This design comes from an exercise in tuning for small area, a short achievable clock period and few clock cycles on the open sky130 flow, not from production work.
RTL that was checked went through simulation tests only; none was proved equivalent to the original.
Not every run is shown, and edits may drop behaviour that the tests do not exercise.
For runs 2 to 4 and 6 to 8, only the layout was checked, not whether the RTL still works.

--- constraint.sdc ---
create_clock -name core_clock -period 77.0 [get_ports {clk}]
set_input_delay 15.4000 -clock core_clock [delete_from_list [all_inputs] [get_ports {clk}]]
set_output_delay 15.4000 -clock core_clock [all_outputs]
set_load 0.01 [all_outputs]
--- run.sh ---
#!/bin/bash
# synth_recipe.tcl (not shown) runs the flow's synth.tcl, then flattens the netlist and writes it again
# the make line also repeats each setting of config.mk as NAME=value (left out here)
make -C /OpenROAD-flow-scripts/flow DESIGN_CONFIG=/design/flow/config.mk WORK_HOME=/design/flow/orfs CLKGATE_MAP_FILE= SYNTH_SCRIPT=/design/flow/synth_recipe.tcl finish
--- config.mk ---
export PLATFORM = sky130hd
export DESIGN_NAME = EC_TOP
export DESIGN_NICKNAME = EC_TOP
export VERILOG_FILES = /design/flow/design.v
export SDC_FILE = /design/flow/constraint.sdc
export NUM_CORES = 4
export LEC_CHECK = 0
export CAP_MARGIN = 20
export CORE_MARGIN = 2
export CORE_UTILIZATION = 40
export SLEW_MARGIN = 20
--- design.v ---
module INV_IP #(parameter IP_WIDTH = 6) (
    IN_1, IN_2,
    OUT_INV
);
input  [IP_WIDTH-1:0] IN_1, IN_2;
output [IP_WIDTH-1:0] OUT_INV;
parameter LOOP_IDX = 8;
genvar i;
reg [IP_WIDTH-1:0] old_r [0:LOOP_IDX-1];
reg [IP_WIDTH-1:0] r [0:LOOP_IDX-1];
reg [IP_WIDTH-1:0] q [0:LOOP_IDX-1];
reg signed [IP_WIDTH-1:0] old_t [0:LOOP_IDX-1];
reg [3:0] index [1:LOOP_IDX-1];
reg signed [IP_WIDTH-1:0] t [0:LOOP_IDX-1];
generate
for(i=0;i<LOOP_IDX;i=i+1) begin: loop_old_r
    always@(*) begin
        if(i==0) begin
            old_r[0] = (IN_1 > IN_2)? IN_1:IN_2;
        end
        else begin
            old_r[i] = r[i-1];        
        end
    end
end
endgenerate
generate
for(i=0;i<LOOP_IDX;i=i+1) begin: loop_r
    always@(*) begin
        if(i==0) begin
            r[0] = (IN_1 > IN_2)? IN_2:IN_1;
        end
        else begin
            if(r[i-1]!=0)
                r[i] = old_r[i-1] - q[i-1] * r[i-1];
            else
                r[i] = 0;
        end
    end
end
endgenerate
generate
for(i=0;i<LOOP_IDX;i=i+1) begin: loop_q
    always@(*) begin
        if(r[i]!=0)
            q[i] = old_r[i] / r[i];
        else
            q[i] = 0;
    end
end
endgenerate
generate
for(i=0;i<LOOP_IDX;i=i+1) begin: loop_old_t
    always@(*) begin
        if(i==0) begin
            old_t[0] = 0;    
        end
        else begin
            if(r[i-1]!=0) begin
                old_t[i] = t[i-1];
            end
            else
                old_t[i] = 0;
        end
    end
end
endgenerate
generate
for(i=1;i<LOOP_IDX;i=i+1) begin: loop_index
    always@(*) begin
            if(r[i-1]!=0) begin
                index[i] = i;
            end
            else
                index[i] = index[i-1];
    end
end
endgenerate
generate
for(i=0;i<LOOP_IDX;i=i+1) begin: loop_t
    always@(*) begin
        if(i==0) begin
            t[0] = 1;    
        end
        else begin
            if(r[i-1]!=0)
                t[i] = old_t[i-1] - q[i-1] * t[i-1];
            else
                t[i] = 0;
        end
    end
end
endgenerate
assign OUT_INV = (old_t[index[LOOP_IDX-1]][IP_WIDTH-1]==1)? old_t[index[LOOP_IDX-1]]+old_r[0]:old_t[index[LOOP_IDX-1]];
endmodule
module EC_TOP(
    clk, rst_n, in_valid,
    in_Px, in_Py, in_Qx, in_Qy, in_prime, in_a,
    out_valid, out_Rx, out_Ry
);
input clk, rst_n, in_valid;
input [6-1:0] in_Px, in_Py, in_Qx, in_Qy, in_prime, in_a;
output reg out_valid;
output reg [6-1:0] out_Rx, out_Ry;
localparam S_IDLE = 0;
localparam S_IN_DATA = 1;
localparam S_P_ADD = 2;
localparam S_P_DOU = 3;
localparam S_XR_YR = 4;
localparam S_OUT = 5;
parameter IP_WIDTH = 6;
reg [2:0] current_state, next_state;
reg [3:0] cnt_s_p;
reg [2:0] cnt_xr_yr;
reg [5:0] px_reg;
reg [5:0] py_reg;
reg [5:0] qx_reg;
reg [5:0] qy_reg;
reg [5:0] a_reg;
reg [5:0] prime_reg;
wire [5:0] p_sub_xp;
wire [5:0] p_sub_yp;
wire [5:0] p_sub_xq;
wire [5:0] p_sub_xr;
wire [6:0] xq_xp1;
wire [6:0] yq_yp1;
wire [7:0] xr_w;
wire [6:0] xp2_3_a;
reg [5:0] xr_reg ;
reg [5:0] s_reg;
reg [11:0] mod_in;
wire [5:0] mod_out;
reg [IP_WIDTH-1:0]  IN_2;
wire [IP_WIDTH-1:0] OUT_INV;
reg [5:0] yp2_ip;
wire [6:0] xp_xr1;
wire [11:0]mul_out;
reg [5:0] mul_in1, mul_in2;
wire [6:0] s_xp_xr1_yp1;
always@(posedge clk or negedge rst_n) begin
    if(!rst_n)
        current_state <= S_IDLE;
    else
        current_state <= next_state;
end
always@(*) begin
    case (current_state)
        S_IDLE:    next_state = in_valid? S_IN_DATA:S_IDLE;
        S_IN_DATA: next_state = (px_reg==qx_reg && py_reg==qy_reg)? S_P_DOU:S_P_ADD;
        S_P_ADD:   next_state = (cnt_s_p==4)? S_XR_YR:S_P_ADD;
        S_P_DOU:   next_state = (cnt_s_p==8)? S_XR_YR:S_P_DOU;
        S_XR_YR:   next_state = (cnt_xr_yr==6)? S_OUT:S_XR_YR;
        S_OUT:     next_state = S_IDLE;
        default: next_state = S_IDLE;
    endcase
end
always @(posedge clk or negedge rst_n) begin
    if (!rst_n) 
        cnt_s_p <= 0;    
    else begin
        if(current_state==S_P_ADD && cnt_s_p<=3)
            cnt_s_p <= cnt_s_p + 1;
        else if(current_state==S_P_DOU && cnt_s_p<=7)
            cnt_s_p <= cnt_s_p + 1;
        else
            cnt_s_p <= 0;
    end  
end
always @(posedge clk or negedge rst_n) begin
    if (!rst_n) 
        cnt_xr_yr <= 0;    
    else begin
        if(current_state==S_XR_YR && cnt_xr_yr<=5)
            cnt_xr_yr <= cnt_xr_yr + 1;
        else
            cnt_xr_yr <= 0;
    end  
end
always@(posedge clk or negedge rst_n) begin
    if(!rst_n) 
        px_reg <= 0;
    else begin
        if(in_valid)
            px_reg <= in_Px;
    end
end
always@(posedge clk or negedge rst_n) begin
    if(!rst_n) 
        py_reg <= 0;
    else begin
        if(in_valid)
            py_reg <= in_Py;
    end
end
always@(posedge clk or negedge rst_n) begin
    if(!rst_n) 
        qx_reg <= 0;
    else begin
        if(in_valid)
            qx_reg <= in_Qx;
    end
end
always@(posedge clk or negedge rst_n) begin
    if(!rst_n) 
        qy_reg <= 0;
    else begin
        if(in_valid)
            qy_reg <= in_Qy;
    end
end
always@(posedge clk or negedge rst_n) begin
    if(!rst_n) 
        a_reg <= 0;
    else begin
        if(in_valid)
            a_reg <= in_a;
    end
end
always@(posedge clk or negedge rst_n) begin
    if(!rst_n) 
        prime_reg <= 2;
    else begin
        if(in_valid)
            prime_reg <= in_prime;
    end
end
assign p_sub_xp = prime_reg - px_reg;
assign p_sub_yp = prime_reg - py_reg;
assign p_sub_xq = prime_reg - qx_reg;
assign p_sub_xr = prime_reg - mod_out;
assign xq_xp1 = qx_reg + p_sub_xp;    
assign yq_yp1 = qy_reg + p_sub_yp;    
assign xr_w = mod_out + p_sub_xp + p_sub_xq;  
assign xp_xr1 = px_reg + p_sub_xr;
assign s_xp_xr1_yp1 = mod_out + p_sub_yp;
assign xp2_3_a = mod_out + a_reg;
always@(posedge clk or negedge rst_n) begin
    if(!rst_n)
        s_reg <= 0;
    else begin
        if(current_state==S_P_ADD && cnt_s_p==4 || current_state==S_P_DOU && cnt_s_p==8)
            s_reg <= mod_out;
    end
end
always @(posedge clk or negedge rst_n) begin
    if (!rst_n) begin
       xr_reg <= 0;
    end
    else begin
        if(cnt_xr_yr==2) 
            xr_reg <= mod_out;
    end
end
always @(posedge clk or negedge rst_n) begin
    if(!rst_n)
        mod_in <= 0;
    else begin
        if(current_state==S_P_ADD) begin
            case(cnt_s_p)
                'd0: mod_in <= xq_xp1;
                'd1: mod_in <= yq_yp1;
                'd3: mod_in <= mul_out;
            endcase
        end
        else if(current_state==S_P_DOU) begin
            case(cnt_s_p)
                'd0: mod_in <= {py_reg, 1'b0};
                'd2: mod_in <= mul_out;
                'd4: mod_in <= mul_out;
                'd5: mod_in <= xp2_3_a;
                'd7: mod_in <= mul_out;
            endcase
        end
        else if(current_state==S_XR_YR) begin
             case(cnt_xr_yr)
                'd0: mod_in <= mul_out;
                'd1: mod_in <= xr_w;
                'd2: mod_in <= xp_xr1;
                'd4: mod_in <= mul_out;
                'd5: mod_in <= s_xp_xr1_yp1;
            endcase
        end
    end
end
assign mod_out = mod_in % prime_reg;
always@(posedge clk or negedge rst_n) begin
    if(!rst_n)
        IN_2 <= 0;
    else begin
        if((current_state==S_P_ADD || current_state==S_P_DOU) && cnt_s_p==1) begin
            IN_2 <= mod_out;
        end
    end
end
INV_IP #(.IP_WIDTH(IP_WIDTH)) I_INV_IP ( .IN_1(prime_reg), .IN_2(IN_2), . OUT_INV(OUT_INV));
always@(posedge clk or negedge rst_n) begin
    if(!rst_n) 
        yp2_ip <= 0;
    else begin
        if(current_state==S_P_DOU && cnt_s_p==2)
            yp2_ip <= OUT_INV;
    end
end
always @(posedge clk or negedge rst_n) begin
    if(!rst_n)
        mul_in1 <= 0;
    else begin
         if(current_state==S_P_ADD) begin
            case(cnt_s_p)
                'd2: mul_in1 <= mod_out;
                'd4: mul_in1 <= mod_out;
            endcase
        end
        else if(current_state==S_P_DOU) begin
            case(cnt_s_p)
                'd1: mul_in1 <= px_reg;
                'd3: mul_in1 <= 3;
                'd6: mul_in1 <= mod_out;
                'd8: mul_in1 <= mod_out;
            endcase
        end
        else if(current_state==S_XR_YR) begin
            case(cnt_xr_yr)
                'd3: mul_in1 <= s_reg;
            endcase
        end
    end
end
always @(posedge clk or negedge rst_n) begin
    if(!rst_n)
        mul_in2 <= 0;
    else begin
         if(current_state==S_P_ADD) begin
            case(cnt_s_p)
                'd2: mul_in2 <= OUT_INV;
                'd4: mul_in2 <= mod_out;
            endcase
        end
        else if(current_state==S_P_DOU) begin
            case(cnt_s_p)
                'd1: mul_in2 <= px_reg;
                'd3: mul_in2 <= mod_out;
                'd6: mul_in2 <= yp2_ip;
                'd8: mul_in2 <= mod_out;
            endcase
        end
        else if(current_state==S_XR_YR) begin
            case(cnt_xr_yr)
                'd3: mul_in2 <= mod_out;
            endcase
        end
    end
end
assign mul_out = mul_in1 * mul_in2;
always @(posedge clk or negedge rst_n) begin
    if(!rst_n)
        out_valid <= 0;
    else begin
        if(cnt_xr_yr==6)
            out_valid <= 1;
        else
            out_valid <= 0;
    end
end
always @(posedge clk or negedge rst_n) begin
    if(!rst_n)
        out_Rx <= 0;
    else begin
        if(cnt_xr_yr==6)
            out_Rx <= xr_reg;
        else
            out_Rx <= 0;
    end
end
always @(posedge clk or negedge rst_n) begin
    if(!rst_n)
        out_Ry <= 0;
    else begin
        if(cnt_xr_yr==6)
            out_Ry <= mod_out;
        else
            out_Ry <= 0;
    end
end
endmodule
Fig. 1: run 1, layout detail
Window x 165 to 215, y 38 to 88 um. Cells in gray, sequential cells in the stronger gray; small squares are vias.
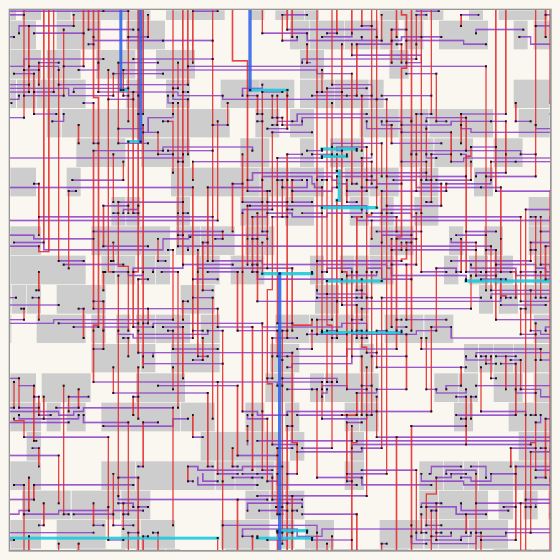
legend:
  purple:
    layer: metal 1
  red:
    layer: metal 2
  blue:
    layer: metal 4
  cyan:
    layer: metal 3
most frequent: nor2_1 (19), ha_1 (19), nand2_1 (15)
sequential cells in the window: 0
cells with their middle in the window: 175

Fig. 2: run 1, routing congestion
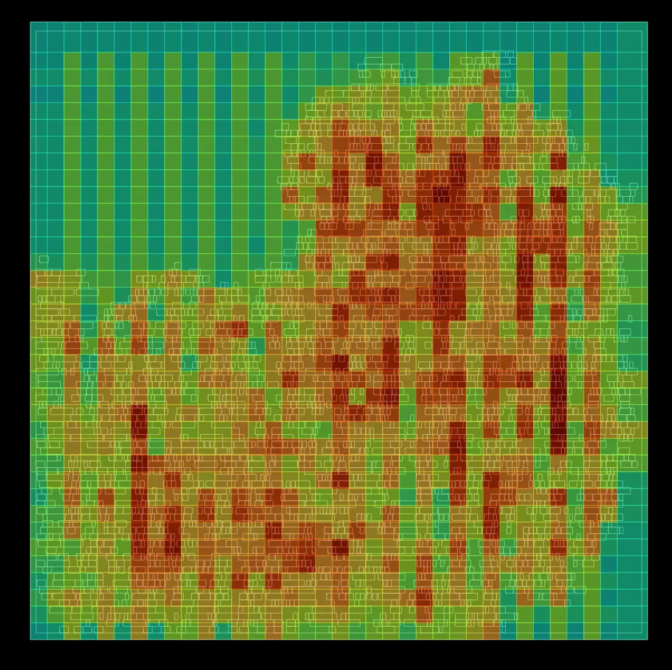
met3 GRT Util: 1.96%
grt met2 use: 39.0%
GRT Util Overall: 23.0%
drt wl/cell: 18.6 um

==> metrics.cfg, run 1 <==
[critical_path]
crit_slowest_cell=dfrtp_1
crit_cells=311
endpoint_kind=flop
cpMostUsedCell=ha_1
crit_buf_inv=23
start_kind=flop

[sta]
slew_headroom_pct=29.7
drv_slew=0
fin_skew_ps=20.8
rsz0062_at_grt=false
setup_viol=0

[die]
die_y_um=254
std_cell_rows=91
core_region_area_sq_mm=0.0617
taps=837

[yosys]
synth_edf_count=0
yosys.area_share.simple_pct=19.1
netlist_area_sq_mm=0.0250
synth-seq-area-share_pct=10.7
yosysWarnings=8
synthXorXnorAreaFrac_pct=9.74
synth_cell_types=100

[detailed_routing]
m1WireLength_um=34100
drc=0
finalWirelength_um=74200

[final_layout]
syn_to_final_growth_pct=6.93
multi_input_gates=2650
sh_seq_area_pct=10.0
multi_input_area_sq_mm=0.0208
inv_count=298
final_layout_size_suffix_gt1_share_pct=6.49
multi_input_area_share_pct=77.8
nFlopsAndLatches=107
final_common_cell=ha_1
nFillCells=6333

[grt]
grt_use_met1_pct=31.2
grt_busiest_layer=met2
antenna_found_initial=1

[run_status]
status=finished clean

[clocking]
cts_buffers=9
cts_setup_buffers=0
hold_buffers=0
cts_buffer_depth=2

[job]
max-cap-violations=0

[placement]
hpwl_um=60500
dpl_worst_slack_ps=7040

Testbench counts for the RTL of run 1, summed over its fixed seeds: cycles 38,496.
Fig. 3: run 1, wiring heat map
(1.5 px per um) 25 x 25 tiles, from dark blue (low) to red (high), scaled to the fullest tile. Values are wire area over tile area, all layers added.
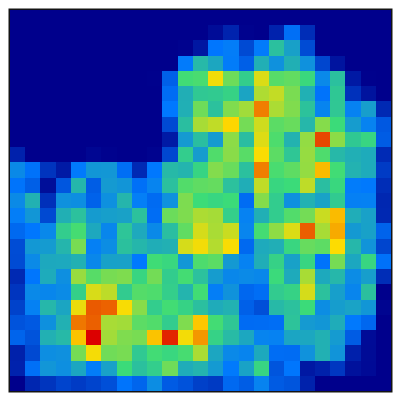
mean over tiles: 0.18
tiles over half the peak: 21%
emptiest ninth of the die: top left
fullest tile: 0.61

Fig. 4: run 1, clock tree branches
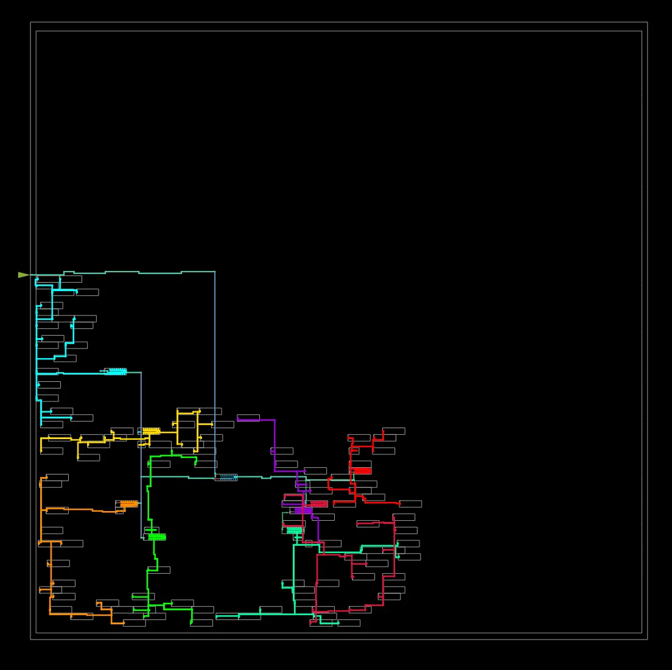
Root Driver: clkbuf_16
H-Tree Level Count: 3

run 1: stage by stage:
stage / cells / area [sq um] / hold WS, ps / utilization, %
after global placement: 3979 / 26400 / 457 / 42.8
after global routing: 3995 / 26700 / 513 / 43.3
after detailed placement: 3979 / 26400 / 466 / 42.8
final: 3995 / 26700 / 486 / 43.3
after floorplan: 3150 / 25000 / 443 / -
after CTS: 3995 / 26700 / 487 / 43.3
run 1: Yosys cell counts (all sizes together) (7+ instances only):
| master | number | share of area, % |
|---|---|---|
| a211oi | 10 | 0.32 |
| a21o | 84 | 2.5 |
| a21oi | 176 | 3.6 |
| a221oi | 10 | 0.40 |
| a22oi | 14 | 0.42 |
| a31oi | 10 | 0.31 |
| and2 | 39 | 0.98 |
| and3 | 14 | 0.35 |
| buf | 19 | 0.46 |
| clkbuf | 76 | 1.1 |
| dfrtp | 106 | 11 |
| fa | 108 | 8.7 |
| ha | 417 | 21 |
| inv | 297 | 4.5 |
| mux2 | 70 | 3.2 |
| mux2i | 52 | 2.1 |
| nand2 | 252 | 3.8 |
| nand2b | 55 | 1.4 |
| nand3 | 48 | 1.0 |
| nand4 | 11 | 0.28 |
| nor2 | 298 | 4.5 |
| nor2b | 43 | 1.1 |
| nor3 | 111 | 2.3 |
| nor4 | 28 | 0.91 |
| o211ai | 17 | 0.51 |
| o21a | 91 | 2.7 |
| o21ai | 204 | 4.1 |
| o21bai | 19 | 0.59 |
| o221ai | 15 | 0.53 |
| o22ai | 12 | 0.30 |
| o31ai | 32 | 0.98 |
| or2 | 33 | 0.83 |
| or3 | 23 | 0.58 |
| or4 | 7 | 0.21 |
| xnor2 | 162 | 6.1 |
| xor2 | 91 | 3.2 |
run 1: path summary, 6_finish.rpt:
kind / startpoint / endpoint / slack [ps]
worst max-delay path: prime_reg[0] / mul_in2[5] / 6680
worst min-delay path: s_reg[0] / s_reg[0] / 490
worst max register to register: prime_reg[0] / mul_in2[5] / 6680
worst min register to register: s_reg[0] / s_reg[0] / 490
max in group asynchronous: rst_n / yp2_ip[0] / 60740
min in group asynchronous: rst_n / out_Ry[3] / 15080
run 1: what timing repair did:
item | in CTS | in global routing
endpoints found under the hold margin | 0 | 0
endpoints found under the setup margin | 0 | 2
resized for setup | 0 | 1
## Run 2: files that changed since run 1, shown whole
==> design.v <==
module INV_IP (IN_P, IN_K, OUT_INV);
input  [5:0] IN_P;
input  [4:0] IN_K;
output [5:0] OUT_INV;
reg [4:0] idx;
always @(*) begin
    case (IN_P)
        6'd3: idx = 5'd0;
        6'd5: idx = 5'd1;
        6'd7: idx = 5'd2;
        6'd11: idx = 5'd3;
        6'd13: idx = 5'd4;
        6'd17: idx = 5'd5;
        6'd19: idx = 5'd6;
        6'd23: idx = 5'd7;
        6'd29: idx = 5'd8;
        6'd31: idx = 5'd9;
        6'd37: idx = 5'd10;
        6'd41: idx = 5'd11;
        6'd43: idx = 5'd12;
        6'd47: idx = 5'd13;
        6'd53: idx = 5'd14;
        6'd59: idx = 5'd15;
        6'd61: idx = 5'd16;
        default: idx = 5'd0;
    endcase
end
localparam [1023:0] T0 = 1024'h00000000000000000000000000000000000000000000000000000000000000000000000000000000000000000000000000000000000000000000000011d702cf1562652901655161007a6e5d0014dc8b00015be5000178b700007dbf00001059000007210000017b0000000d0000001300000015000000070000000100000001;
localparam [1023:0] T1 = 1024'h0000000000000000000000000000000000000000000000000000000000000000000000000000000000000000000000000000000000000000000000003e52917802a33970021e6a9a007720ac00055bc4000634ea0002f62400006f10000036860000051c000000e8000000360000003800000000000000040000000200000000;
localparam [1023:0] T2 = 1024'h00000000000000000000000000000000000000000000000000000000000000000000000000000000000000000000000000000000000000000000000037ab32401bd0079601b18ab80054ebf0001519aa0009b32a0000ccc4000070d200003114000000a4000000a60000006e0000002000000012000000020000000000000000;
localparam [1023:0] T3 = 1024'h00000000000000000000000000000000000000000000000000000000000000000000000000000000000000000000000000000000000000000000000038a04ac2182ed6340385cba0000fcc680001bc5600040ba200012d26000049cc00002b7a0000040e0000018a000000a0000000060000000c000000000000000000000000;
localparam [1023:0] T4 = 1024'h000000000000000000000000000000000000000000000000000000000000000000000000000000000000000000000000000000000000000000000000204031a417ca5a4a02121d62004000fe001390960008594000024d6a00002aa600000e08000003f000000010000000000000000000000000000000000000000000000000;
localparam [1023:0] T5 = 1024'h000000000000000000000000000000000000000000000000000000000000000000000000000000000000000000000000000000000000000000000000042d66fe0d99e47000ef04cc003a990000080708000220140000001000000000000000000000000000000000000000000000000000000000000000000000000000000000;
wire [9:0] sel = {idx, IN_K};
assign OUT_INV[0] = T0[sel];
assign OUT_INV[1] = T1[sel];
assign OUT_INV[2] = T2[sel];
assign OUT_INV[3] = T3[sel];
assign OUT_INV[4] = T4[sel];
assign OUT_INV[5] = T5[sel];
endmodule
module EC_TOP(
    clk, rst_n, in_valid,
    in_Px, in_Py, in_Qx, in_Qy, in_prime, in_a,
    out_valid, out_Rx, out_Ry
);
input clk, rst_n, in_valid;
input [6-1:0] in_Px, in_Py, in_Qx, in_Qy, in_prime, in_a;
output reg out_valid;
output reg [6-1:0] out_Rx, out_Ry;
reg v1, v2, v3, v4;
always @(posedge clk or negedge rst_n) begin
    if (!rst_n) begin
        v1 <= 1'b0; v2 <= 1'b0; v3 <= 1'b0; v4 <= 1'b0;
    end else begin
        v1 <= in_valid; v2 <= v1; v3 <= v2; v4 <= v3;
    end
end
reg [5:0] px, py, qx, qy, pr, aa;
always @(posedge clk) begin
    if (in_valid) begin
        px <= in_Px; py <= in_Py; qx <= in_Qx; qy <= in_Qy; pr <= in_prime; aa <= in_a;
    end
end
reg  [5:0] mm_a, mm_b;
reg  [6:0] mm_c;
reg  [11:0] mm_x;
reg  [7:0] mm_d;
integer k;
always @(*) begin
    mm_x = mm_a * mm_b + mm_c;
    for (k = 5; k >= 0; k = k - 1) begin
        mm_d = {1'b0, mm_x[k +: 7]} - {2'b00, pr};
        if (!mm_d[7]) mm_x[k +: 7] = mm_d[6:0];
    end
end
wire [5:0] mm_out = mm_x[5:0];
wire dbl = (px == qx) && (py == qy);
wire [7:0] px3  = {2'b00, px} + {1'b0, px, 1'b0};
wire [7:0] px3a = px3 - {1'b0, pr, 1'b0};
wire [7:0] px3b = px3 - {2'b00, pr};
wire [5:0] tx   = !px3a[7] ? px3a[5:0] : (!px3b[7] ? px3b[5:0] : px3[5:0]);    
wire [6:0] py2  = {py, 1'b0};
wire [7:0] py2s = {1'b0, py2} - {2'b00, pr};
wire [6:0] dsub = {1'b0, qx} - {1'b0, px};
wire [5:0] den  = dbl ? (py2s[7] ? py2[5:0] : py2s[5:0])
                      : (dsub[6] ? dsub[5:0] + pr : dsub[5:0]);
wire [5:0] dodd = den[0] ? den : pr - den;       
wire [5:0] rinv;
INV_IP I_INV_IP (.IN_P(pr), .IN_K(dodd[5:1]), .OUT_INV(rinv));
wire [5:0] inv  = den[0] ? rinv : pr - rinv;
reg [5:0] r_num, r_inv, r_s, r_rx, r_t;
wire [6:0] tsub = {1'b0, px} - {1'b0, mm_out};
wire [5:0] tval = tsub[6] ? tsub[5:0] + pr : tsub[5:0];
always @(*) begin
    mm_a = r_s; mm_b = r_s; mm_c = 7'd0;
    if (v1) begin
        mm_a = px;
        mm_b = dbl ? tx : 6'd0;
        mm_c = dbl ? {1'b0, aa} : ({1'b0, qy} + {1'b0, pr} - {1'b0, py});
    end else if (v2) begin
        mm_a = r_num; mm_b = r_inv; mm_c = 7'd0;
    end else if (v3) begin
        mm_a = r_s; mm_b = r_s; mm_c = {pr, 1'b0} - {1'b0, px} - {1'b0, qx};
    end else begin
        mm_a = r_s; mm_b = r_t; mm_c = {1'b0, pr} - {1'b0, py};
    end
end
always @(posedge clk) begin
    if (v1) begin r_num <= mm_out; r_inv <= inv; end
    if (v2) r_s <= mm_out;
    if (v3) begin r_rx <= mm_out; r_t <= tval; end
end
always @(posedge clk or negedge rst_n) begin
    if (!rst_n) begin
        out_valid <= 1'b0; out_Rx <= 6'd0; out_Ry <= 6'd0;
    end else begin
        out_valid <= v4;
        out_Rx <= v4 ? r_rx : 6'd0;
        out_Ry <= v4 ? mm_out : 6'd0;
    end
end
endmodule
==> config.mk <==
export PLATFORM = sky130hd
export DESIGN_NAME = EC_TOP
export DESIGN_NICKNAME = EC_TOP
export VERILOG_FILES = /design/flow/design.v
export SDC_FILE = /design/flow/constraint.sdc
export NUM_CORES = 4
export LEC_CHECK = 0
export ABC_CLOCK_PERIOD_IN_PS = 12000
export CAP_MARGIN = 20
export CORE_MARGIN = 2
export CORE_UTILIZATION = 40
export SLEW_MARGIN = 20
Fig. 5: run 2, routing congestion
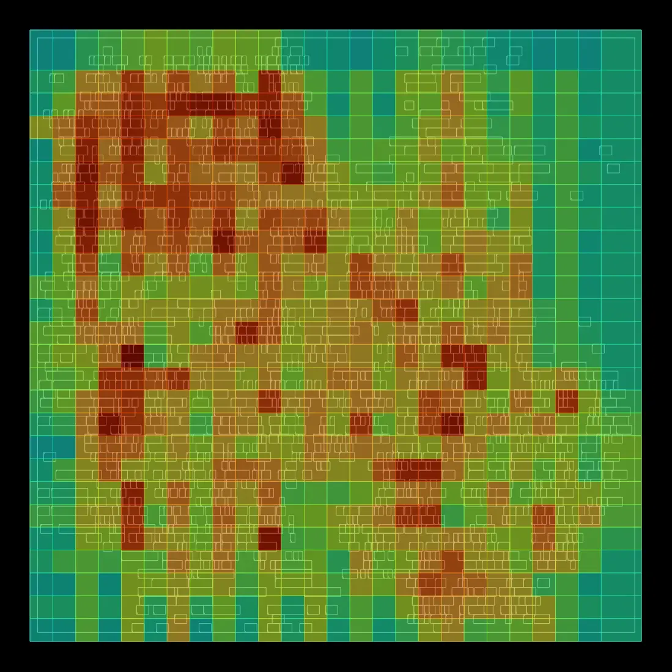
grt met2 use: 38.4%
Util after Layout: 44.3%
met3 GRT Util: 4.23%
GRT Util Overall: 24.4%
drt wl/cell: 20.1 um

==> run 2 against run 1 <==
  * Synthesized cell count decreased by 50%
  * Critical endpoint is now r_t[5]
  * Global-route usage increased by 1.4 points
  * First-iteration DRC count decreased by 25%
  * Core utilization increased by 1.0 points
  * Critical path type unchanged
  * Sequential share of layout area increased by 7.5 points
  * Hold slack got worse by 28 ps
==> metrics.cfg, run 2 <==
[clocking]
cts_buffer_depth=2  ; unchanged
root_buffer=clkbuf_16  ; unchanged
hold_buffers=0  ; unchanged
htreeDepth=3  ; unchanged
cts_buffers=9  ; unchanged
cts_setup_buffers=0  ; unchanged
clkTransAtPathRegs_ps=70  ; was 90 ps

[detailed_routing]
finalWirelength_um=41100  ; was 74200 um
m1WireLength_um=18300  ; was 34100 um
drtIter0Drc=1331  ; was 1776
drc=0  ; unchanged

[yosys]
synth_edf_count=66  ; was 0
synth_top_cell_by_area=edfxtp_1  ; was ha_1
netlist_area_sq_mm=0.0131  ; was 0.0250 sq mm
syn_area_per_cell_sq_um=8.23  ; was 7.93 sq um
synth_cell_types=98  ; was 100
synth_common_cells=nor2_1 (156), ha_1 (155), a21oi_1 (137)  ; was ha_1 (417), nor2_1 (296), inv_1 (293)
synth_top_area_share_pct=15.2  ; was 20.9%
yosys.area_share.simple_pct=15.4  ; was 19.1%
synthXorXnorAreaFrac_pct=5.30  ; was 9.74%
yosysWarnings=2  ; was 8
yosysMostFrequentCell=nor2_1  ; was ha_1

[die]
core_region_area_sq_mm=0.0324  ; was 0.0617 sq mm
std_cell_rows=66  ; was 91
die_y_um=185  ; was 254 um

[critical_path]
endpoint_kind=flop  ; unchanged
startpoint=px[1]  ; was prime_reg[0]
crit_slowest_cell=edfxtp_1  ; was dfrtp_1
cpMostUsedCell=ha_1  ; unchanged
rr_startpoint=px[1]  ; was prime_reg[0]
start_kind=flop  ; unchanged
path_max_fanout=11  ; was 35

[sta]
hold_viol=0  ; unchanged
slew_headroom_pct=33.0  ; was 29.7%
setup_viol=0  ; unchanged
drv_slew=0  ; unchanged
rsz0062_at_grt=false  ; unchanged
fin_skew_ps=8.69  ; was 20.8 ps

[final_layout]
final_cells=2045  ; was 3995
final_common_cell=nor2_1  ; was ha_1
syn_to_final_growth_pct=9.93  ; was 6.93%
final_layout_size_suffix_gt1_share_pct=6.86  ; was 6.49%
nFillCells=3283  ; was 6333

[run_status]
status=finished clean  ; unchanged

[placement]
dp_cells=2029  ; was 3979
hpwl_um=30400  ; was 60500 um

[min_path]
hold_start=r_rx[5]  ; was s_reg[0]

[job]
max-cap-violations=0  ; unchanged

[grt]
antenna_found_initial=0  ; was 1

Fig. 6: run 2, wires at chosen ports, followed through buffers
(3 px per um)
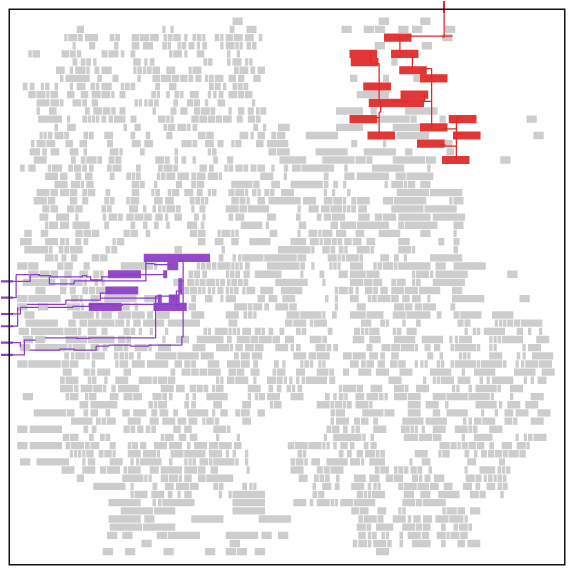
legend:
  purple:
    port: `in_prime`
    direction: input
    edge: left
    end_cells: 12
    buffers: 6
    wire: 413 um
  red:
    port: `rst_n`
    direction: input
    edge: top
    end_cells: 17
    buffers: 1
    wire: 132 um

[run 2: cell types whose count changed after synthesis, moves of 60 or more]
cell      previous run  this run
ha_1               417       155
inv_1              293       131
nor2_1             296       156
nand2_1            252       124
xnor2_1            152        50
o21ai_0            188        89
nor3_1             108        18
dfrtp_1            106        17
o21a_1              91        22
edfxtp_1             0        66
xor2_1              90        29
fa_1               108        48
[run 2: layout make-up]
| type | instances | area (sq um) | area share (%) |
|---|---|---|---|
| Clock inverter | 4 | 37.5 | 0.262 |
| Inverter | 134 | 503 | 3.51 |
| Clock buffer | 12 | 283 | 1.97 |
| Tap cell | 442 | 553 | 3.85 |
| Sequential cell | 88 | 2510 | 17.5 |
| Timing Repair Buffer | 78 | 708 | 4.94 |
| Multi-Input combinational cell | 1287 | 9760 | 68.0 |
[run 2: path summary, 6_finish.rpt]
check	cells after the start	slack, ps	to
min	1	460	out_Rx[5]
max in group asynchronous	1	61050	out_Ry[4]
min reg2reg	1	460	out_Rx[5]
min in group asynchronous	1	15480	out_Rx[2]
max reg2reg	97	53260	r_t[5]
max	97	53260	r_t[5]
[run 2: routing by layer]
metal	track usage (%)	vias up
met5	0	-
met4	7.68	0
met2	38.4	602
met1	33.9	5845
met3	4.23	93
li1	-	5804
[run 2: worst reg2reg max path: cells and delay by family (launching register included)]
family,cells,cell delay [ps]
compound gates,46,10080
simple gates,14,2640
flops,1,570
xor+xnor,3,880
buf+inv,10,600
fa+ha+maj,18,6250
mux,6,2430
[run 2: cells by family (layout without fill, tap and decap cells)]
family / Yosys count / in the layout
adders and majority gates: 205 / 205
muxes: 52 / 52
and+or+nand+nor: 434 / 434
AOI/OAI and AO/OA: 517 / 517
xor gates and xnor gates: 79 / 79
buffers and inverters: 211 / 228
DFF: 88 / 88
[run 2: metrics by stage]
step	setup WS (ps)	hold WS, ps	cell area (sq um)
finish	53260	457	14300
CTS	53400	463	14300
global route	51430	468	14300
global placement	54080	442	14000
floorplan	55850	378	13100
detailed placement	53510	447	14000
==> inputs of run 3 (changes only) <==
--- a/config.mk
+++ b/config.mk
@@ -5,7 +5,6 @@
 export SDC_FILE = /design/flow/constraint.sdc
 export NUM_CORES = 4
 export LEC_CHECK = 0
-export ABC_CLOCK_PERIOD_IN_PS = 12000
 export CAP_MARGIN = 20
 export CORE_MARGIN = 2
 export CORE_UTILIZATION = 40
Fig. 7: run 3, wiring heat map
(2 px per um) 37 x 37 tiles, from dark blue (low) to red (high), scaled to the fullest tile. Values are wire area over tile area, all layers added.
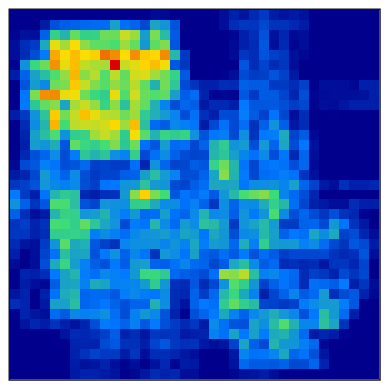
mean over tiles: 0.20
densest ninth of the die: top left
emptiest ninth of the die: top right
nearly empty tiles: 20%
tiles over half the peak: 9.8%
fullest tile: 0.93
via count: 12300
Routed WL: 41100 um

==> run 3 against run 2 <==
  * Register-to-register slack hardly changed
  * Core utilization stayed put
  * First-iteration DRC count stayed put
==> metrics.cfg, run 3 <==
[grt]
grt_usage_pct=24.4  ; unchanged
antenna_found_initial=0  ; unchanged

[clocking]
root_buffer=clkbuf_16  ; unchanged
cts_buffer_depth=2  ; unchanged
htreeDepth=3  ; unchanged
hold_buffers=0  ; unchanged
clkTransAtPathRegs_ps=70  ; about the same
cts_setup_buffers=0  ; unchanged
cts_resized=0  ; unchanged

[yosys]
syn_area_per_cell_sq_um=8.23  ; unchanged
yosysMostFrequentCell=nor2_1  ; unchanged
synth_top_cell_by_area=edfxtp_1  ; unchanged
netlist_area_sq_mm=0.0131  ; unchanged
synth_cell_types=98  ; unchanged
yosysWarnings=2  ; unchanged
synth_area_leaders=edfxtp_1 (15%), ha_1 (15%), fa_1 (7.4%), a21oi_1 (5.3%), nor2_1 (4.5%)  ; unchanged
synth_top_area_share_pct=15.2  ; unchanged
synth_edf_count=66  ; unchanged
synth-seq-area-share_pct=19.2  ; unchanged

[critical_path]
crit_slowest_cell=edfxtp_1  ; unchanged
endpoint_kind=flop  ; unchanged
start_kind=flop  ; unchanged
path_max_fanout=11  ; unchanged
cpMostUsedCell=ha_1  ; unchanged

[placement]
hpwl_um=30400  ; unchanged
dpl_worst_slack_ps=53510  ; unchanged

[sta]
hold_ws_ps=457  ; unchanged
hold_viol=0  ; unchanged
timing.final.ws_setup_ps=53260  ; unchanged
setup_viol=0  ; unchanged
drv_slew=0  ; unchanged
fin_skew_ps=8.69  ; unchanged
rsz0062_at_grt=false  ; unchanged
slew_headroom_pct=33.0  ; unchanged

[die]
die_y_um=185  ; unchanged
std_cell_rows=66  ; unchanged

[final_layout]
final_layout_size_suffix_gt1_share_pct=6.86  ; unchanged
nFillCells=3283  ; unchanged
final_cells=2045  ; unchanged

[detailed_routing]
drtIter0Drc=1331  ; unchanged
m1WireLength_um=18300  ; unchanged

[job]
max-cap-violations=0  ; unchanged

[run_status]
status=finished clean  ; unchanged

Fig. 8: run 3, clock tree branches
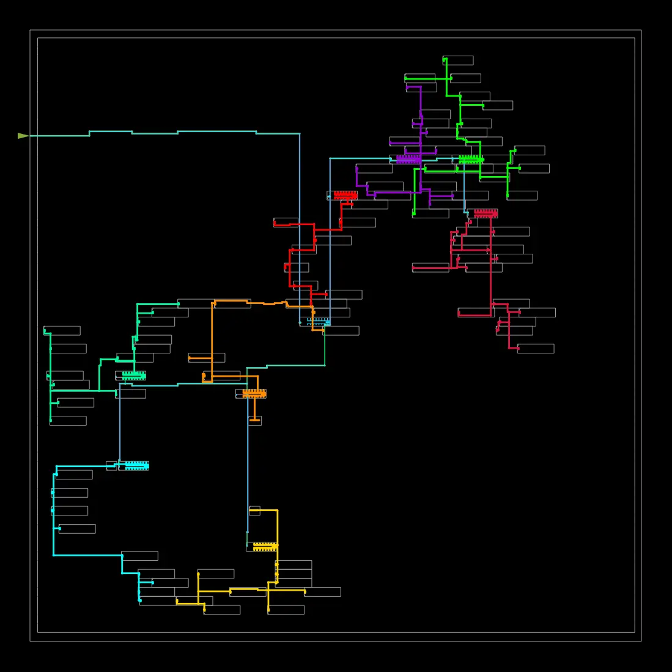
CTS Buf Count: 9
clock sink count: 88
Seq cells: 88

-- run 3: path summary, 6_finish.rpt --
check / slack, ps / depth (start not counted) / start / endpoint
setup / recovery: 53260 / 97 / px[1] / r_t[5]
hold / removal: 460 / 1 / r_rx[5] / out_Rx[5]
setup reg to reg: 53260 / 97 / px[1] / r_t[5]
hold reg to reg: 460 / 1 / r_rx[5] / out_Rx[5]
max in group asynchronous: 61050 / 1 / rst_n / out_Ry[4]
min in group asynchronous: 15480 / 1 / rst_n / out_Rx[2]
-- run 3: layout make-up --
cell class | count | area (sq um) | area share [%]
Tap cell | 442 | 553 | 3.85
Multi-Input combinational cell | 1287 | 9760 | 68.0
Clock inverter | 4 | 37.5 | 0.262
Timing Repair Buffer | 78 | 708 | 4.94
Clock buffer | 12 | 283 | 1.97
Sequential cell | 88 | 2510 | 17.5
Inverter | 134 | 503 | 3.51
-- run 3: critical path, delay by kind of cell, from the launching register on --
family          cells  cell delay, ps
compound gates     46           10080
xor+xnor            3             880
fa+ha+maj          18            6250
buf+inv            10             600
flops               1             570
mux                 6            2430
simple gates       14            2640
-- run 3: logic make-up after synthesis --
kind of cell | after synthesis | synth area share [%]
AO/OA/AOI/OAI | 517 | 27.0
XOR/XNOR | 79 | 5.30
adder cells (fa/ha/maj) | 205 | 22.4
buffers and inverters | 211 | 6.25
flip-flops | 88 | 19.2
multiplexers | 52 | 4.40
AND/OR/NAND/NOR | 434 | 15.4
-- run 3: per-stage QoR --
| step | util [%] | cell area [sq um] |
|---|---|---|
| CTS | 44.3 | 14300 |
| floorplan | - | 13100 |
| finish | 44.3 | 14300 |
| detailed placement | 43.3 | 14000 |
| global placement | 43.3 | 14000 |
| global route | 44.3 | 14300 |
-- run 3: metal layers --
metal | track usage (%) | up-vias
met4 | 7.68 | 0
met1 | 33.9 | 5845
met5 | 0 | -
met3 | 4.23 | 93
li1 | - | 5804
met2 | 38.4 | 602
--- run 4 (changed files replaced; the others as in run 3) ---
==> design.v <==
module INV_IP (IN_P, IN_K, OUT_INV);
input  [5:0] IN_P;
input  [4:0] IN_K;
output [5:0] OUT_INV;
reg [4:0] idx;
always @(*) begin
    case (IN_P)
        6'd3: idx = 5'd0;
        6'd5: idx = 5'd1;
        6'd7: idx = 5'd2;
        6'd11: idx = 5'd3;
        6'd13: idx = 5'd4;
        6'd17: idx = 5'd5;
        6'd19: idx = 5'd6;
        6'd23: idx = 5'd7;
        6'd29: idx = 5'd8;
        6'd31: idx = 5'd9;
        6'd37: idx = 5'd10;
        6'd41: idx = 5'd11;
        6'd43: idx = 5'd12;
        6'd47: idx = 5'd13;
        6'd53: idx = 5'd14;
        6'd59: idx = 5'd15;
        6'd61: idx = 5'd16;
        default: idx = 5'd0;
    endcase
end
localparam [1023:0] T0 = 1024'h00000000000000000000000000000000000000000000000000000000000000000000000000000000000000000000000000000000000000000000000011d702cf1562652901655161007a6e5d0014dc8b00015be5000178b700007dbf00001059000007210000017b0000000d0000001300000015000000070000000100000001;
localparam [1023:0] T1 = 1024'h0000000000000000000000000000000000000000000000000000000000000000000000000000000000000000000000000000000000000000000000003e52917802a33970021e6a9a007720ac00055bc4000634ea0002f62400006f10000036860000051c000000e8000000360000003800000000000000040000000200000000;
localparam [1023:0] T2 = 1024'h00000000000000000000000000000000000000000000000000000000000000000000000000000000000000000000000000000000000000000000000037ab32401bd0079601b18ab80054ebf0001519aa0009b32a0000ccc4000070d200003114000000a4000000a60000006e0000002000000012000000020000000000000000;
localparam [1023:0] T3 = 1024'h00000000000000000000000000000000000000000000000000000000000000000000000000000000000000000000000000000000000000000000000038a04ac2182ed6340385cba0000fcc680001bc5600040ba200012d26000049cc00002b7a0000040e0000018a000000a0000000060000000c000000000000000000000000;
localparam [1023:0] T4 = 1024'h000000000000000000000000000000000000000000000000000000000000000000000000000000000000000000000000000000000000000000000000204031a417ca5a4a02121d62004000fe001390960008594000024d6a00002aa600000e08000003f000000010000000000000000000000000000000000000000000000000;
localparam [1023:0] T5 = 1024'h000000000000000000000000000000000000000000000000000000000000000000000000000000000000000000000000000000000000000000000000042d66fe0d99e47000ef04cc003a990000080708000220140000001000000000000000000000000000000000000000000000000000000000000000000000000000000000;
wire [9:0] sel = {idx, IN_K};
assign OUT_INV[0] = T0[sel];
assign OUT_INV[1] = T1[sel];
assign OUT_INV[2] = T2[sel];
assign OUT_INV[3] = T3[sel];
assign OUT_INV[4] = T4[sel];
assign OUT_INV[5] = T5[sel];
endmodule
module EC_TOP(
    clk, rst_n, in_valid,
    in_Px, in_Py, in_Qx, in_Qy, in_prime, in_a,
    out_valid, out_Rx, out_Ry
);
input clk, rst_n, in_valid;
input [6-1:0] in_Px, in_Py, in_Qx, in_Qy, in_prime, in_a;
output reg out_valid;
output reg [6-1:0] out_Rx, out_Ry;
reg v1, vd, v2, v3, v4;
wire dbl;
always @(posedge clk or negedge rst_n) begin
    if (!rst_n) begin
        v1 <= 1'b0; vd <= 1'b0; v2 <= 1'b0; v3 <= 1'b0; v4 <= 1'b0;
    end else begin
        v1 <= in_valid;
        vd <= v1 & dbl;
        v2 <= (v1 & ~dbl) | vd;
        v3 <= v2;
        v4 <= v3;
    end
end
reg [5:0] px, py, qx, qy, pr, aa;
always @(posedge clk) begin
    if (in_valid) begin
        px <= in_Px; py <= in_Py; qx <= in_Qx; pr <= in_prime; aa <= in_a;
    end
    qy <= in_Qy;
end
assign dbl = (px == qx) && (py == qy);
reg  [5:0] mm_a, mm_b;
reg  [7:0] mm_c;
reg  [11:0] mm_x;
reg  [8:0] mm_d1, mm_d2, mm_d3;
wire [7:0] p3 = {2'b00, pr} + {1'b0, pr, 1'b0};
integer k;
always @(*) begin
    mm_x = mm_a * mm_b + mm_c;
    for (k = 4; k >= 0; k = k - 2) begin
        mm_d1 = {1'b0, mm_x[k +: 8]} - {3'b000, pr};
        mm_d2 = {1'b0, mm_x[k +: 8]} - {2'b00, pr, 1'b0};
        mm_d3 = {1'b0, mm_x[k +: 8]} - {1'b0, p3};
        if (!mm_d3[8])      mm_x[k +: 8] = mm_d3[7:0];
        else if (!mm_d2[8]) mm_x[k +: 8] = mm_d2[7:0];
        else if (!mm_d1[8]) mm_x[k +: 8] = mm_d1[7:0];
    end
end
wire [5:0] mm_out = mm_x[5:0];
wire [6:0] ex   = dbl ? {py, 1'b0} : {1'b0, qx};
wire [6:0] ey   = dbl ? {1'b0, pr} : {1'b0, px};
wire [7:0] e;
wire [5:0] eneg_v, dflip;
RIPPLE #(8) u_e  (.a({1'b0, ex}), .b(~{1'b0, ey}), .ci(1'b1), .s(e));
RIPPLE #(6) u_en (.a(ey[5:0]), .b(~ex[5:0]), .ci(1'b1), .s(eneg_v));
wire       eneg = e[7];
wire [5:0] eabs = eneg ? eneg_v : e[5:0];
RIPPLE #(6) u_df (.a(pr), .b(~eabs), .ci(1'b1), .s(dflip));
wire [5:0] dodd = e[0] ? eabs : dflip;
wire       sg   = eneg ^ ~e[0];
wire [5:0] rinv;
INV_IP I_INV_IP (.IN_P(pr), .IN_K(dodd[5:1]), .OUT_INV(rinv));
reg [5:0] ra, rb;
reg       r_sg;
wire [5:0] mneg;                     
RIPPLE #(6) u_mn (.a(pr), .b(~mm_out), .ci(1'b1), .s(mneg));
wire [6:0] nsub;
wire [5:0] nadd;
RIPPLE #(7) u_ns (.a({1'b0, qy}), .b(~{1'b0, py}), .ci(1'b1), .s(nsub));
RIPPLE #(6) u_na (.a(nsub[5:0]), .b(nsub[6] ? pr : 6'd0), .ci(1'b0), .s(nadd));    
wire [7:0] c3, c4;
RIPPLE #(8) u_c3 (.a({1'b0, px, 1'b0}), .b({2'b00, qx}), .ci(1'b0), .s(c3));     
RIPPLE #(8) u_c4 (.a({2'b00, pr}), .b(~{2'b00, py}), .ci(1'b1), .s(c4));          
always @(*) begin
    mm_a = ra; mm_b = rb; mm_c = 8'd0;
    if (v1) begin
        mm_a = px; mm_b = px;
    end
    if (vd) begin
        mm_b = 6'd3; mm_c = {2'b00, aa};
    end
    if (v3) mm_c = c3;
    if (v4) mm_c = c4;
end
always @(posedge clk) begin
    if (v1) r_sg <= sg;
    if (v1) ra <= dbl ? mm_out : nadd;
    else if (vd) ra <= mm_out;
    else if (v2) ra <= r_sg ? mneg : mm_out;
    if (v1) rb <= rinv;
    else if (v2) rb <= r_sg ? mm_out : mneg;
    else if (v3) rb <= mm_out;
end
wire [6:0] rxs;
wire [5:0] rxv;
RIPPLE #(7) u_rs (.a({1'b0, px}), .b(~{1'b0, rb}), .ci(1'b1), .s(rxs));
RIPPLE #(6) u_rv (.a(rxs[5:0]), .b(rxs[6] ? pr : 6'd0), .ci(1'b0), .s(rxv));   
always @(posedge clk or negedge rst_n) begin
    if (!rst_n) begin
        out_valid <= 1'b0; out_Rx <= 6'd0; out_Ry <= 6'd0;
    end else begin
        out_valid <= v4;
        out_Rx <= v4 ? rxv : 6'd0;
        out_Ry <= v4 ? mm_out : 6'd0;
    end
end
endmodule
module RIPPLE #(parameter N = 6) (a, b, ci, s);
input  [N-1:0] a, b;
input          ci;
output [N-1:0] s;
wire   [N:0]   c;
assign c[0] = ci;
genvar i;
generate
    for (i = 0; i < N; i = i + 1) begin : g
        assign s[i]   = a[i] ^ b[i] ^ c[i];
        assign c[i+1] = (a[i] & b[i]) | (c[i] & (a[i] ^ b[i]));
    end
endgenerate
endmodule
Fig. 9: run 4, clock tree branches
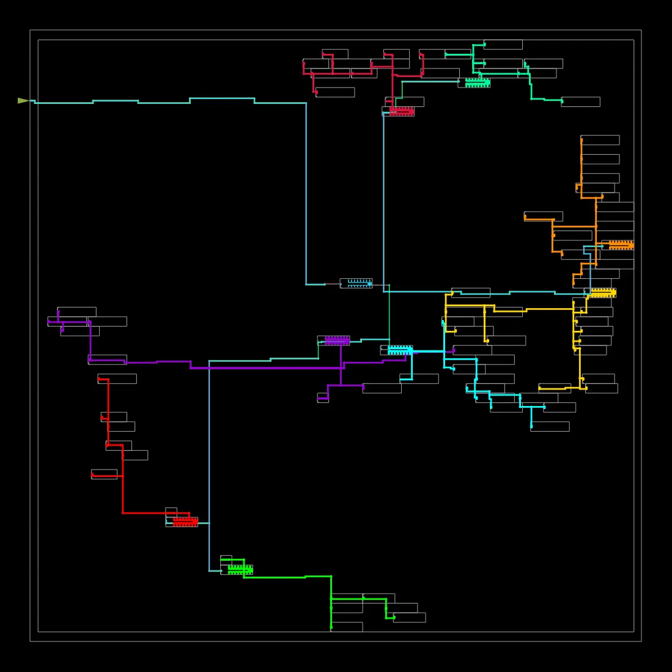
clock sink count: 72
Seq cells: 72

==> run 4 against run 3 <==
  * Still clean
  * Via count shrank 12%
  * Hold slack gained 14 ps
  * Synthesized cell count shrank 9.6%
  * Cell count shrank 11%
  * Routed wire length shrank 10%
  * Core utilization grew 0.22 points
  * Design area shrank 11%
  * Area after synthesis shrank 11%
  * Non-clock buffer count shrank 10
  * Register-to-register slack gained 8100 ps
  * Critical endpoint is now I_INV_IP.idx[0]
==> metrics.cfg, run 4 <==
[clocking]
htreeDepth=3  ; unchanged
cts_buffers=9  ; unchanged
root_buffer=clkbuf_16  ; unchanged
clkTransAtPathRegs_ps=60  ; was 70 ps
cts_resized=0  ; unchanged
cts_buffer_depth=2  ; unchanged
hold_buffers=0  ; unchanged
cts_setup_buffers=0  ; unchanged

[critical_path]
path_max_fanout=45  ; was 11
r2r_slack_ps=61360  ; was 53260 ps
crit_slowest_cell=buf_4  ; was edfxtp_1
start_kind=input pin  ; was flop
startpoint=in_valid  ; was px[1]
rr_startpoint=v1  ; was px[1]
reg2regPathDepth=61  ; was 97
timing.rr.end=ra[5]  ; was r_t[5]

[detailed_routing]
drtIter0Drc=1344  ; was 1331
detail_route.wl_per_cell_um=20.2  ; was 20.1 um
drc=0  ; unchanged
antenna_left=0  ; unchanged
finalWirelength_um=36900  ; was 41100 um
vias=10900  ; was 12300

[grt]
grt_pass1_vias=10500  ; was 11800
grt_usage_pct=24.6  ; was 24.4%
antenna_found_initial=0  ; unchanged

[min_path]
hold_start=v2  ; was r_rx[5]
holdPathEnd=v3  ; was out_Rx[5]
hold_depth=0  ; was 1

[die]
die_y_um=174  ; was 185 um
std_cell_rows=62  ; was 66
core_region_area_sq_mm=0.0286  ; was 0.0324 sq mm

[placement]
postPlaceCellArea_sq_mm=0.0124  ; was 0.0140 sq mm
hpwl_um=28000  ; was 30400 um
dpl_worst_slack_ps=59680  ; was 53510 ps

[sta]
timing.final.ws_setup_ps=59990  ; was 53260 ps
slew_headroom_pct=38.3  ; was 33.0%
hold_viol=0  ; unchanged
fin_skew_ps=15.4  ; was 8.69 ps
setup_viol=0  ; unchanged
rsz0062_at_grt=false  ; unchanged
drv_slew=0  ; unchanged

[yosys]
synth_area_leaders=fa_1 (13%), ha_1 (13%), edfxtp_1 (11%), a21oi_1 (5.2%), nor2_1 (4.6%)  ; was edfxtp_1 (15%), ha_1 (15%), fa_1 (7.4%), a21oi_1 (5.3%), nor2_1 (4.5%)
synth_top_area_share_pct=13.1  ; was 15.2%
synth_edf_count=43  ; was 66
syn_area_per_cell_sq_um=8.08  ; was 8.23 sq um
netlist_area_sq_mm=0.0116  ; was 0.0131 sq mm
yosysMostFrequentCell=nor2_1  ; unchanged
yosysWarnings=2  ; unchanged
synth_top_cell_by_area=fa_1  ; was edfxtp_1
synth_common_cells=nor2_1 (141), inv_1 (128), a21oi_1 (121)  ; was nor2_1 (156), ha_1 (155), a21oi_1 (137)
synth-seq-area-share_pct=16.9  ; was 19.2%

[final_layout]
fin_area_sq_mm=0.0127  ; was 0.0143 sq mm
final_common_cell=nor2_1  ; unchanged
final_layout_size_suffix_gt1_share_pct=6.44  ; was 6.86%
syn_to_final_growth_pct=10.1  ; was 9.93%

[job]
max-cap-violations=0  ; unchanged

[run_status]
status=finished clean  ; unchanged

Fig. 10: run 4, wires at chosen ports, followed through buffers
(3 px per um)
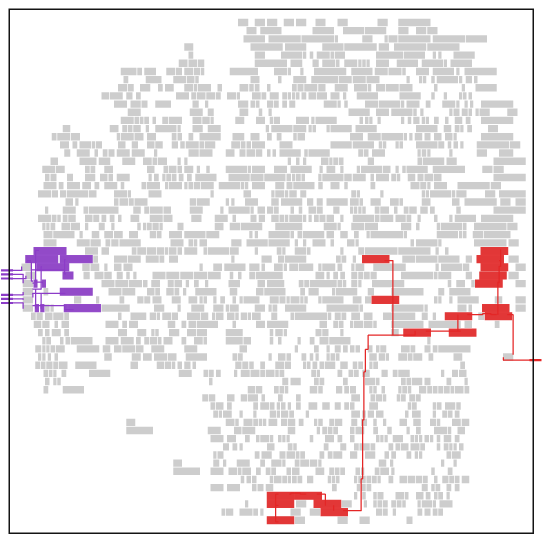
legend:
  purple:
    port: `in_prime`
    direction: input
    edge: left
    end_cells: 12
    buffers: 6
    wire: 122 um
  red:
    port: `rst_n`
    direction: input
    edge: right
    end_cells: 18
    buffers: 1
    wire: 214 um
I/O pin cnt: 52
PortBufs: 51

[run 4: critical path: cells and delay by family]
kind / cells / cell delay, ps
buffers and inverters: 2 / 560
and+or+nand+nor: 2 / 370
AOI/OAI and AO/OA: 3 / 880
[run 4: per-layer routing]
layer	wire length, um	track usage [%]
met1	16900	35.4
met2	16000	36.7
met3	2930	4.66
met4	981	8.61
met5	0	0
[run 4: worst max path at each step]
stage / slack, ps / endpoint
after global placement: 59760 / I_INV_IP.idx[0]
final: 59990 / I_INV_IP.idx[0]
after global routing: 59930 / I_INV_IP.idx[0]
after CTS: 60060 / I_INV_IP.idx[0]
after detailed placement: 59680 / I_INV_IP.idx[0]
after floorplan: 60310 / I_INV_IP.idx[0]
[run 4: cells by family after synthesis]
group / count (synthesis) / share of synthesized area (%)
simple gates: 429 / 17.7
fa+ha+maj: 194 / 25.9
flops: 72 / 16.9
xor+xnor: 61 / 4.61
mux: 31 / 2.87
compound gates: 439 / 25.0
buf+inv: 208 / 6.99
[run 4: final cells by class]
cell class,count,area (sq um)
Multi-Input combinational cell,1154,8840
Inverter,133,500
Clock inverter,6,95.1
Clock buffer,10,239
Tap cell,384,480
Fill cell,2829,15900
Timing Repair Buffer,68,633
Sequential cell,72,1960
[run 4: per-stage QoR]
stage                     hold WS, ps  std cells  util [%]
final                             471       1827      44.5
after global routing              485       1827      44.5
after CTS                         471       1827      44.5
after detailed placement          457       1811      43.4
after global placement            447       1811      43.4
after floorplan                   373       1434         -
==> inputs of run 5 (changes only) <==
--- a/design.v
+++ b/design.v
@@ -2,36 +2,15 @@
 input  [5:0] IN_P;
 input  [4:0] IN_K;
 output [5:0] OUT_INV;
-reg [4:0] idx;
-always @(*) begin
-    case (IN_P)
-        6'd3: idx = 5'd0;
-        6'd5: idx = 5'd1;
-        6'd7: idx = 5'd2;
-        6'd11: idx = 5'd3;
-        6'd13: idx = 5'd4;
-        6'd17: idx = 5'd5;
-        6'd19: idx = 5'd6;
-        6'd23: idx = 5'd7;
-        6'd29: idx = 5'd8;
-        6'd31: idx = 5'd9;
-        6'd37: idx = 5'd10;
-        6'd41: idx = 5'd11;
-        6'd43: idx = 5'd12;
-        6'd47: idx = 5'd13;
-        6'd53: idx = 5'd14;
-        6'd59: idx = 5'd15;
-        6'd61: idx = 5'd16;
-        default: idx = 5'd0;
-    endcase
-end
-localparam [1023:0] T0 = 1024'h00000000000000000000000000000000000000000000000000000000000000000000000000000000000000000000000000000000000000000000000011d702cf1562652901655161007a6e5d0014dc8b00015be5000178b700007dbf00001059000007210000017b0000000d0000001300000015000000070000000100000001;
-localparam [1023:0] T1 = 1024'h0000000000000000000000000000000000000000000000000000000000000000000000000000000000000000000000000000000000000000000000003e52917802a33970021e6a9a007720ac00055bc4000634ea0002f62400006f10000036860000051c000000e8000000360000003800000000000000040000000200000000;
-localparam [1023:0] T2 = 1024'h00000000000000000000000000000000000000000000000000000000000000000000000000000000000000000000000000000000000000000000000037ab32401bd0079601b18ab80054ebf0001519aa0009b32a0000ccc4000070d200003114000000a4000000a60000006e0000002000000012000000020000000000000000;
-localparam [1023:0] T3 = 1024'h00000000000000000000000000000000000000000000000000000000000000000000000000000000000000000000000000000000000000000000000038a04ac2182ed6340385cba0000fcc680001bc5600040ba200012d26000049cc00002b7a0000040e0000018a000000a0000000060000000c000000000000000000000000;
-localparam [1023:0] T4 = 1024'h000000000000000000000000000000000000000000000000000000000000000000000000000000000000000000000000000000000000000000000000204031a417ca5a4a02121d62004000fe001390960008594000024d6a00002aa600000e08000003f000000010000000000000000000000000000000000000000000000000;
-localparam [1023:0] T5 = 1024'h000000000000000000000000000000000000000000000000000000000000000000000000000000000000000000000000000000000000000000000000042d66fe0d99e47000ef04cc003a990000080708000220140000001000000000000000000000000000000000000000000000000000000000000000000000000000000000;
+localparam [319:0] PIDX = 320'h0020078000001c00000068000601600014000000481000000038000300a000080180001002000000;
+wire [4:0] idx = PIDX[IN_P*5 +: 5];
 wire [9:0] sel = {idx, IN_K};
+localparam [1023:0] T0 = 1024'h75626529516551616e7a6e5ddc94dc8b5be15be578b578b7fdbffdbf50595059272127217b7b7b7b0d0d0d0d1313131355555555ffffffff5555555511d702cf75626529516551616e7a6e5ddc94dc8b5be15be578b578b7fdbffdbf50595059272127217b7b7b7b0d0d0d0d1313131355555555ffffffff55555555ffffffff;
+localparam [1023:0] T1 = 1024'h22a339706a1e6a9a20f720ac5bc55bc434e634eaf626f6246f106f10b686b6861d1c1d1ce8e8e8e836363636b8b8b8b80000000044444444aaaaaaaabe52917822a339706a1e6a9a20f720ac5bc55bc434e634eaf626f6246f106f10b686b6861d1c1d1ce8e8e8e836363636b8b8b8b80000000044444444aaaaaaaa00000000;
+localparam [1023:0] T2 = 1024'h1bd0079689b18ab8ebd4ebf019b519aab329b32accc4ccc4f0d2f0d231143114a0a4a0a4a6a6a6a66e6e6e6e2020202032323232aaaaaaaa0000000037ab32401bd0079689b18ab8ebd4ebf019b519aab329b32accc4ccc4f0d2f0d231143114a0a4a0a4a6a6a6a66e6e6e6e2020202032323232aaaaaaaa0000000000000000;
+localparam [1023:0] T3 = 1024'hd82ed634cb85cba0cc0fcc68bc41bc560ba40ba22d252d26c9ccc9cc6b7a6b7a0c0e0c0e8b8a8b8aa0a0a0a046464646cccccccc000000000000000078a04ac2d82ed634cb85cba0cc0fcc68bc41bc560ba40ba22d252d26c9ccc9cc6b7a6b7a0c0e0c0e8b8a8b8aa0a0a0a046464646cccccccc000000000000000000000000;
+localparam [1023:0] T4 = 1024'h57ca5a4a1e121d6200c000fe90939096594859404d6a4d6aaaa6aaa60e080e08f3f0f3f0101010100000000000000000000000000000000000000000204031a457ca5a4a1e121d6200c000fe90939096594859404d6a4d6aaaa6aaa60e080e08f3f0f3f010101010000000000000000000000000000000000000000000000000;
+localparam [1023:0] T5 = 1024'hed99e47004ef04cc993a9900070807082012201400100010000000000000000000000000000000000000000000000000000000000000000000000000442d66feed99e47004ef04cc993a990007080708201220140010001000000000000000000000000000000000000000000000000000000000000000000000000000000000;
 assign OUT_INV[0] = T0[sel];
 assign OUT_INV[1] = T1[sel];
 assign OUT_INV[2] = T2[sel];
@@ -62,8 +41,9 @@
     end
 end
 reg [5:0] px, py, qx, qy, pr, aa;
+wire busy = v1 | vd | v2 | v3 | v4;
 always @(posedge clk) begin
-    if (in_valid) begin
+    if (!busy) begin
         px <= in_Px; py <= in_Py; qx <= in_Qx; pr <= in_prime; aa <= in_a;
     end
     qy <= in_Qy;
Fig. 11: run 5, clock tree branches
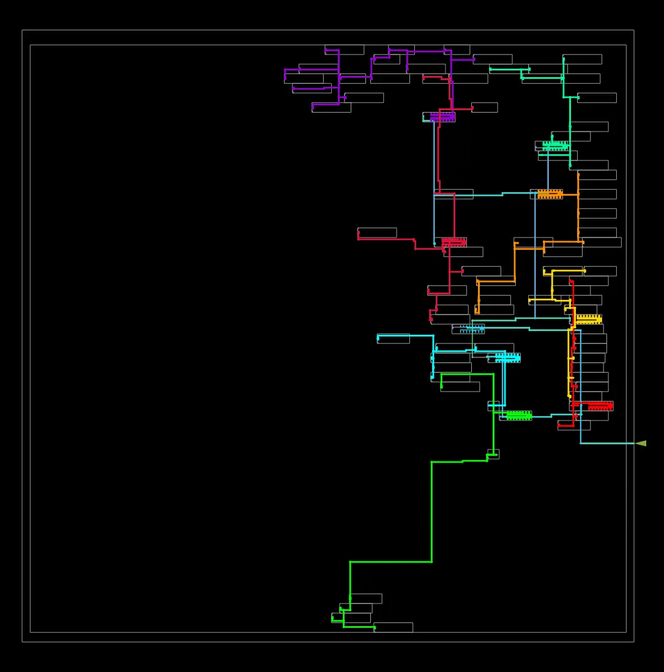
clock sink count: 67
Seq cells: 67

==> run 5 against run 4 <==
  * Non-clock buffer count increased by 4
  * Global-route usage fell by 1.2 points
  * Sequential share of layout area is 0.68 points lower
  * Critical path type is now reg2out
  * Still clean on timing, DRC and antenna
  * Hold slack better by 16 ps
  * Die area down 1.5%
  * Critical endpoint is now out_Ry[5]
  * Highest routed layer unchanged
  * Critical path depth decreased by 6
==> metrics.cfg, run 5 <==
[detailed_routing]
detail_route.wl_per_cell_um=19.8  ; was 20.2 um
drtIter0Drc=1306  ; was 1344

[placement]
dpl_worst_slack_ps=60410  ; was 59680 ps

[final_layout]
final_layout_size_suffix_gt1_share_pct=5.50  ; was 6.44%
regArea_sq_mm=0.00186  ; was 0.00196 sq mm
syn_to_final_growth_pct=10.9  ; was 10.1%
fin_area_sq_mm=0.0126  ; was 0.0127 sq mm

[sta]
timing.final.ws_setup_ps=60400  ; was 59990 ps
drv_slew=0  ; unchanged
fin_skew_ps=15.1  ; was 15.4 ps
setup_viol=0  ; unchanged

[yosys]
netlist_area_sq_mm=0.0114  ; was 0.0116 sq mm
synth-seq-area-share_pct=16.3  ; was 16.9%
synth_common_cells=nor2_1 (140), inv_1 (123), ha_1 (121)  ; was nor2_1 (141), inv_1 (128), a21oi_1 (121)
synthAdderAreaFrac_pct=26.6  ; was 25.9%

[job]
max-cap-violations=0  ; unchanged

[critical_path]
endpoint_kind=output port  ; was flop
path_max_fanout=1  ; was 45
start_kind=flop  ; was input pin
crit_slowest_cell=clkdlybuf4s50_1  ; was buf_4

[die]
std_cell_rows=61  ; was 62
core_region_area_sq_mm=0.0279  ; was 0.0286 sq mm

[clocking]
root_buffer=clkbuf_16  ; unchanged
clkTransAtPathRegs_ps=70  ; was 60 ps
htreeDepth=3  ; unchanged

[grt]
grt_pass1_vias=9896  ; was 10500

[run_status]
status=finished clean  ; unchanged

Testbench counts for the RTL of run 5, summed over its fixed seeds: cycles 15,024.
Fig. 12: run 5, layout detail
Window x 105 to 155, y 18 to 68 um. Cells in gray, sequential cells in the stronger gray; small squares are vias.
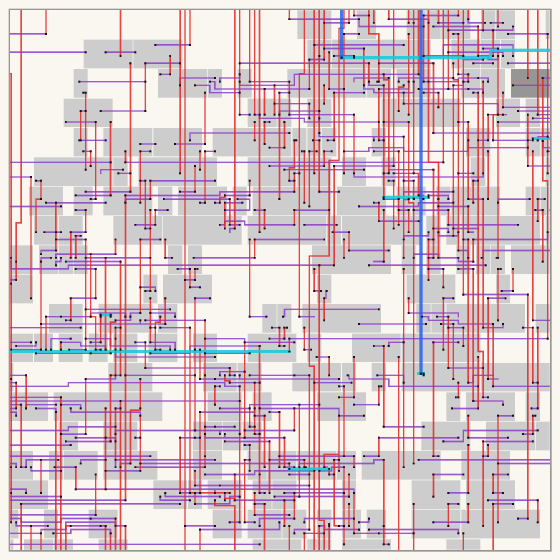
legend:
  purple:
    layer: metal 1
  cyan:
    layer: metal 3
  red:
    layer: metal 2
  blue:
    layer: metal 4
cells with their middle in the window: 167
sequential cells in the window: 0
most frequent: inv_1 (29), ha_1 (25), nor2_1 (23)

## run 5: final cells by class
cell class / count / area share, %
clock inverter: 7 / 1.16
clock buffer: 9 / 1.78
tap: 378 / 3.74
timing repair buffer: 72 / 5.28
inverter: 128 / 3.80
multi-input combinational: 1116 / 69.5
sequential: 67 / 14.7
## run 5: cells by family after synthesis
kind of cell | after synthesis
xor+xnor | 60
compound gates | 401
mux | 23
buf+inv | 204
simple gates | 435
fa+ha+maj | 197
flops | 67
## run 5: layer usage
metal / track usage [%] / wire (um) / vias up
li1: - / - / 4972
met1: 32.9 / 15600 / 4984
met2: 37.5 / 16100 / 471
met3: 3.19 / 2640 / 81
met4: 6.29 / 945 / 0
met5: 0 / 0 / -
## run 5: metrics by stage
step | std cells
after floorplan | 1387
after detailed placement | 1761
after global routing | 1777
final | 1777
after CTS | 1777
after global placement | 1761
## run 5: final timing paths
kind | from | endpoint | slack, ps | cells after the start
worst max-delay path | out_Ry[5] | out_Ry[5] | 60400 | 1
worst min-delay path | v2 | v3 | 490 | 0
worst max register to register | v1 | rb[5] | 61240 | 60
worst min register to register | v2 | v3 | 490 | 0
max in group asynchronous | rst_n | out_Rx[0] | 60810 | 1
min in group asynchronous | rst_n | out_Ry[5] | 15590 | 1
==> inputs of run 6 (changes only) <==
--- a/design.v
+++ b/design.v
@@ -51,12 +51,19 @@
 assign dbl = (px == qx) && (py == qy);
 reg  [5:0] mm_a, mm_b;
 reg  [7:0] mm_c;
-reg  [11:0] mm_x;
+reg  [11:0] mm_x, mm_s, mm_cy, mm_pp, mm_ns;
 reg  [8:0] mm_d1, mm_d2, mm_d3;
 wire [7:0] p3 = {2'b00, pr} + {1'b0, pr, 1'b0};
 integer k;
 always @(*) begin
-    mm_x = mm_a * mm_b + mm_c;
+    mm_s = {4'd0, mm_c}; mm_cy = 12'd0;
+    for (k = 0; k < 6; k = k + 1) begin
+        mm_pp = mm_b[k] ? ({6'd0, mm_a} << k) : 12'd0;
+        mm_ns = mm_s ^ mm_cy ^ mm_pp;
+        mm_cy = ((mm_s & mm_cy) | (mm_s & mm_pp) | (mm_cy & mm_pp)) << 1;
+        mm_s  = mm_ns;
+    end
+    mm_x = mm_s + mm_cy;
     for (k = 4; k >= 0; k = k - 2) begin
         mm_d1 = {1'b0, mm_x[k +: 8]} - {3'b000, pr};
         mm_d2 = {1'b0, mm_x[k +: 8]} - {2'b00, pr, 1'b0};
@@ -69,17 +76,14 @@
 wire [5:0] mm_out = mm_x[5:0];
 wire [6:0] ex   = dbl ? {py, 1'b0} : {1'b0, qx};
 wire [6:0] ey   = dbl ? {1'b0, pr} : {1'b0, px};
-wire [7:0] e;
-wire [5:0] eneg_v, dflip;
+wire [7:0] e, eo;
 RIPPLE #(8) u_e  (.a({1'b0, ex}), .b(~{1'b0, ey}), .ci(1'b1), .s(e));
-RIPPLE #(6) u_en (.a(ey[5:0]), .b(~ex[5:0]), .ci(1'b1), .s(eneg_v));
-wire       eneg = e[7];
-wire [5:0] eabs = eneg ? eneg_v : e[5:0];
-RIPPLE #(6) u_df (.a(pr), .b(~eabs), .ci(1'b1), .s(dflip));
-wire [5:0] dodd = e[0] ? eabs : dflip;
-wire       sg   = eneg ^ ~e[0];
+wire [7:0] emv  = e[0] ? 8'd0 : (e[7] ? {2'b00, pr} : ~{2'b00, pr});
+RIPPLE #(8) u_eo (.a(e), .b(emv), .ci(~e[0] & ~e[7]), .s(eo));
+wire       sg   = eo[7];
+wire [4:0] kidx = sg ? ~eo[5:1] : eo[5:1];    
 wire [5:0] rinv;
-INV_IP I_INV_IP (.IN_P(pr), .IN_K(dodd[5:1]), .OUT_INV(rinv));
+INV_IP I_INV_IP (.IN_P(pr), .IN_K(kidx), .OUT_INV(rinv));
 reg [5:0] ra, rb;
 reg       r_sg;
 wire [5:0] mneg;                     
Fig. 13: run 6, layout detail
Window x 104 to 154, y 18 to 68 um. Cells in gray, sequential cells in the stronger gray; small squares are vias.
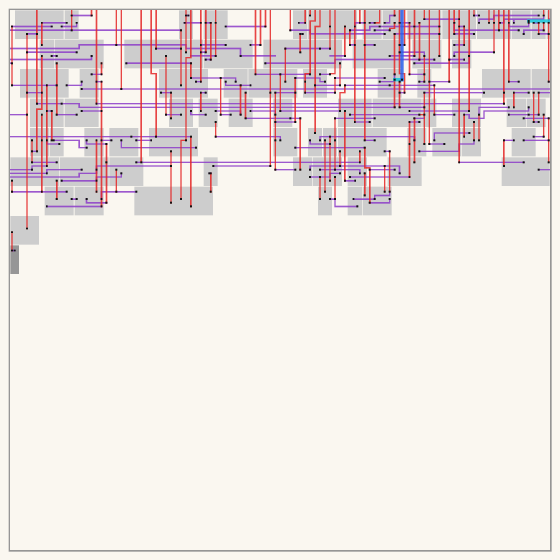
legend:
  cyan:
    layer: metal 3
  purple:
    layer: metal 1
  blue:
    layer: metal 4
  red:
    layer: metal 2
most frequent: ha_1 (15), a21oi_1 (8), nor2_1 (7)
cells with their middle in the window: 71
sequential cells in the window: 0

==> run 6 against run 5 <==
  * Routed wire length up 0.99%
  * Core utilization down 0.26 points
  * Synthesized cell count increased by 0.50%
  * Sequential share of layout area is 0.17 points higher
  * Largest cell class unchanged
  * Highest routed layer unchanged
==> metrics.cfg, run 6 <==
[run_status]
status=finished clean  ; unchanged

[placement]
dp_cells=1777  ; was 1761

[critical_path]
crit_family=buffers and inverters  ; unchanged
r2r_slack_ps=61040  ; was 61240 ps
crit_slowest_cell=clkdlybuf4s50_1  ; unchanged
crit_cells=1  ; unchanged
endpoint_kind=output port  ; unchanged
startpoint=out_Ry[3]  ; was out_Ry[5]
rr_startpoint=pr[0]  ; was v1

[clocking]
root_buffer=clkbuf_16  ; unchanged
clkSinkCount=67  ; unchanged
hold_buffers=0  ; unchanged

[final_layout]
final_util_pct=45.0  ; was 45.3%
syn_to_final_growth_pct=11.1  ; was 10.9%
final_cells=1793  ; was 1777

[die]
die_y_um=172  ; was 173 um
ios=52  ; unchanged
std_cell_rows=61  ; unchanged

[yosys]
yosys.area_share.simple_pct=17.7  ; was 18.4%
synth_area_leaders=fa_1 (14%), ha_1 (12%), edfxtp_1 (11%), nor2_1 (4.9%), a21oi_1 (4.8%)  ; was fa_1 (13%), ha_1 (13%), edfxtp_1 (11%), nor2_1 (4.6%), inv_1 (4.0%)
yosysWarnings=1  ; unchanged
synth_top_cell_by_area=fa_1  ; unchanged
synth_cell_types=84  ; was 92
synth_common_cells=nor2_1 (146), inv_1 (132), nand2_1 (118)  ; was nor2_1 (140), inv_1 (123), ha_1 (121)
synth_compound_area_share_pct=25.8  ; was 24.9%
netlist_area_sq_mm=0.0113  ; was 0.0114 sq mm

[detailed_routing]
vias=10700  ; was 10500
finalWirelength_um=35600  ; was 35300 um

[grt]
use_met2_pct=39.3  ; was 37.5%
grt_busiest_layer=met2  ; unchanged
antenna_found_initial=0  ; unchanged

[job]
max-cap-violations=0  ; unchanged

[sta]
setup_viol=0  ; unchanged

Fig. 14: run 6, clock tree branches
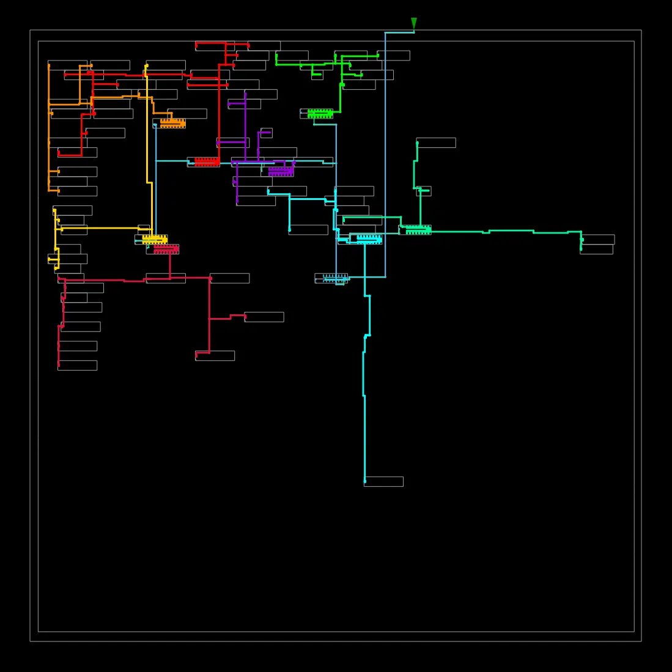

==> run 6: metal layers <==
metal,wire [um],vias up
li1,-,5017
met1,15700,5091
met2,16200,484
met3,2530,92
met4,1170,0
met5,0,-
==> run 6: logic make-up after synthesis <==
logic type / after synthesis
buffers and inverters: 208
multiplexers: 24
AO/OA/AOI/OAI: 433
adder cells (fa/ha/maj): 185
XOR/XNOR: 51
AND/OR/NAND/NOR: 426
flip-flops: 67
==> run 6: cell type report <==
type	instances	area [sq um]
clock buffers	9	225
fillers	2798	15300
flip-flops and latches	67	1860
well taps	378	473
inverters	134	503
clock inverters	7	106
multi-input cells	1119	8610
repair buffers	79	721
==> run 6: worst min-delay path by stage <==
stage	start	cells past startpoint	end	slack (ps)
after floorplan	v4	0	out_valid	350
after global placement	v2	0	v3	450
after detailed placement	v2	0	v3	460
after CTS	v2	0	v3	470
after global routing	v2	0	v3	470
final	v2	0	v3	480
==> run 6: per-stage QoR <==
stage / instance area [sq um]
final: 12500
after detailed placement: 12200
after global routing: 12500
after floorplan: 11300
after CTS: 12500
after global placement: 12200
## Run 7: files that changed since run 6, shown whole
==> design.v <==
module INV_IP (IN_P, IN_K, OUT_INV);
input  [5:0] IN_P;
input  [4:0] IN_K;
output reg [5:0] OUT_INV;
reg [4:0] idx;
always @(*) begin
    case (IN_P)
        6'd3: idx = 5'd0;
        6'd5: idx = 5'd1;
        6'd7: idx = 5'd2;
        6'd11: idx = 5'd3;
        6'd13: idx = 5'd4;
        6'd17: idx = 5'd5;
        6'd19: idx = 5'd6;
        6'd23: idx = 5'd7;
        6'd29: idx = 5'd8;
        6'd31: idx = 5'd9;
        6'd37: idx = 5'd10;
        6'd41: idx = 5'd11;
        6'd43: idx = 5'd12;
        6'd47: idx = 5'd13;
        6'd53: idx = 5'd14;
        6'd59: idx = 5'd15;
        6'd61: idx = 5'd16;
        default: idx = 5'd0;
    endcase
end
always @(*) begin
    case ({idx, IN_K})
        10'd0: OUT_INV = 6'd1;
        10'd32: OUT_INV = 6'd1;
        10'd33: OUT_INV = 6'd2;
        10'd64: OUT_INV = 6'd1;
        10'd65: OUT_INV = 6'd5;
        10'd66: OUT_INV = 6'd3;
        10'd96: OUT_INV = 6'd1;
        10'd97: OUT_INV = 6'd4;
        10'd98: OUT_INV = 6'd9;
        10'd99: OUT_INV = 6'd8;
        10'd100: OUT_INV = 6'd5;
        10'd128: OUT_INV = 6'd1;
        10'd129: OUT_INV = 6'd9;
        10'd130: OUT_INV = 6'd8;
        10'd131: OUT_INV = 6'd2;
        10'd132: OUT_INV = 6'd3;
        10'd133: OUT_INV = 6'd6;
        10'd160: OUT_INV = 6'd1;
        10'd161: OUT_INV = 6'd6;
        10'd162: OUT_INV = 6'd7;
        10'd163: OUT_INV = 6'd5;
        10'd164: OUT_INV = 6'd2;
        10'd165: OUT_INV = 6'd14;
        10'd166: OUT_INV = 6'd4;
        10'd167: OUT_INV = 6'd8;
        10'd192: OUT_INV = 6'd1;
        10'd193: OUT_INV = 6'd13;
        10'd194: OUT_INV = 6'd4;
        10'd195: OUT_INV = 6'd11;
        10'd196: OUT_INV = 6'd17;
        10'd197: OUT_INV = 6'd7;
        10'd198: OUT_INV = 6'd3;
        10'd199: OUT_INV = 6'd14;
        10'd200: OUT_INV = 6'd9;
        10'd224: OUT_INV = 6'd1;
        10'd225: OUT_INV = 6'd8;
        10'd226: OUT_INV = 6'd14;
        10'd227: OUT_INV = 6'd10;
        10'd228: OUT_INV = 6'd18;
        10'd229: OUT_INV = 6'd21;
        10'd230: OUT_INV = 6'd16;
        10'd231: OUT_INV = 6'd20;
        10'd232: OUT_INV = 6'd19;
        10'd233: OUT_INV = 6'd17;
        10'd234: OUT_INV = 6'd11;
        10'd256: OUT_INV = 6'd1;
        10'd257: OUT_INV = 6'd10;
        10'd258: OUT_INV = 6'd6;
        10'd259: OUT_INV = 6'd25;
        10'd260: OUT_INV = 6'd13;
        10'd261: OUT_INV = 6'd8;
        10'd262: OUT_INV = 6'd9;
        10'd263: OUT_INV = 6'd2;
        10'd264: OUT_INV = 6'd12;
        10'd265: OUT_INV = 6'd26;
        10'd266: OUT_INV = 6'd18;
        10'd267: OUT_INV = 6'd24;
        10'd268: OUT_INV = 6'd7;
        10'd269: OUT_INV = 6'd14;
        10'd288: OUT_INV = 6'd1;
        10'd289: OUT_INV = 6'd21;
        10'd290: OUT_INV = 6'd25;
        10'd291: OUT_INV = 6'd9;
        10'd292: OUT_INV = 6'd7;
        10'd293: OUT_INV = 6'd17;
        10'd294: OUT_INV = 6'd12;
        10'd295: OUT_INV = 6'd29;
        10'd296: OUT_INV = 6'd11;
        10'd297: OUT_INV = 6'd18;
        10'd298: OUT_INV = 6'd3;
        10'd299: OUT_INV = 6'd27;
        10'd300: OUT_INV = 6'd5;
        10'd301: OUT_INV = 6'd23;
        10'd302: OUT_INV = 6'd15;
        10'd320: OUT_INV = 6'd1;
        10'd321: OUT_INV = 6'd25;
        10'd322: OUT_INV = 6'd15;
        10'd323: OUT_INV = 6'd16;
        10'd324: OUT_INV = 6'd33;
        10'd325: OUT_INV = 6'd27;
        10'd326: OUT_INV = 6'd20;
        10'd327: OUT_INV = 6'd5;
        10'd328: OUT_INV = 6'd24;
        10'd329: OUT_INV = 6'd2;
        10'd330: OUT_INV = 6'd30;
        10'd331: OUT_INV = 6'd29;
        10'd332: OUT_INV = 6'd3;
        10'd333: OUT_INV = 6'd11;
        10'd334: OUT_INV = 6'd23;
        10'd335: OUT_INV = 6'd6;
        10'd336: OUT_INV = 6'd9;
        10'd337: OUT_INV = 6'd18;
        10'd352: OUT_INV = 6'd1;
        10'd353: OUT_INV = 6'd14;
        10'd354: OUT_INV = 6'd33;
        10'd355: OUT_INV = 6'd6;
        10'd356: OUT_INV = 6'd32;
        10'd357: OUT_INV = 6'd15;
        10'd358: OUT_INV = 6'd19;
        10'd359: OUT_INV = 6'd11;
        10'd360: OUT_INV = 6'd29;
        10'd361: OUT_INV = 6'd13;
        10'd362: OUT_INV = 6'd2;
        10'd363: OUT_INV = 6'd25;
        10'd364: OUT_INV = 6'd23;
        10'd365: OUT_INV = 6'd38;
        10'd366: OUT_INV = 6'd17;
        10'd367: OUT_INV = 6'd4;
        10'd368: OUT_INV = 6'd5;
        10'd369: OUT_INV = 6'd34;
        10'd370: OUT_INV = 6'd10;
        10'd371: OUT_INV = 6'd20;
        10'd384: OUT_INV = 6'd1;
        10'd385: OUT_INV = 6'd29;
        10'd386: OUT_INV = 6'd26;
        10'd387: OUT_INV = 6'd37;
        10'd388: OUT_INV = 6'd24;
        10'd389: OUT_INV = 6'd4;
        10'd390: OUT_INV = 6'd10;
        10'd391: OUT_INV = 6'd23;
        10'd392: OUT_INV = 6'd38;
        10'd393: OUT_INV = 6'd34;
        10'd394: OUT_INV = 6'd41;
        10'd395: OUT_INV = 6'd15;
        10'd396: OUT_INV = 6'd31;
        10'd397: OUT_INV = 6'd8;
        10'd398: OUT_INV = 6'd3;
        10'd399: OUT_INV = 6'd25;
        10'd400: OUT_INV = 6'd30;
        10'd401: OUT_INV = 6'd16;
        10'd402: OUT_INV = 6'd7;
        10'd403: OUT_INV = 6'd32;
        10'd404: OUT_INV = 6'd21;
        10'd416: OUT_INV = 6'd1;
        10'd417: OUT_INV = 6'd16;
        10'd418: OUT_INV = 6'd19;
        10'd419: OUT_INV = 6'd27;
        10'd420: OUT_INV = 6'd21;
        10'd421: OUT_INV = 6'd30;
        10'd422: OUT_INV = 6'd29;
        10'd423: OUT_INV = 6'd22;
        10'd424: OUT_INV = 6'd36;
        10'd425: OUT_INV = 6'd5;
        10'd426: OUT_INV = 6'd9;
        10'd427: OUT_INV = 6'd45;
        10'd428: OUT_INV = 6'd32;
        10'd429: OUT_INV = 6'd7;
        10'd430: OUT_INV = 6'd13;
        10'd431: OUT_INV = 6'd44;
        10'd432: OUT_INV = 6'd10;
        10'd433: OUT_INV = 6'd43;
        10'd434: OUT_INV = 6'd14;
        10'd435: OUT_INV = 6'd41;
        10'd436: OUT_INV = 6'd39;
        10'd437: OUT_INV = 6'd35;
        10'd438: OUT_INV = 6'd23;
        10'd448: OUT_INV = 6'd1;
        10'd449: OUT_INV = 6'd18;
        10'd450: OUT_INV = 6'd32;
        10'd451: OUT_INV = 6'd38;
        10'd452: OUT_INV = 6'd6;
        10'd453: OUT_INV = 6'd29;
        10'd454: OUT_INV = 6'd49;
        10'd455: OUT_INV = 6'd46;
        10'd456: OUT_INV = 6'd25;
        10'd457: OUT_INV = 6'd14;
        10'd458: OUT_INV = 6'd48;
        10'd459: OUT_INV = 6'd30;
        10'd460: OUT_INV = 6'd17;
        10'd461: OUT_INV = 6'd2;
        10'd462: OUT_INV = 6'd11;
        10'd463: OUT_INV = 6'd12;
        10'd464: OUT_INV = 6'd45;
        10'd465: OUT_INV = 6'd50;
        10'd466: OUT_INV = 6'd43;
        10'd467: OUT_INV = 6'd34;
        10'd468: OUT_INV = 6'd22;
        10'd469: OUT_INV = 6'd37;
        10'd470: OUT_INV = 6'd33;
        10'd471: OUT_INV = 6'd44;
        10'd472: OUT_INV = 6'd13;
        10'd473: OUT_INV = 6'd26;
        10'd480: OUT_INV = 6'd1;
        10'd481: OUT_INV = 6'd20;
        10'd482: OUT_INV = 6'd12;
        10'd483: OUT_INV = 6'd17;
        10'd484: OUT_INV = 6'd46;
        10'd485: OUT_INV = 6'd43;
        10'd486: OUT_INV = 6'd50;
        10'd487: OUT_INV = 6'd4;
        10'd488: OUT_INV = 6'd7;
        10'd489: OUT_INV = 6'd28;
        10'd490: OUT_INV = 6'd45;
        10'd491: OUT_INV = 6'd18;
        10'd492: OUT_INV = 6'd26;
        10'd493: OUT_INV = 6'd35;
        10'd494: OUT_INV = 6'd57;
        10'd495: OUT_INV = 6'd40;
        10'd496: OUT_INV = 6'd34;
        10'd497: OUT_INV = 6'd27;
        10'd498: OUT_INV = 6'd8;
        10'd499: OUT_INV = 6'd56;
        10'd500: OUT_INV = 6'd36;
        10'd501: OUT_INV = 6'd11;
        10'd502: OUT_INV = 6'd21;
        10'd503: OUT_INV = 6'd54;
        10'd504: OUT_INV = 6'd53;
        10'd505: OUT_INV = 6'd22;
        10'd506: OUT_INV = 6'd49;
        10'd507: OUT_INV = 6'd44;
        10'd508: OUT_INV = 6'd29;
        10'd512: OUT_INV = 6'd1;
        10'd513: OUT_INV = 6'd41;
        10'd514: OUT_INV = 6'd49;
        10'd515: OUT_INV = 6'd35;
        10'd516: OUT_INV = 6'd34;
        10'd517: OUT_INV = 6'd50;
        10'd518: OUT_INV = 6'd47;
        10'd519: OUT_INV = 6'd57;
        10'd520: OUT_INV = 6'd18;
        10'd521: OUT_INV = 6'd45;
        10'd522: OUT_INV = 6'd32;
        10'd523: OUT_INV = 6'd8;
        10'd524: OUT_INV = 6'd22;
        10'd525: OUT_INV = 6'd52;
        10'd526: OUT_INV = 6'd40;
        10'd527: OUT_INV = 6'd2;
        10'd528: OUT_INV = 6'd37;
        10'd529: OUT_INV = 6'd7;
        10'd530: OUT_INV = 6'd33;
        10'd531: OUT_INV = 6'd36;
        10'd532: OUT_INV = 6'd3;
        10'd533: OUT_INV = 6'd44;
        10'd534: OUT_INV = 6'd19;
        10'd535: OUT_INV = 6'd13;
        10'd536: OUT_INV = 6'd5;
        10'd537: OUT_INV = 6'd6;
        10'd538: OUT_INV = 6'd38;
        10'd539: OUT_INV = 6'd10;
        10'd540: OUT_INV = 6'd15;
        10'd541: OUT_INV = 6'd30;
        default: OUT_INV = 6'd0;
    endcase
end
endmodule
module EC_TOP(
    clk, rst_n, in_valid,
    in_Px, in_Py, in_Qx, in_Qy, in_prime, in_a,
    out_valid, out_Rx, out_Ry
);
input clk, rst_n, in_valid;
input [6-1:0] in_Px, in_Py, in_Qx, in_Qy, in_prime, in_a;
output reg out_valid;
output reg [6-1:0] out_Rx, out_Ry;
reg v1, v2, v3, v4;
always @(posedge clk or negedge rst_n) begin
    if (!rst_n) begin
        v1 <= 1'b0; v2 <= 1'b0; v3 <= 1'b0; v4 <= 1'b0;
    end else begin
        v1 <= in_valid; v2 <= v1; v3 <= v2; v4 <= v3;
    end
end
reg [5:0] px, py, qx, qy, pr, aa;
always @(posedge clk) begin
    if (in_valid) begin
        px <= in_Px; py <= in_Py; qx <= in_Qx; qy <= in_Qy; pr <= in_prime; aa <= in_a;
    end
end
reg  [5:0] mm_a, mm_b;
reg  [6:0] mm_c;
reg  [11:0] mm_x;
reg  [7:0] mm_d;
integer k;
always @(*) begin
    mm_x = mm_a * mm_b + mm_c;
    for (k = 5; k >= 0; k = k - 1) begin
        mm_d = {1'b0, mm_x[k +: 7]} - {2'b00, pr};
        if (!mm_d[7]) mm_x[k +: 7] = mm_d[6:0];
    end
end
wire [5:0] mm_out = mm_x[5:0];
wire dbl = (px == qx) && (py == qy);
wire [7:0] px3  = {2'b00, px} + {1'b0, px, 1'b0};
wire [7:0] px3a = px3 - {1'b0, pr, 1'b0};
wire [7:0] px3b = px3 - {2'b00, pr};
wire [5:0] tx   = !px3a[7] ? px3a[5:0] : (!px3b[7] ? px3b[5:0] : px3[5:0]);    
wire [6:0] py2  = {py, 1'b0};
wire [7:0] py2s = {1'b0, py2} - {2'b00, pr};
wire [6:0] dsub = {1'b0, qx} - {1'b0, px};
wire [5:0] den  = dbl ? (py2s[7] ? py2[5:0] : py2s[5:0])
                      : (dsub[6] ? dsub[5:0] + pr : dsub[5:0]);
wire [5:0] dodd = den[0] ? den : pr - den;       
wire [5:0] rinv;
INV_IP I_INV_IP (.IN_P(pr), .IN_K(dodd[5:1]), .OUT_INV(rinv));
wire [5:0] inv  = den[0] ? rinv : pr - rinv;
reg [5:0] r_num, r_inv, r_s, r_rx, r_t;
wire [6:0] tsub = {1'b0, px} - {1'b0, mm_out};
wire [5:0] tval = tsub[6] ? tsub[5:0] + pr : tsub[5:0];
always @(*) begin
    mm_a = r_s; mm_b = r_s; mm_c = 7'd0;
    if (v1) begin
        mm_a = px;
        mm_b = dbl ? tx : 6'd0;
        mm_c = dbl ? {1'b0, aa} : ({1'b0, qy} + {1'b0, pr} - {1'b0, py});
    end else if (v2) begin
        mm_a = r_num; mm_b = r_inv; mm_c = 7'd0;
    end else if (v3) begin
        mm_a = r_s; mm_b = r_s; mm_c = {pr, 1'b0} - {1'b0, px} - {1'b0, qx};
    end else begin
        mm_a = r_s; mm_b = r_t; mm_c = {1'b0, pr} - {1'b0, py};
    end
end
always @(posedge clk) begin
    if (v1) begin r_num <= mm_out; r_inv <= inv; end
    if (v2) r_s <= mm_out;
    if (v3) begin r_rx <= mm_out; r_t <= tval; end
end
always @(posedge clk or negedge rst_n) begin
    if (!rst_n) begin
        out_valid <= 1'b0; out_Rx <= 6'd0; out_Ry <= 6'd0;
    end else begin
        out_valid <= v4;
        out_Rx <= v4 ? r_rx : 6'd0;
        out_Ry <= v4 ? mm_out : 6'd0;
    end
end
endmodule
==> config.mk <==
export PLATFORM = sky130hd
export DESIGN_NAME = EC_TOP
export DESIGN_NICKNAME = EC_TOP
export VERILOG_FILES = /design/flow/design.v
export SDC_FILE = /design/flow/constraint.sdc
export NUM_CORES = 4
export LEC_CHECK = 0
export ABC_CLOCK_PERIOD_IN_PS = 12000
export CAP_MARGIN = 20
export CORE_MARGIN = 2
export CORE_UTILIZATION = 40
export SLEW_MARGIN = 20
==> run 7 against run 6 <==
  * The run now fails in 1_2_yosys
==> metrics.cfg, run 7 <==
[yosys]
yosysWarnings=2  ; was 1

[run_status]
tool.error=ERROR: TCL interpreter returned an error: Source files actually used in the design:
stop_stage=1_2_yosys
status=aborted with a tool error  ; was finished clean

==> inputs of run 8 (changes only) <==
--- a/config.mk
+++ b/config.mk
@@ -5,7 +5,6 @@
 export SDC_FILE = /design/flow/constraint.sdc
 export NUM_CORES = 4
 export LEC_CHECK = 0
-export ABC_CLOCK_PERIOD_IN_PS = 12000
 export CAP_MARGIN = 20
 export CORE_MARGIN = 2
 export CORE_UTILIZATION = 40
==> run 8 against run 7 <==
  * The flow again stops in 1_2_yosys
==> metrics.cfg, run 8 <==
[run_status]
status=aborted with a tool error  ; unchanged
stop_stage=1_2_yosys  ; unchanged
tool.error=ERROR: TCL interpreter returned an error: Source files actually used in the design:  ; unchanged

[yosys]
yosysWarnings=2  ; unchanged

## Run 9: large edit since run 8, in outline
design.v: 356 -> 383 lines; modules unchanged: 0
  INV_IP: edited, 274 -> 268 lines
  EC_TOP: edited, 82 -> 101 lines
  RIPPLE: new, 14 lines
==> module EC_TOP as of run 9 <==
module EC_TOP(
    clk, rst_n, in_valid,
    in_Px, in_Py, in_Qx, in_Qy, in_prime, in_a,
    out_valid, out_Rx, out_Ry
);
input clk, rst_n, in_valid;
input [6-1:0] in_Px, in_Py, in_Qx, in_Qy, in_prime, in_a;
output reg out_valid;
output reg [6-1:0] out_Rx, out_Ry;
reg v1, vd, v2, v3, v4;
wire dbl;
always @(posedge clk or negedge rst_n) begin
    if (!rst_n) begin
        v1 <= 1'b0; vd <= 1'b0; v2 <= 1'b0; v3 <= 1'b0; v4 <= 1'b0;
    end else begin
        v1 <= in_valid;
        vd <= v1 & dbl;
        v2 <= (v1 & ~dbl) | vd;
        v3 <= v2;
        v4 <= v3;
    end
end
reg [5:0] px, py, qx, qy, pr, aa;
wire busy = v1 | vd | v2 | v3 | v4;
always @(posedge clk) begin
    if (!busy) begin
        px <= in_Px; py <= in_Py; qx <= in_Qx; pr <= in_prime; aa <= in_a;
    end
    qy <= in_Qy;
end
assign dbl = (px == qx) && (py == qy);
reg  [5:0] mm_a, mm_b;
reg  [7:0] mm_c;
reg  [11:0] mm_x;
reg  [8:0] mm_d1, mm_d2, mm_d3;
wire [7:0] p3 = {2'b00, pr} + {1'b0, pr, 1'b0};
integer k;
always @(*) begin
    mm_x = mm_a * mm_b + mm_c;
    for (k = 4; k >= 0; k = k - 2) begin
        mm_d1 = {1'b0, mm_x[k +: 8]} - {3'b000, pr};
        mm_d2 = {1'b0, mm_x[k +: 8]} - {2'b00, pr, 1'b0};
        mm_d3 = {1'b0, mm_x[k +: 8]} - {1'b0, p3};
        if (!mm_d3[8])      mm_x[k +: 8] = mm_d3[7:0];
        else if (!mm_d2[8]) mm_x[k +: 8] = mm_d2[7:0];
        else if (!mm_d1[8]) mm_x[k +: 8] = mm_d1[7:0];
    end
end
wire [5:0] mm_out = mm_x[5:0];
wire [6:0] ex   = dbl ? {py, 1'b0} : {1'b0, qx};
wire [6:0] ey   = dbl ? {1'b0, pr} : {1'b0, px};
wire [7:0] e, eo;
RIPPLE #(8) u_e  (.a({1'b0, ex}), .b(~{1'b0, ey}), .ci(1'b1), .s(e));
wire [7:0] emv  = e[0] ? 8'd0 : (e[7] ? {2'b00, pr} : ~{2'b00, pr});
RIPPLE #(8) u_eo (.a(e), .b(emv), .ci(~e[0] & ~e[7]), .s(eo));
wire       sg   = eo[7];
wire [4:0] kidx = sg ? ~eo[5:1] : eo[5:1];    
wire [5:0] rinv;
INV_IP I_INV_IP (.IN_P(pr), .IN_K(kidx), .OUT_INV(rinv));
reg [5:0] ra, rb;
reg       r_sg;
wire [5:0] mneg;                     
RIPPLE #(6) u_mn (.a(pr), .b(~mm_out), .ci(1'b1), .s(mneg));
wire [7:0] c3, c4;
RIPPLE #(8) u_c3 (.a({1'b0, px, 1'b0}), .b({2'b00, qx}), .ci(1'b0), .s(c3));     
RIPPLE #(8) u_c4 (.a({2'b00, pr}), .b(~{2'b00, py}), .ci(1'b1), .s(c4));          
always @(*) begin
    mm_a = ra; mm_b = rb; mm_c = 8'd0;
    if (v1) begin
        mm_a = dbl ? px : {pr[5:1], 1'b0};
        mm_b = dbl ? px : py;
        mm_c = dbl ? 8'd0 : {2'b00, qy};
    end
    if (vd) begin
        mm_b = 6'd3; mm_c = {2'b00, aa};
    end
    if (v3) mm_c = c3;
    if (v4) mm_c = c4;
end
always @(posedge clk) begin
    if (v1) r_sg <= sg;
    if (v1 | vd) ra <= mm_out;
    else if (v2) ra <= r_sg ? mneg : mm_out;
    if (v1) rb <= rinv;
    else if (v2) rb <= r_sg ? mm_out : mneg;
    else if (v3) rb <= mm_out;
end
wire [6:0] rxs;
wire [5:0] rxv;
RIPPLE #(7) u_rs (.a({1'b0, px}), .b(~{1'b0, rb}), .ci(1'b1), .s(rxs));
RIPPLE #(6) u_rv (.a(rxs[5:0]), .b(rxs[6] ? pr : 6'd0), .ci(1'b0), .s(rxv));   
always @(posedge clk or negedge rst_n) begin
    if (!rst_n) begin
        out_valid <= 1'b0; out_Rx <= 6'd0; out_Ry <= 6'd0;
    end else begin
        out_valid <= v4;
        out_Rx <= v4 ? rxv : 6'd0;
        out_Ry <= v4 ? mm_out : 6'd0;
    end
end
endmodule
==> module RIPPLE as of run 9 <==
module RIPPLE #(parameter N = 6) (a, b, ci, s);
input  [N-1:0] a, b;
input          ci;
output [N-1:0] s;
wire   [N:0]   c;
assign c[0] = ci;
genvar i;
generate
    for (i = 0; i < N; i = i + 1) begin : g
        assign s[i]   = a[i] ^ b[i] ^ c[i];
        assign c[i+1] = (a[i] & b[i]) | (c[i] & (a[i] ^ b[i]));
    end
endgenerate
endmodule
Fig. 15: run 9, layout detail
Window x 99 to 149, y 16 to 66 um. Cells in gray, sequential cells in the stronger gray; small squares are vias.
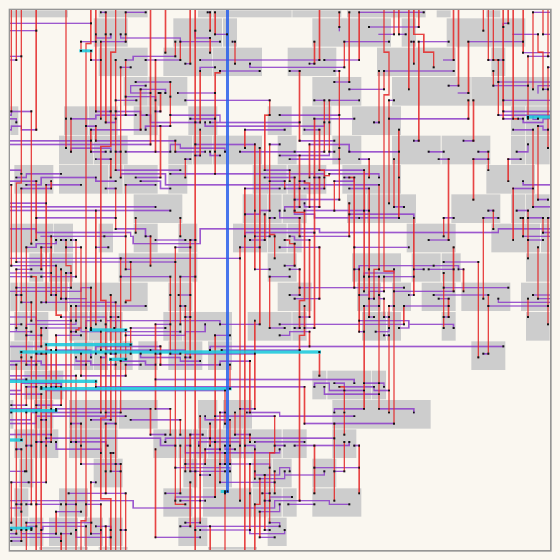
legend:
  blue:
    layer: metal 4
  cyan:
    layer: metal 3
  purple:
    layer: metal 1
  red:
    layer: metal 2
most frequent: ha_1 (21), nor2_1 (14), a21oi_1 (13)
cells with their middle in the window: 145
sequential cells in the window: 0

==> run 9 against run 8 <==
  * Now clean on timing, DRC and antenna
==> metrics.cfg, run 9 <==
[placement]
io_buffers=51
dp_cells=1614

[yosys]
synth-seq-area-share_pct=17.9
synth_cell_types=78
netlist_area_sq_mm=0.0104
synth_top_cell_by_area=ha_1
synth_edf_count=43
yosysWarnings=1  ; was 2
synth_common_cells=nor2_1 (115), ha_1 (112), nand2_1 (110)
synth_top_area_share_pct=13.5

[sta]
setup_viol=0
fin_skew_ps=12.5
drv_slew=0
slew_headroom_pct=28.4
rsz0062_at_grt=false

[clocking]
cts_buffer_depth=2
htreeDepth=3
clkSinkCount=67

[die]
ios=52
core_region_area_sq_mm=0.0258
die_y_um=165

[critical_path]
rr_startpoint=px[5]
crit_family=buffers and inverters
crit_buf_inv=1
start_kind=flop
crit_slowest_cell=clkdlybuf4s50_1
path_max_fanout=1
startpoint=out_Rx[3]
endpoint_kind=output port

[detailed_routing]
detail_route.wl_per_cell_um=21.4
antenna_left=0
drtIter0Drc=1391
vias=10100

[grt]
grt_pass1_vias=9621
antenna_found_initial=0

[final_layout]
syn_to_final_growth_pct=12.3
final_layout_size_suffix_gt1_share_pct=5.64

[min_path]
hold_start=v2

[job]
max-cap-violations=0

[run_status]
status=finished clean  ; was aborted with a tool error

Testbench counts for the RTL of run 9, summed over its fixed seeds: cycles 15,024.
Fig. 16: run 9, routing congestion
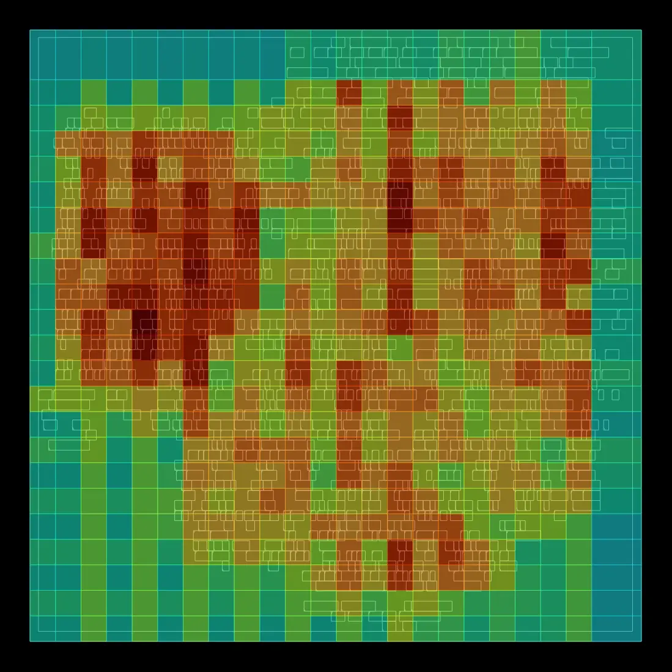
GRT Util Overall: 25.4%
gr busiest metal: met2
met1 Usage GRT: 34.9%
met3 GRT Util: 3.85%
Util after Layout: 45.3%

run 9: layout make-up:
class                      count  area [sq um]
fill                        2531         14100
clock buffer                  10           239
sequential                    67          1860
multi-input combinational   1050          8050
timing repair buffer          73           671
inverter                      89           334
tap                          335           419
clock inverter                 6          95.1
run 9: routing by layer:
| layer | wire, um | up-vias | GRT usage, % |
|---|---|---|---|
| met5 | 0 | - | 0 |
| met1 | 14800 | 4806 | 34.9 |
| met4 | 980 | 0 | 7.43 |
| met3 | 3010 | 92 | 3.85 |
| li1 | - | 4653 | - |
| met2 | 16000 | 560 | 41.4 |
run 9: worst paths after layout:
path / end / slack [ps] / cells after the start
worst max-delay path: out_Rx[3] / 60400 / 1
worst min-delay path: v3 / 410 / 0
worst max register to register: rb[5] / 60930 / 52
worst min register to register: v3 / 410 / 0
max in group asynchronous: v1 / 61600 / 1
min in group asynchronous: out_Ry[0] / 15030 / 1
run 9: metrics by stage:
step / worst slack (ps) / hold slack, ps / cell area (sq um)
6_report: 60400 / 411 / 11700
3_5_place_dp: 60270 / 400 / 11300
3_3_place_gp: 60280 / 399 / 11300
5_1_grt: 59960 / 440 / 11700
2_1_floorplan: 61220 / 366 / 10400
4_1_cts: 60380 / 412 / 11700
run 9: cell families (layout without fill, tap and decap cells):
logic type,after synthesis,after routing,synth area share [%]
compound gates,388,388,24.7
xor+xnor,68,68,5.73
fa+ha+maj,176,176,25.8
buf+inv,153,178,5.55
flops,67,67,17.9
mux,22,22,2.17
simple gates,396,396,18.2
==> inputs of run 10 (changes only) <==
==> flow/run.sh (new file) <==
#!/bin/bash
# The standard layout, with the port buffers made from buf_2 cells instead of the
# delay buffers buffer_ports picks by default.
export BUFFER_PORTS_ARGS="-buffer_cell sky130_fd_sc_hd__buf_2"
bash standard.sh > standard.log 2>&1
==> standard.sh (new file) <==
#!/bin/bash
# synth_recipe.tcl (not shown) runs the flow's synth.tcl, then flattens the netlist and writes it again
# the make line also repeats each setting of config.mk as NAME=value (left out here)
make -C /OpenROAD-flow-scripts/flow DESIGN_CONFIG=/design/flow/config.mk WORK_HOME=/design/flow/orfs CLKGATE_MAP_FILE= SYNTH_SCRIPT=/design/flow/synth_recipe.tcl "${@:-finish}"
removed: run.sh
Fig. 17: run 10, wires at chosen ports, followed through buffers
(3 px per um)
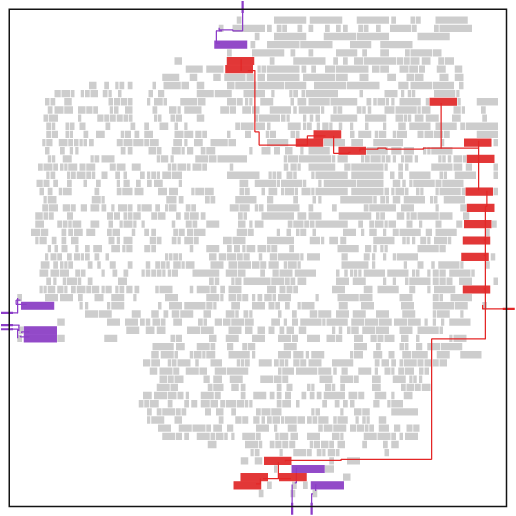
legend:
  red:
    port: `rst_n`
    direction: input
    edge: right
    end_cells: 18
    buffers: 1
    wire: 327 um
  purple:
    port: `in_prime`
    direction: input
    edge: 3 left, 2 bottom, 1 top
    end_cells: 6
    buffers: 6
    wire: 69.5 um

==> run 10 against run 9 <==
  * Sequential share of layout area increased by 0.34 points
  * Core utilization fell by 0.95 points
  * Cell count up 0.12%
  * Via count about the same
  * Highest routed layer unchanged
==> metrics.cfg, run 10 <==
[yosys]
synth_area_leaders=ha_1 (13%), edfxtp_1 (12%), fa_1 (12%), a21oi_1 (5.1%), dfrtp_1 (4.3%)  ; unchanged
yosysMostFrequentCell=nor2_1  ; unchanged
synth.area.mux_share_pct=2.17  ; unchanged
synthXorXnorAreaFrac_pct=5.73  ; unchanged
synth_top_family_by_area=adder cells  ; unchanged
netlist_area_sq_mm=0.0104  ; unchanged
yosys.area_share.simple_pct=18.2  ; unchanged
synthAdderAreaFrac_pct=25.8  ; unchanged
synth_common_cells=nor2_1 (115), ha_1 (112), nand2_1 (110)  ; unchanged
synth_cell_types=78  ; unchanged
synth_edf_count=43  ; unchanged
syn_area_per_cell_sq_um=8.19  ; unchanged
synth_top_cell_by_area=ha_1  ; unchanged
synth_compound_area_share_pct=24.7  ; unchanged
synth_top_area_share_pct=13.5  ; unchanged

[detailed_routing]
finalWirelength_um=34600  ; was 34900 um
drtIter0Drc=1200  ; was 1391
detail_route.wl_per_cell_um=21.2  ; was 21.4 um
drc=0  ; unchanged

[critical_path]
reg2regPathDepth=50  ; was 52
start_kind=flop  ; unchanged
crit_buf_inv=1  ; unchanged
path_max_fanout=1  ; unchanged
crit_slowest_cell=dfrtp_1  ; was clkdlybuf4s50_1
crit_cells=1  ; unchanged

[sta]
slew_headroom_pct=33.2  ; was 28.4%
rsz0062_at_grt=false  ; unchanged
setup_viol=0  ; unchanged
drv_slew=0  ; unchanged
fin_skew_ps=16.5  ; was 12.5 ps
hold_viol=0  ; unchanged

[grt]
antenna_found_initial=0  ; unchanged
grt_usage_pct=25.6  ; was 25.4%
grt_pass1_vias=9585  ; was 9621

[run_status]
status=finished clean  ; unchanged

[clocking]
clkTransAtPathRegs_ps=70  ; about the same
cts_resized=0  ; unchanged
cts_setup_buffers=0  ; unchanged
hold_buffers=0  ; unchanged
clkSinkCount=67  ; unchanged

[job]
max-cap-violations=0  ; unchanged

[die]
die_y_um=165  ; unchanged
core_region_area_sq_mm=0.0258  ; unchanged

[placement]
io_buffers=51  ; unchanged
hpwl_um=24700  ; was 25100 um

[final_layout]
syn_to_final_growth_pct=9.90  ; was 12.3%

[min_path]
hold_depth=0  ; unchanged

Fig. 18: run 10, supply network
(3 px per um) Pins as bars on the die edge.
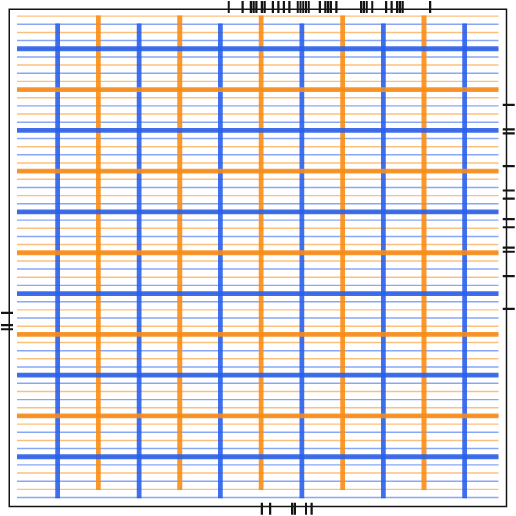
legend:
  blue:
    net: VSS
  orange:
    net: VDD
met1 rails: 60
rows: 59

## run 10: cell counts after synthesis
No cell type changed its count.
## run 10: kinds of logic (layout without fill, tap and decap cells)
family | Yosys count | after routing
and+or+nand+nor | 396 | 396
AOI/OAI and AO/OA | 388 | 388
adders and majority gates | 176 | 176
buffers and inverters | 153 | 180
xor gates and xnor gates | 68 | 68
DFF | 67 | 67
muxes | 22 | 22
## run 10: area by class of cell
| cell class | instances | area, sq um | area share [%] |
|---|---|---|---|
| Multi-Input combinational cell | 1050 | 8060 | 70.5 |
| Sequential cell | 67 | 1860 | 16.3 |
| Timing Repair Buffer | 75 | 455 | 3.99 |
| Tap cell | 335 | 419 | 3.67 |
| Inverter | 89 | 334 | 2.92 |
| Clock buffer | 10 | 250 | 2.19 |
| Clock inverter | 6 | 52.6 | 0.460 |
## run 10: path summary, 6_finish.rpt
check,from,to,slack (ps)
min in group asynchronous,rst_n,out_Ry[0],15020
max in group asynchronous,rst_n,out_Ry[2],61610
setup reg to reg,px[5],rb[5],61560
setup / recovery,out_Ry[3],out_Ry[3],60750
hold / removal,v2,v3,420
hold reg to reg,v2,v3,420
## run 10: per-stage QoR
| step | cell area [sq um] | setup WS [ps] | std cells | hold WS [ps] |
|---|---|---|---|---|
| 6_report | 11400 | 60750 | 1632 | 417 |
| 5_1_grt | 11400 | 60440 | 1632 | 438 |
| 4_1_cts | 11400 | 60740 | 1631 | 406 |
| 3_5_place_dp | 11100 | 61120 | 1615 | 401 |
| 3_3_place_gp | 11100 | 61130 | 1615 | 391 |
| 2_1_floorplan | 10400 | 61220 | 1270 | 366 |
## run 10: worst reg2reg max path, delay by kind of cell (launching register included)
family / cells / cell delay [ps]
AND/OR/NAND/NOR: 14 / 3160
adder cells (fa/ha/maj): 12 / 5390
multiplexers: 2 / 740
flip-flops: 1 / 560
buffers and inverters: 2 / 340
XOR/XNOR: 3 / 770
AO/OA/AOI/OAI: 17 / 4290
## run 10: per-layer routing
metal	GRT usage [%]	share of wire [%]	wire length (um)
met3	3.97	7.8	2680
met5	0	0	0
met1	35.3	43	14800
met4	7.94	3.4	1160
met2	41.2	46	16000
## Run 11: large edit since run 10, in outline
design.v: 383 -> 367 lines; modules unchanged: 2
  INV_IP: edited, 268 -> 252 lines
--- a/config.mk
+++ b/config.mk
@@ -9,3 +9,5 @@
 export CORE_MARGIN = 2
 export CORE_UTILIZATION = 40
+export CTS_BUF_LIST = sky130_fd_sc_hd__clkbuf_8 sky130_fd_sc_hd__clkbuf_16
+export CTS_CLUSTER_SIZE = 40
 export SLEW_MARGIN = 20
Fig. 19: run 11, wires at chosen ports, followed through buffers
(3 px per um)
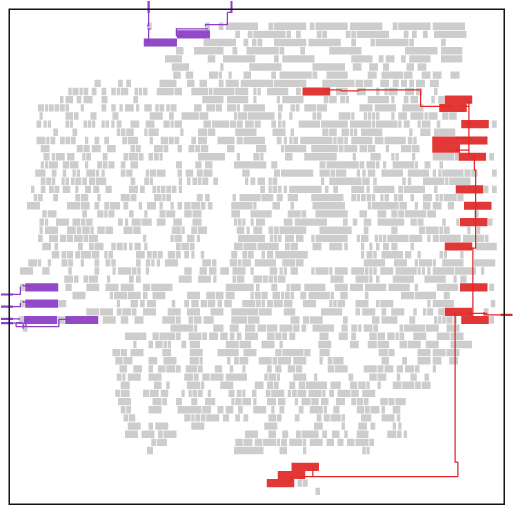
legend:
  red:
    port: `rst_n`
    direction: input
    edge: right
    end_cells: 18
    buffers: 1
    wire: 267 um
  purple:
    port: `in_prime`
    direction: input
    edge: 4 left, 2 top
    end_cells: 6
    buffers: 6
    wire: 89.9 um

==> run 11 against run 10 <==
  * Synthesized cell count down 3.1%
  * Area after synthesis down 0.88%
  * Non-clock buffer count up 1
  * Sequential share of layout area up 0.16 points
  * Clock-buffer cell count down 1
  * Core utilization up 0.46 points
  * Routed wire length down 6.1%
  * Via count down 4.6%
  * Critical path type unchanged
  * Highest routed layer unchanged
==> metrics.cfg, run 11 <==
[run_status]
status=finished clean  ; unchanged

[sta]
drv_slew=0  ; unchanged
timing.final.ws_setup_ps=60750  ; about the same
hold_viol=0  ; unchanged
rsz0062_at_grt=false  ; unchanged
setup_viol=0  ; unchanged
slew_headroom_pct=35.0  ; was 33.2%

[detailed_routing]
vias=9652  ; was 10100
finalWirelength_um=32500  ; was 34600 um
drtIter0Drc=1007  ; was 1200
antenna_left=0  ; unchanged

[yosys]
synth_compound_area_share_pct=25.1  ; was 24.7%
synth_edf_count=43  ; unchanged
yosys.area_share.simple_pct=16.4  ; was 18.2%
synth.area.mux_share_pct=2.88  ; was 2.17%
synth-seq-area-share_pct=18.1  ; was 17.9%
synth_top_family_by_area=adder cells  ; unchanged
synth_common_cells=ha_1 (113), nor2_1 (112), a21oi_1 (105)  ; was nor2_1 (115), ha_1 (112), nand2_1 (110)
synthXorXnorAreaFrac_pct=5.86  ; was 5.73%
synth_cell_types=84  ; was 78
yosysWarnings=1  ; unchanged

[final_layout]
final_cells=1591  ; was 1632
final_layout_size_suffix_gt1_share_pct=10.4  ; was 9.64%
syn_to_final_growth_pct=9.81  ; was 9.90%
fin_area_sq_mm=0.0113  ; was 0.0114 sq mm
final_common_cell=ha_1  ; was nor2_1

[clocking]
clkSinkCount=67  ; unchanged
htreeDepth=3  ; unchanged
cts_setup_buffers=0  ; unchanged
root_buffer=clkbuf_16  ; unchanged
cts_buffers=9  ; unchanged
cts_buffer_depth=2  ; unchanged

[job]
max-cap-violations=0  ; unchanged

[die]
die_y_um=165  ; about the same
core_region_area_sq_mm=0.0253  ; was 0.0258 sq mm

[placement]
dp_cells=1575  ; was 1615
io_buffers=51  ; unchanged
dpl_worst_slack_ps=61110  ; was 61120 ps
postPlaceCellArea_sq_mm=0.0110  ; was 0.0111 sq mm

[critical_path]
start_kind=flop  ; unchanged
r2r_slack_ps=61060  ; was 61560 ps
crit_buf_inv=1  ; unchanged
crit_slowest_cell=dfrtp_1  ; unchanged

[grt]
grt_usage_pct=24.4  ; was 25.6%

Testbench counts for the RTL of run 11, summed over its fixed seeds: cycles 15,024.
Fig. 20: run 11, layout detail
Window x 98 to 148, y 16 to 66 um. Cells in gray, sequential cells in the stronger gray; small squares are vias.
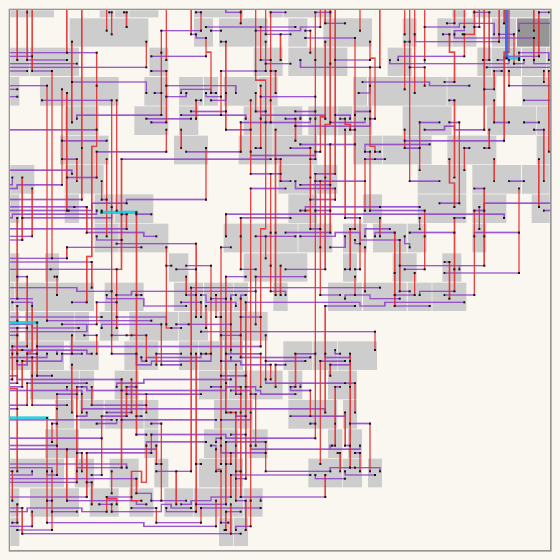
legend:
  purple:
    layer: metal 1
  cyan:
    layer: metal 3
  blue:
    layer: metal 4
  red:
    layer: metal 2
most frequent: ha_1 (22), nor2_1 (12), a21oi_1 (11)
cells with their middle in the window: 142
sequential cells in the window: 0

-- run 11: cell types whose count changed in the layout (fill, tap and decap cells not counted), moves of 9 or more --
| cell | change |
|---|---|
| o32ai_1 | -9 |
| o21a_1 | +9 |
| a221oi_1 | -13 |
| a21o_1 | -9 |
| a211oi_1 | +13 |
| nand3_1 | -11 |
| nand2_1 | -17 |
-- run 11: cell families (layout without fill, tap and decap cells) --
family	after synthesis	after routing
fa+ha+maj	177	177
simple gates	355	355
compound gates	382	382
xor+xnor	69	69
mux	27	27
flops	67	67
buf+inv	154	184
-- run 11: final cells by class --
| type | count | area [sq um] | share of cell area [%] |
|---|---|---|---|
| clock buffer | 9 | 225 | 1.99 |
| clock inverter | 7 | 82.6 | 0.730 |
| inverter | 92 | 345 | 3.05 |
| multi-input combinational | 1010 | 7950 | 70.2 |
| sequential | 67 | 1860 | 16.4 |
| tap | 330 | 413 | 3.65 |
| timing repair buffer | 76 | 443 | 3.91 |
-- run 11: routing by layer --
layer,global-route usage (%),vias up,routed length (um)
met2,37.1,435,14200
met1,34.8,4602,14500
li1,-,4529,-
met5,0,-,0
met3,4.47,86,2670
met4,8.10,0,1030
-- run 11: metrics by stage --
| step | hold WS, ps | utilization, % |
|---|---|---|
| after floorplan | 393 | - |
| after global placement | 508 | 43.6 |
| after detailed placement | 512 | 43.6 |
| after CTS | 521 | 44.8 |
| after global routing | 547 | 44.8 |
| final | 518 | 44.8 |
-- run 11: path summary, 6_finish.rpt --
path	startpoint	endpoint	depth (start not counted)
worst max-delay path	out_Ry[1]	out_Ry[1]	1
worst min-delay path	v2	v3	0
worst max register to register	px[2]	rb[5]	52
worst min register to register	v2	v3	0
max in group asynchronous	rst_n	out_Rx[2]	1
min in group asynchronous	rst_n	out_Ry[1]	1

==> layout pictures side by side <==
Layout detail.
Plate I
Window x 113 to 163, y 21 to 71 um. Cells in gray, sequential cells in the stronger gray; small squares are vias.
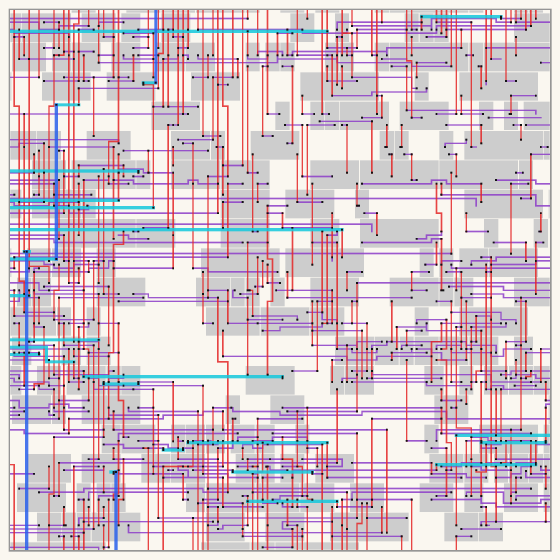
Plate II
Window x 99 to 149, y 16 to 66 um. Cells in gray, sequential cells in the stronger gray; small squares are vias.
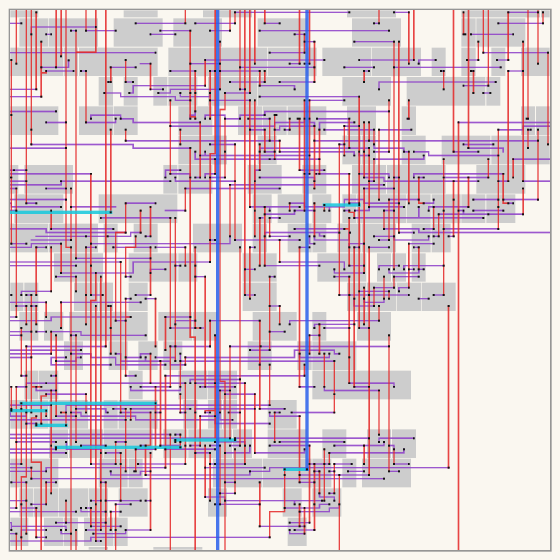
Plate III
Window x 106 to 156, y 19 to 69 um. Cells in gray, sequential cells in the stronger gray; small squares are vias.
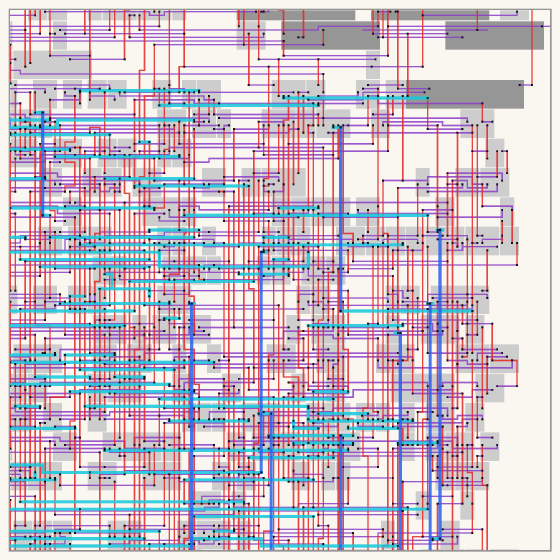
Plate III: run 4
Plate I: run 2
Plate II: run 10

Key to Plate II:
legend:
  cyan:
    layer: metal 3
  blue:
    layer: metal 4
  purple:
    layer: metal 1
  red:
    layer: metal 2
cells with their middle in the window: 157
most frequent: ha_1 (29), inv_1 (18)
sequential cells in the window: 0

-- re-timing with driven ports --
The results above use ideal ports. As a check the final layouts listed here were re-extracted and re-timed, cells and wires unchanged.
Step 1 (the two cells are an assumption about what drives the block):
set clk [get_ports {clk}]
set_driving_cell -lib_cell sky130_fd_sc_hd__clkbuf_16 $clk
set_driving_cell -lib_cell sky130_fd_sc_hd__buf_2 [delete_from_list [all_inputs] $clk]
Step 2 adds t to the input delays and takes it off the output delays; t is the mean of the earliest and latest rising clock arrival at the registers after step 1. Input paths then give back, and output paths get back, about the clock's delay inside the block.
Slacks: no drivers / after step 1 / after step 2; pairs: no drivers / after step 1.
run	t, ns	slack for setup (ns)	hold slack, ns	worst register clock-pin slew, ns	cell pins on the clock port's net
run 1	0.408	6.680 / 6.680 / 6.680	0.486 / 0.486 / 0.486	0.09 / 0.09	1
run 2	0.401	53.257 / 53.257 / 53.257	0.457 / 0.457 / 0.457	0.07 / 0.07	1
run 3	0.401	53.257 / 53.257 / 53.257	0.457 / 0.457 / 0.457	0.07 / 0.07	1
run 4	0.404	59.993 / 60.005 / 59.601	0.471 / 0.471 / 0.471	0.07 / 0.07	1
run 5	0.379	60.400 / 60.364 / 60.439	0.488 / 0.488 / 0.488	0.07 / 0.07	1
run 6	0.377	60.375 / 60.336 / 60.492	0.478 / 0.478 / 0.478	0.07 / 0.07	1
run 9	0.390	60.397 / 60.347 / 60.736	0.411 / 0.411 / 0.411	0.07 / 0.07	1
run 10	0.391	60.755 / 60.706 / 61.096	0.417 / 0.417 / 0.417	0.07 / 0.07	1
run 11	0.394	60.750 / 60.697 / 61.055	0.518 / 0.518 / 0.518	0.09 / 0.09	1
After both steps setup and hold are still met in every run listed. For run 4, which loses most, drivers alone change the setup slack by +0.012 ns; drivers and shift together by -0.392 ns. The worst setup slack also covers recovery checks on asynchronous resets.
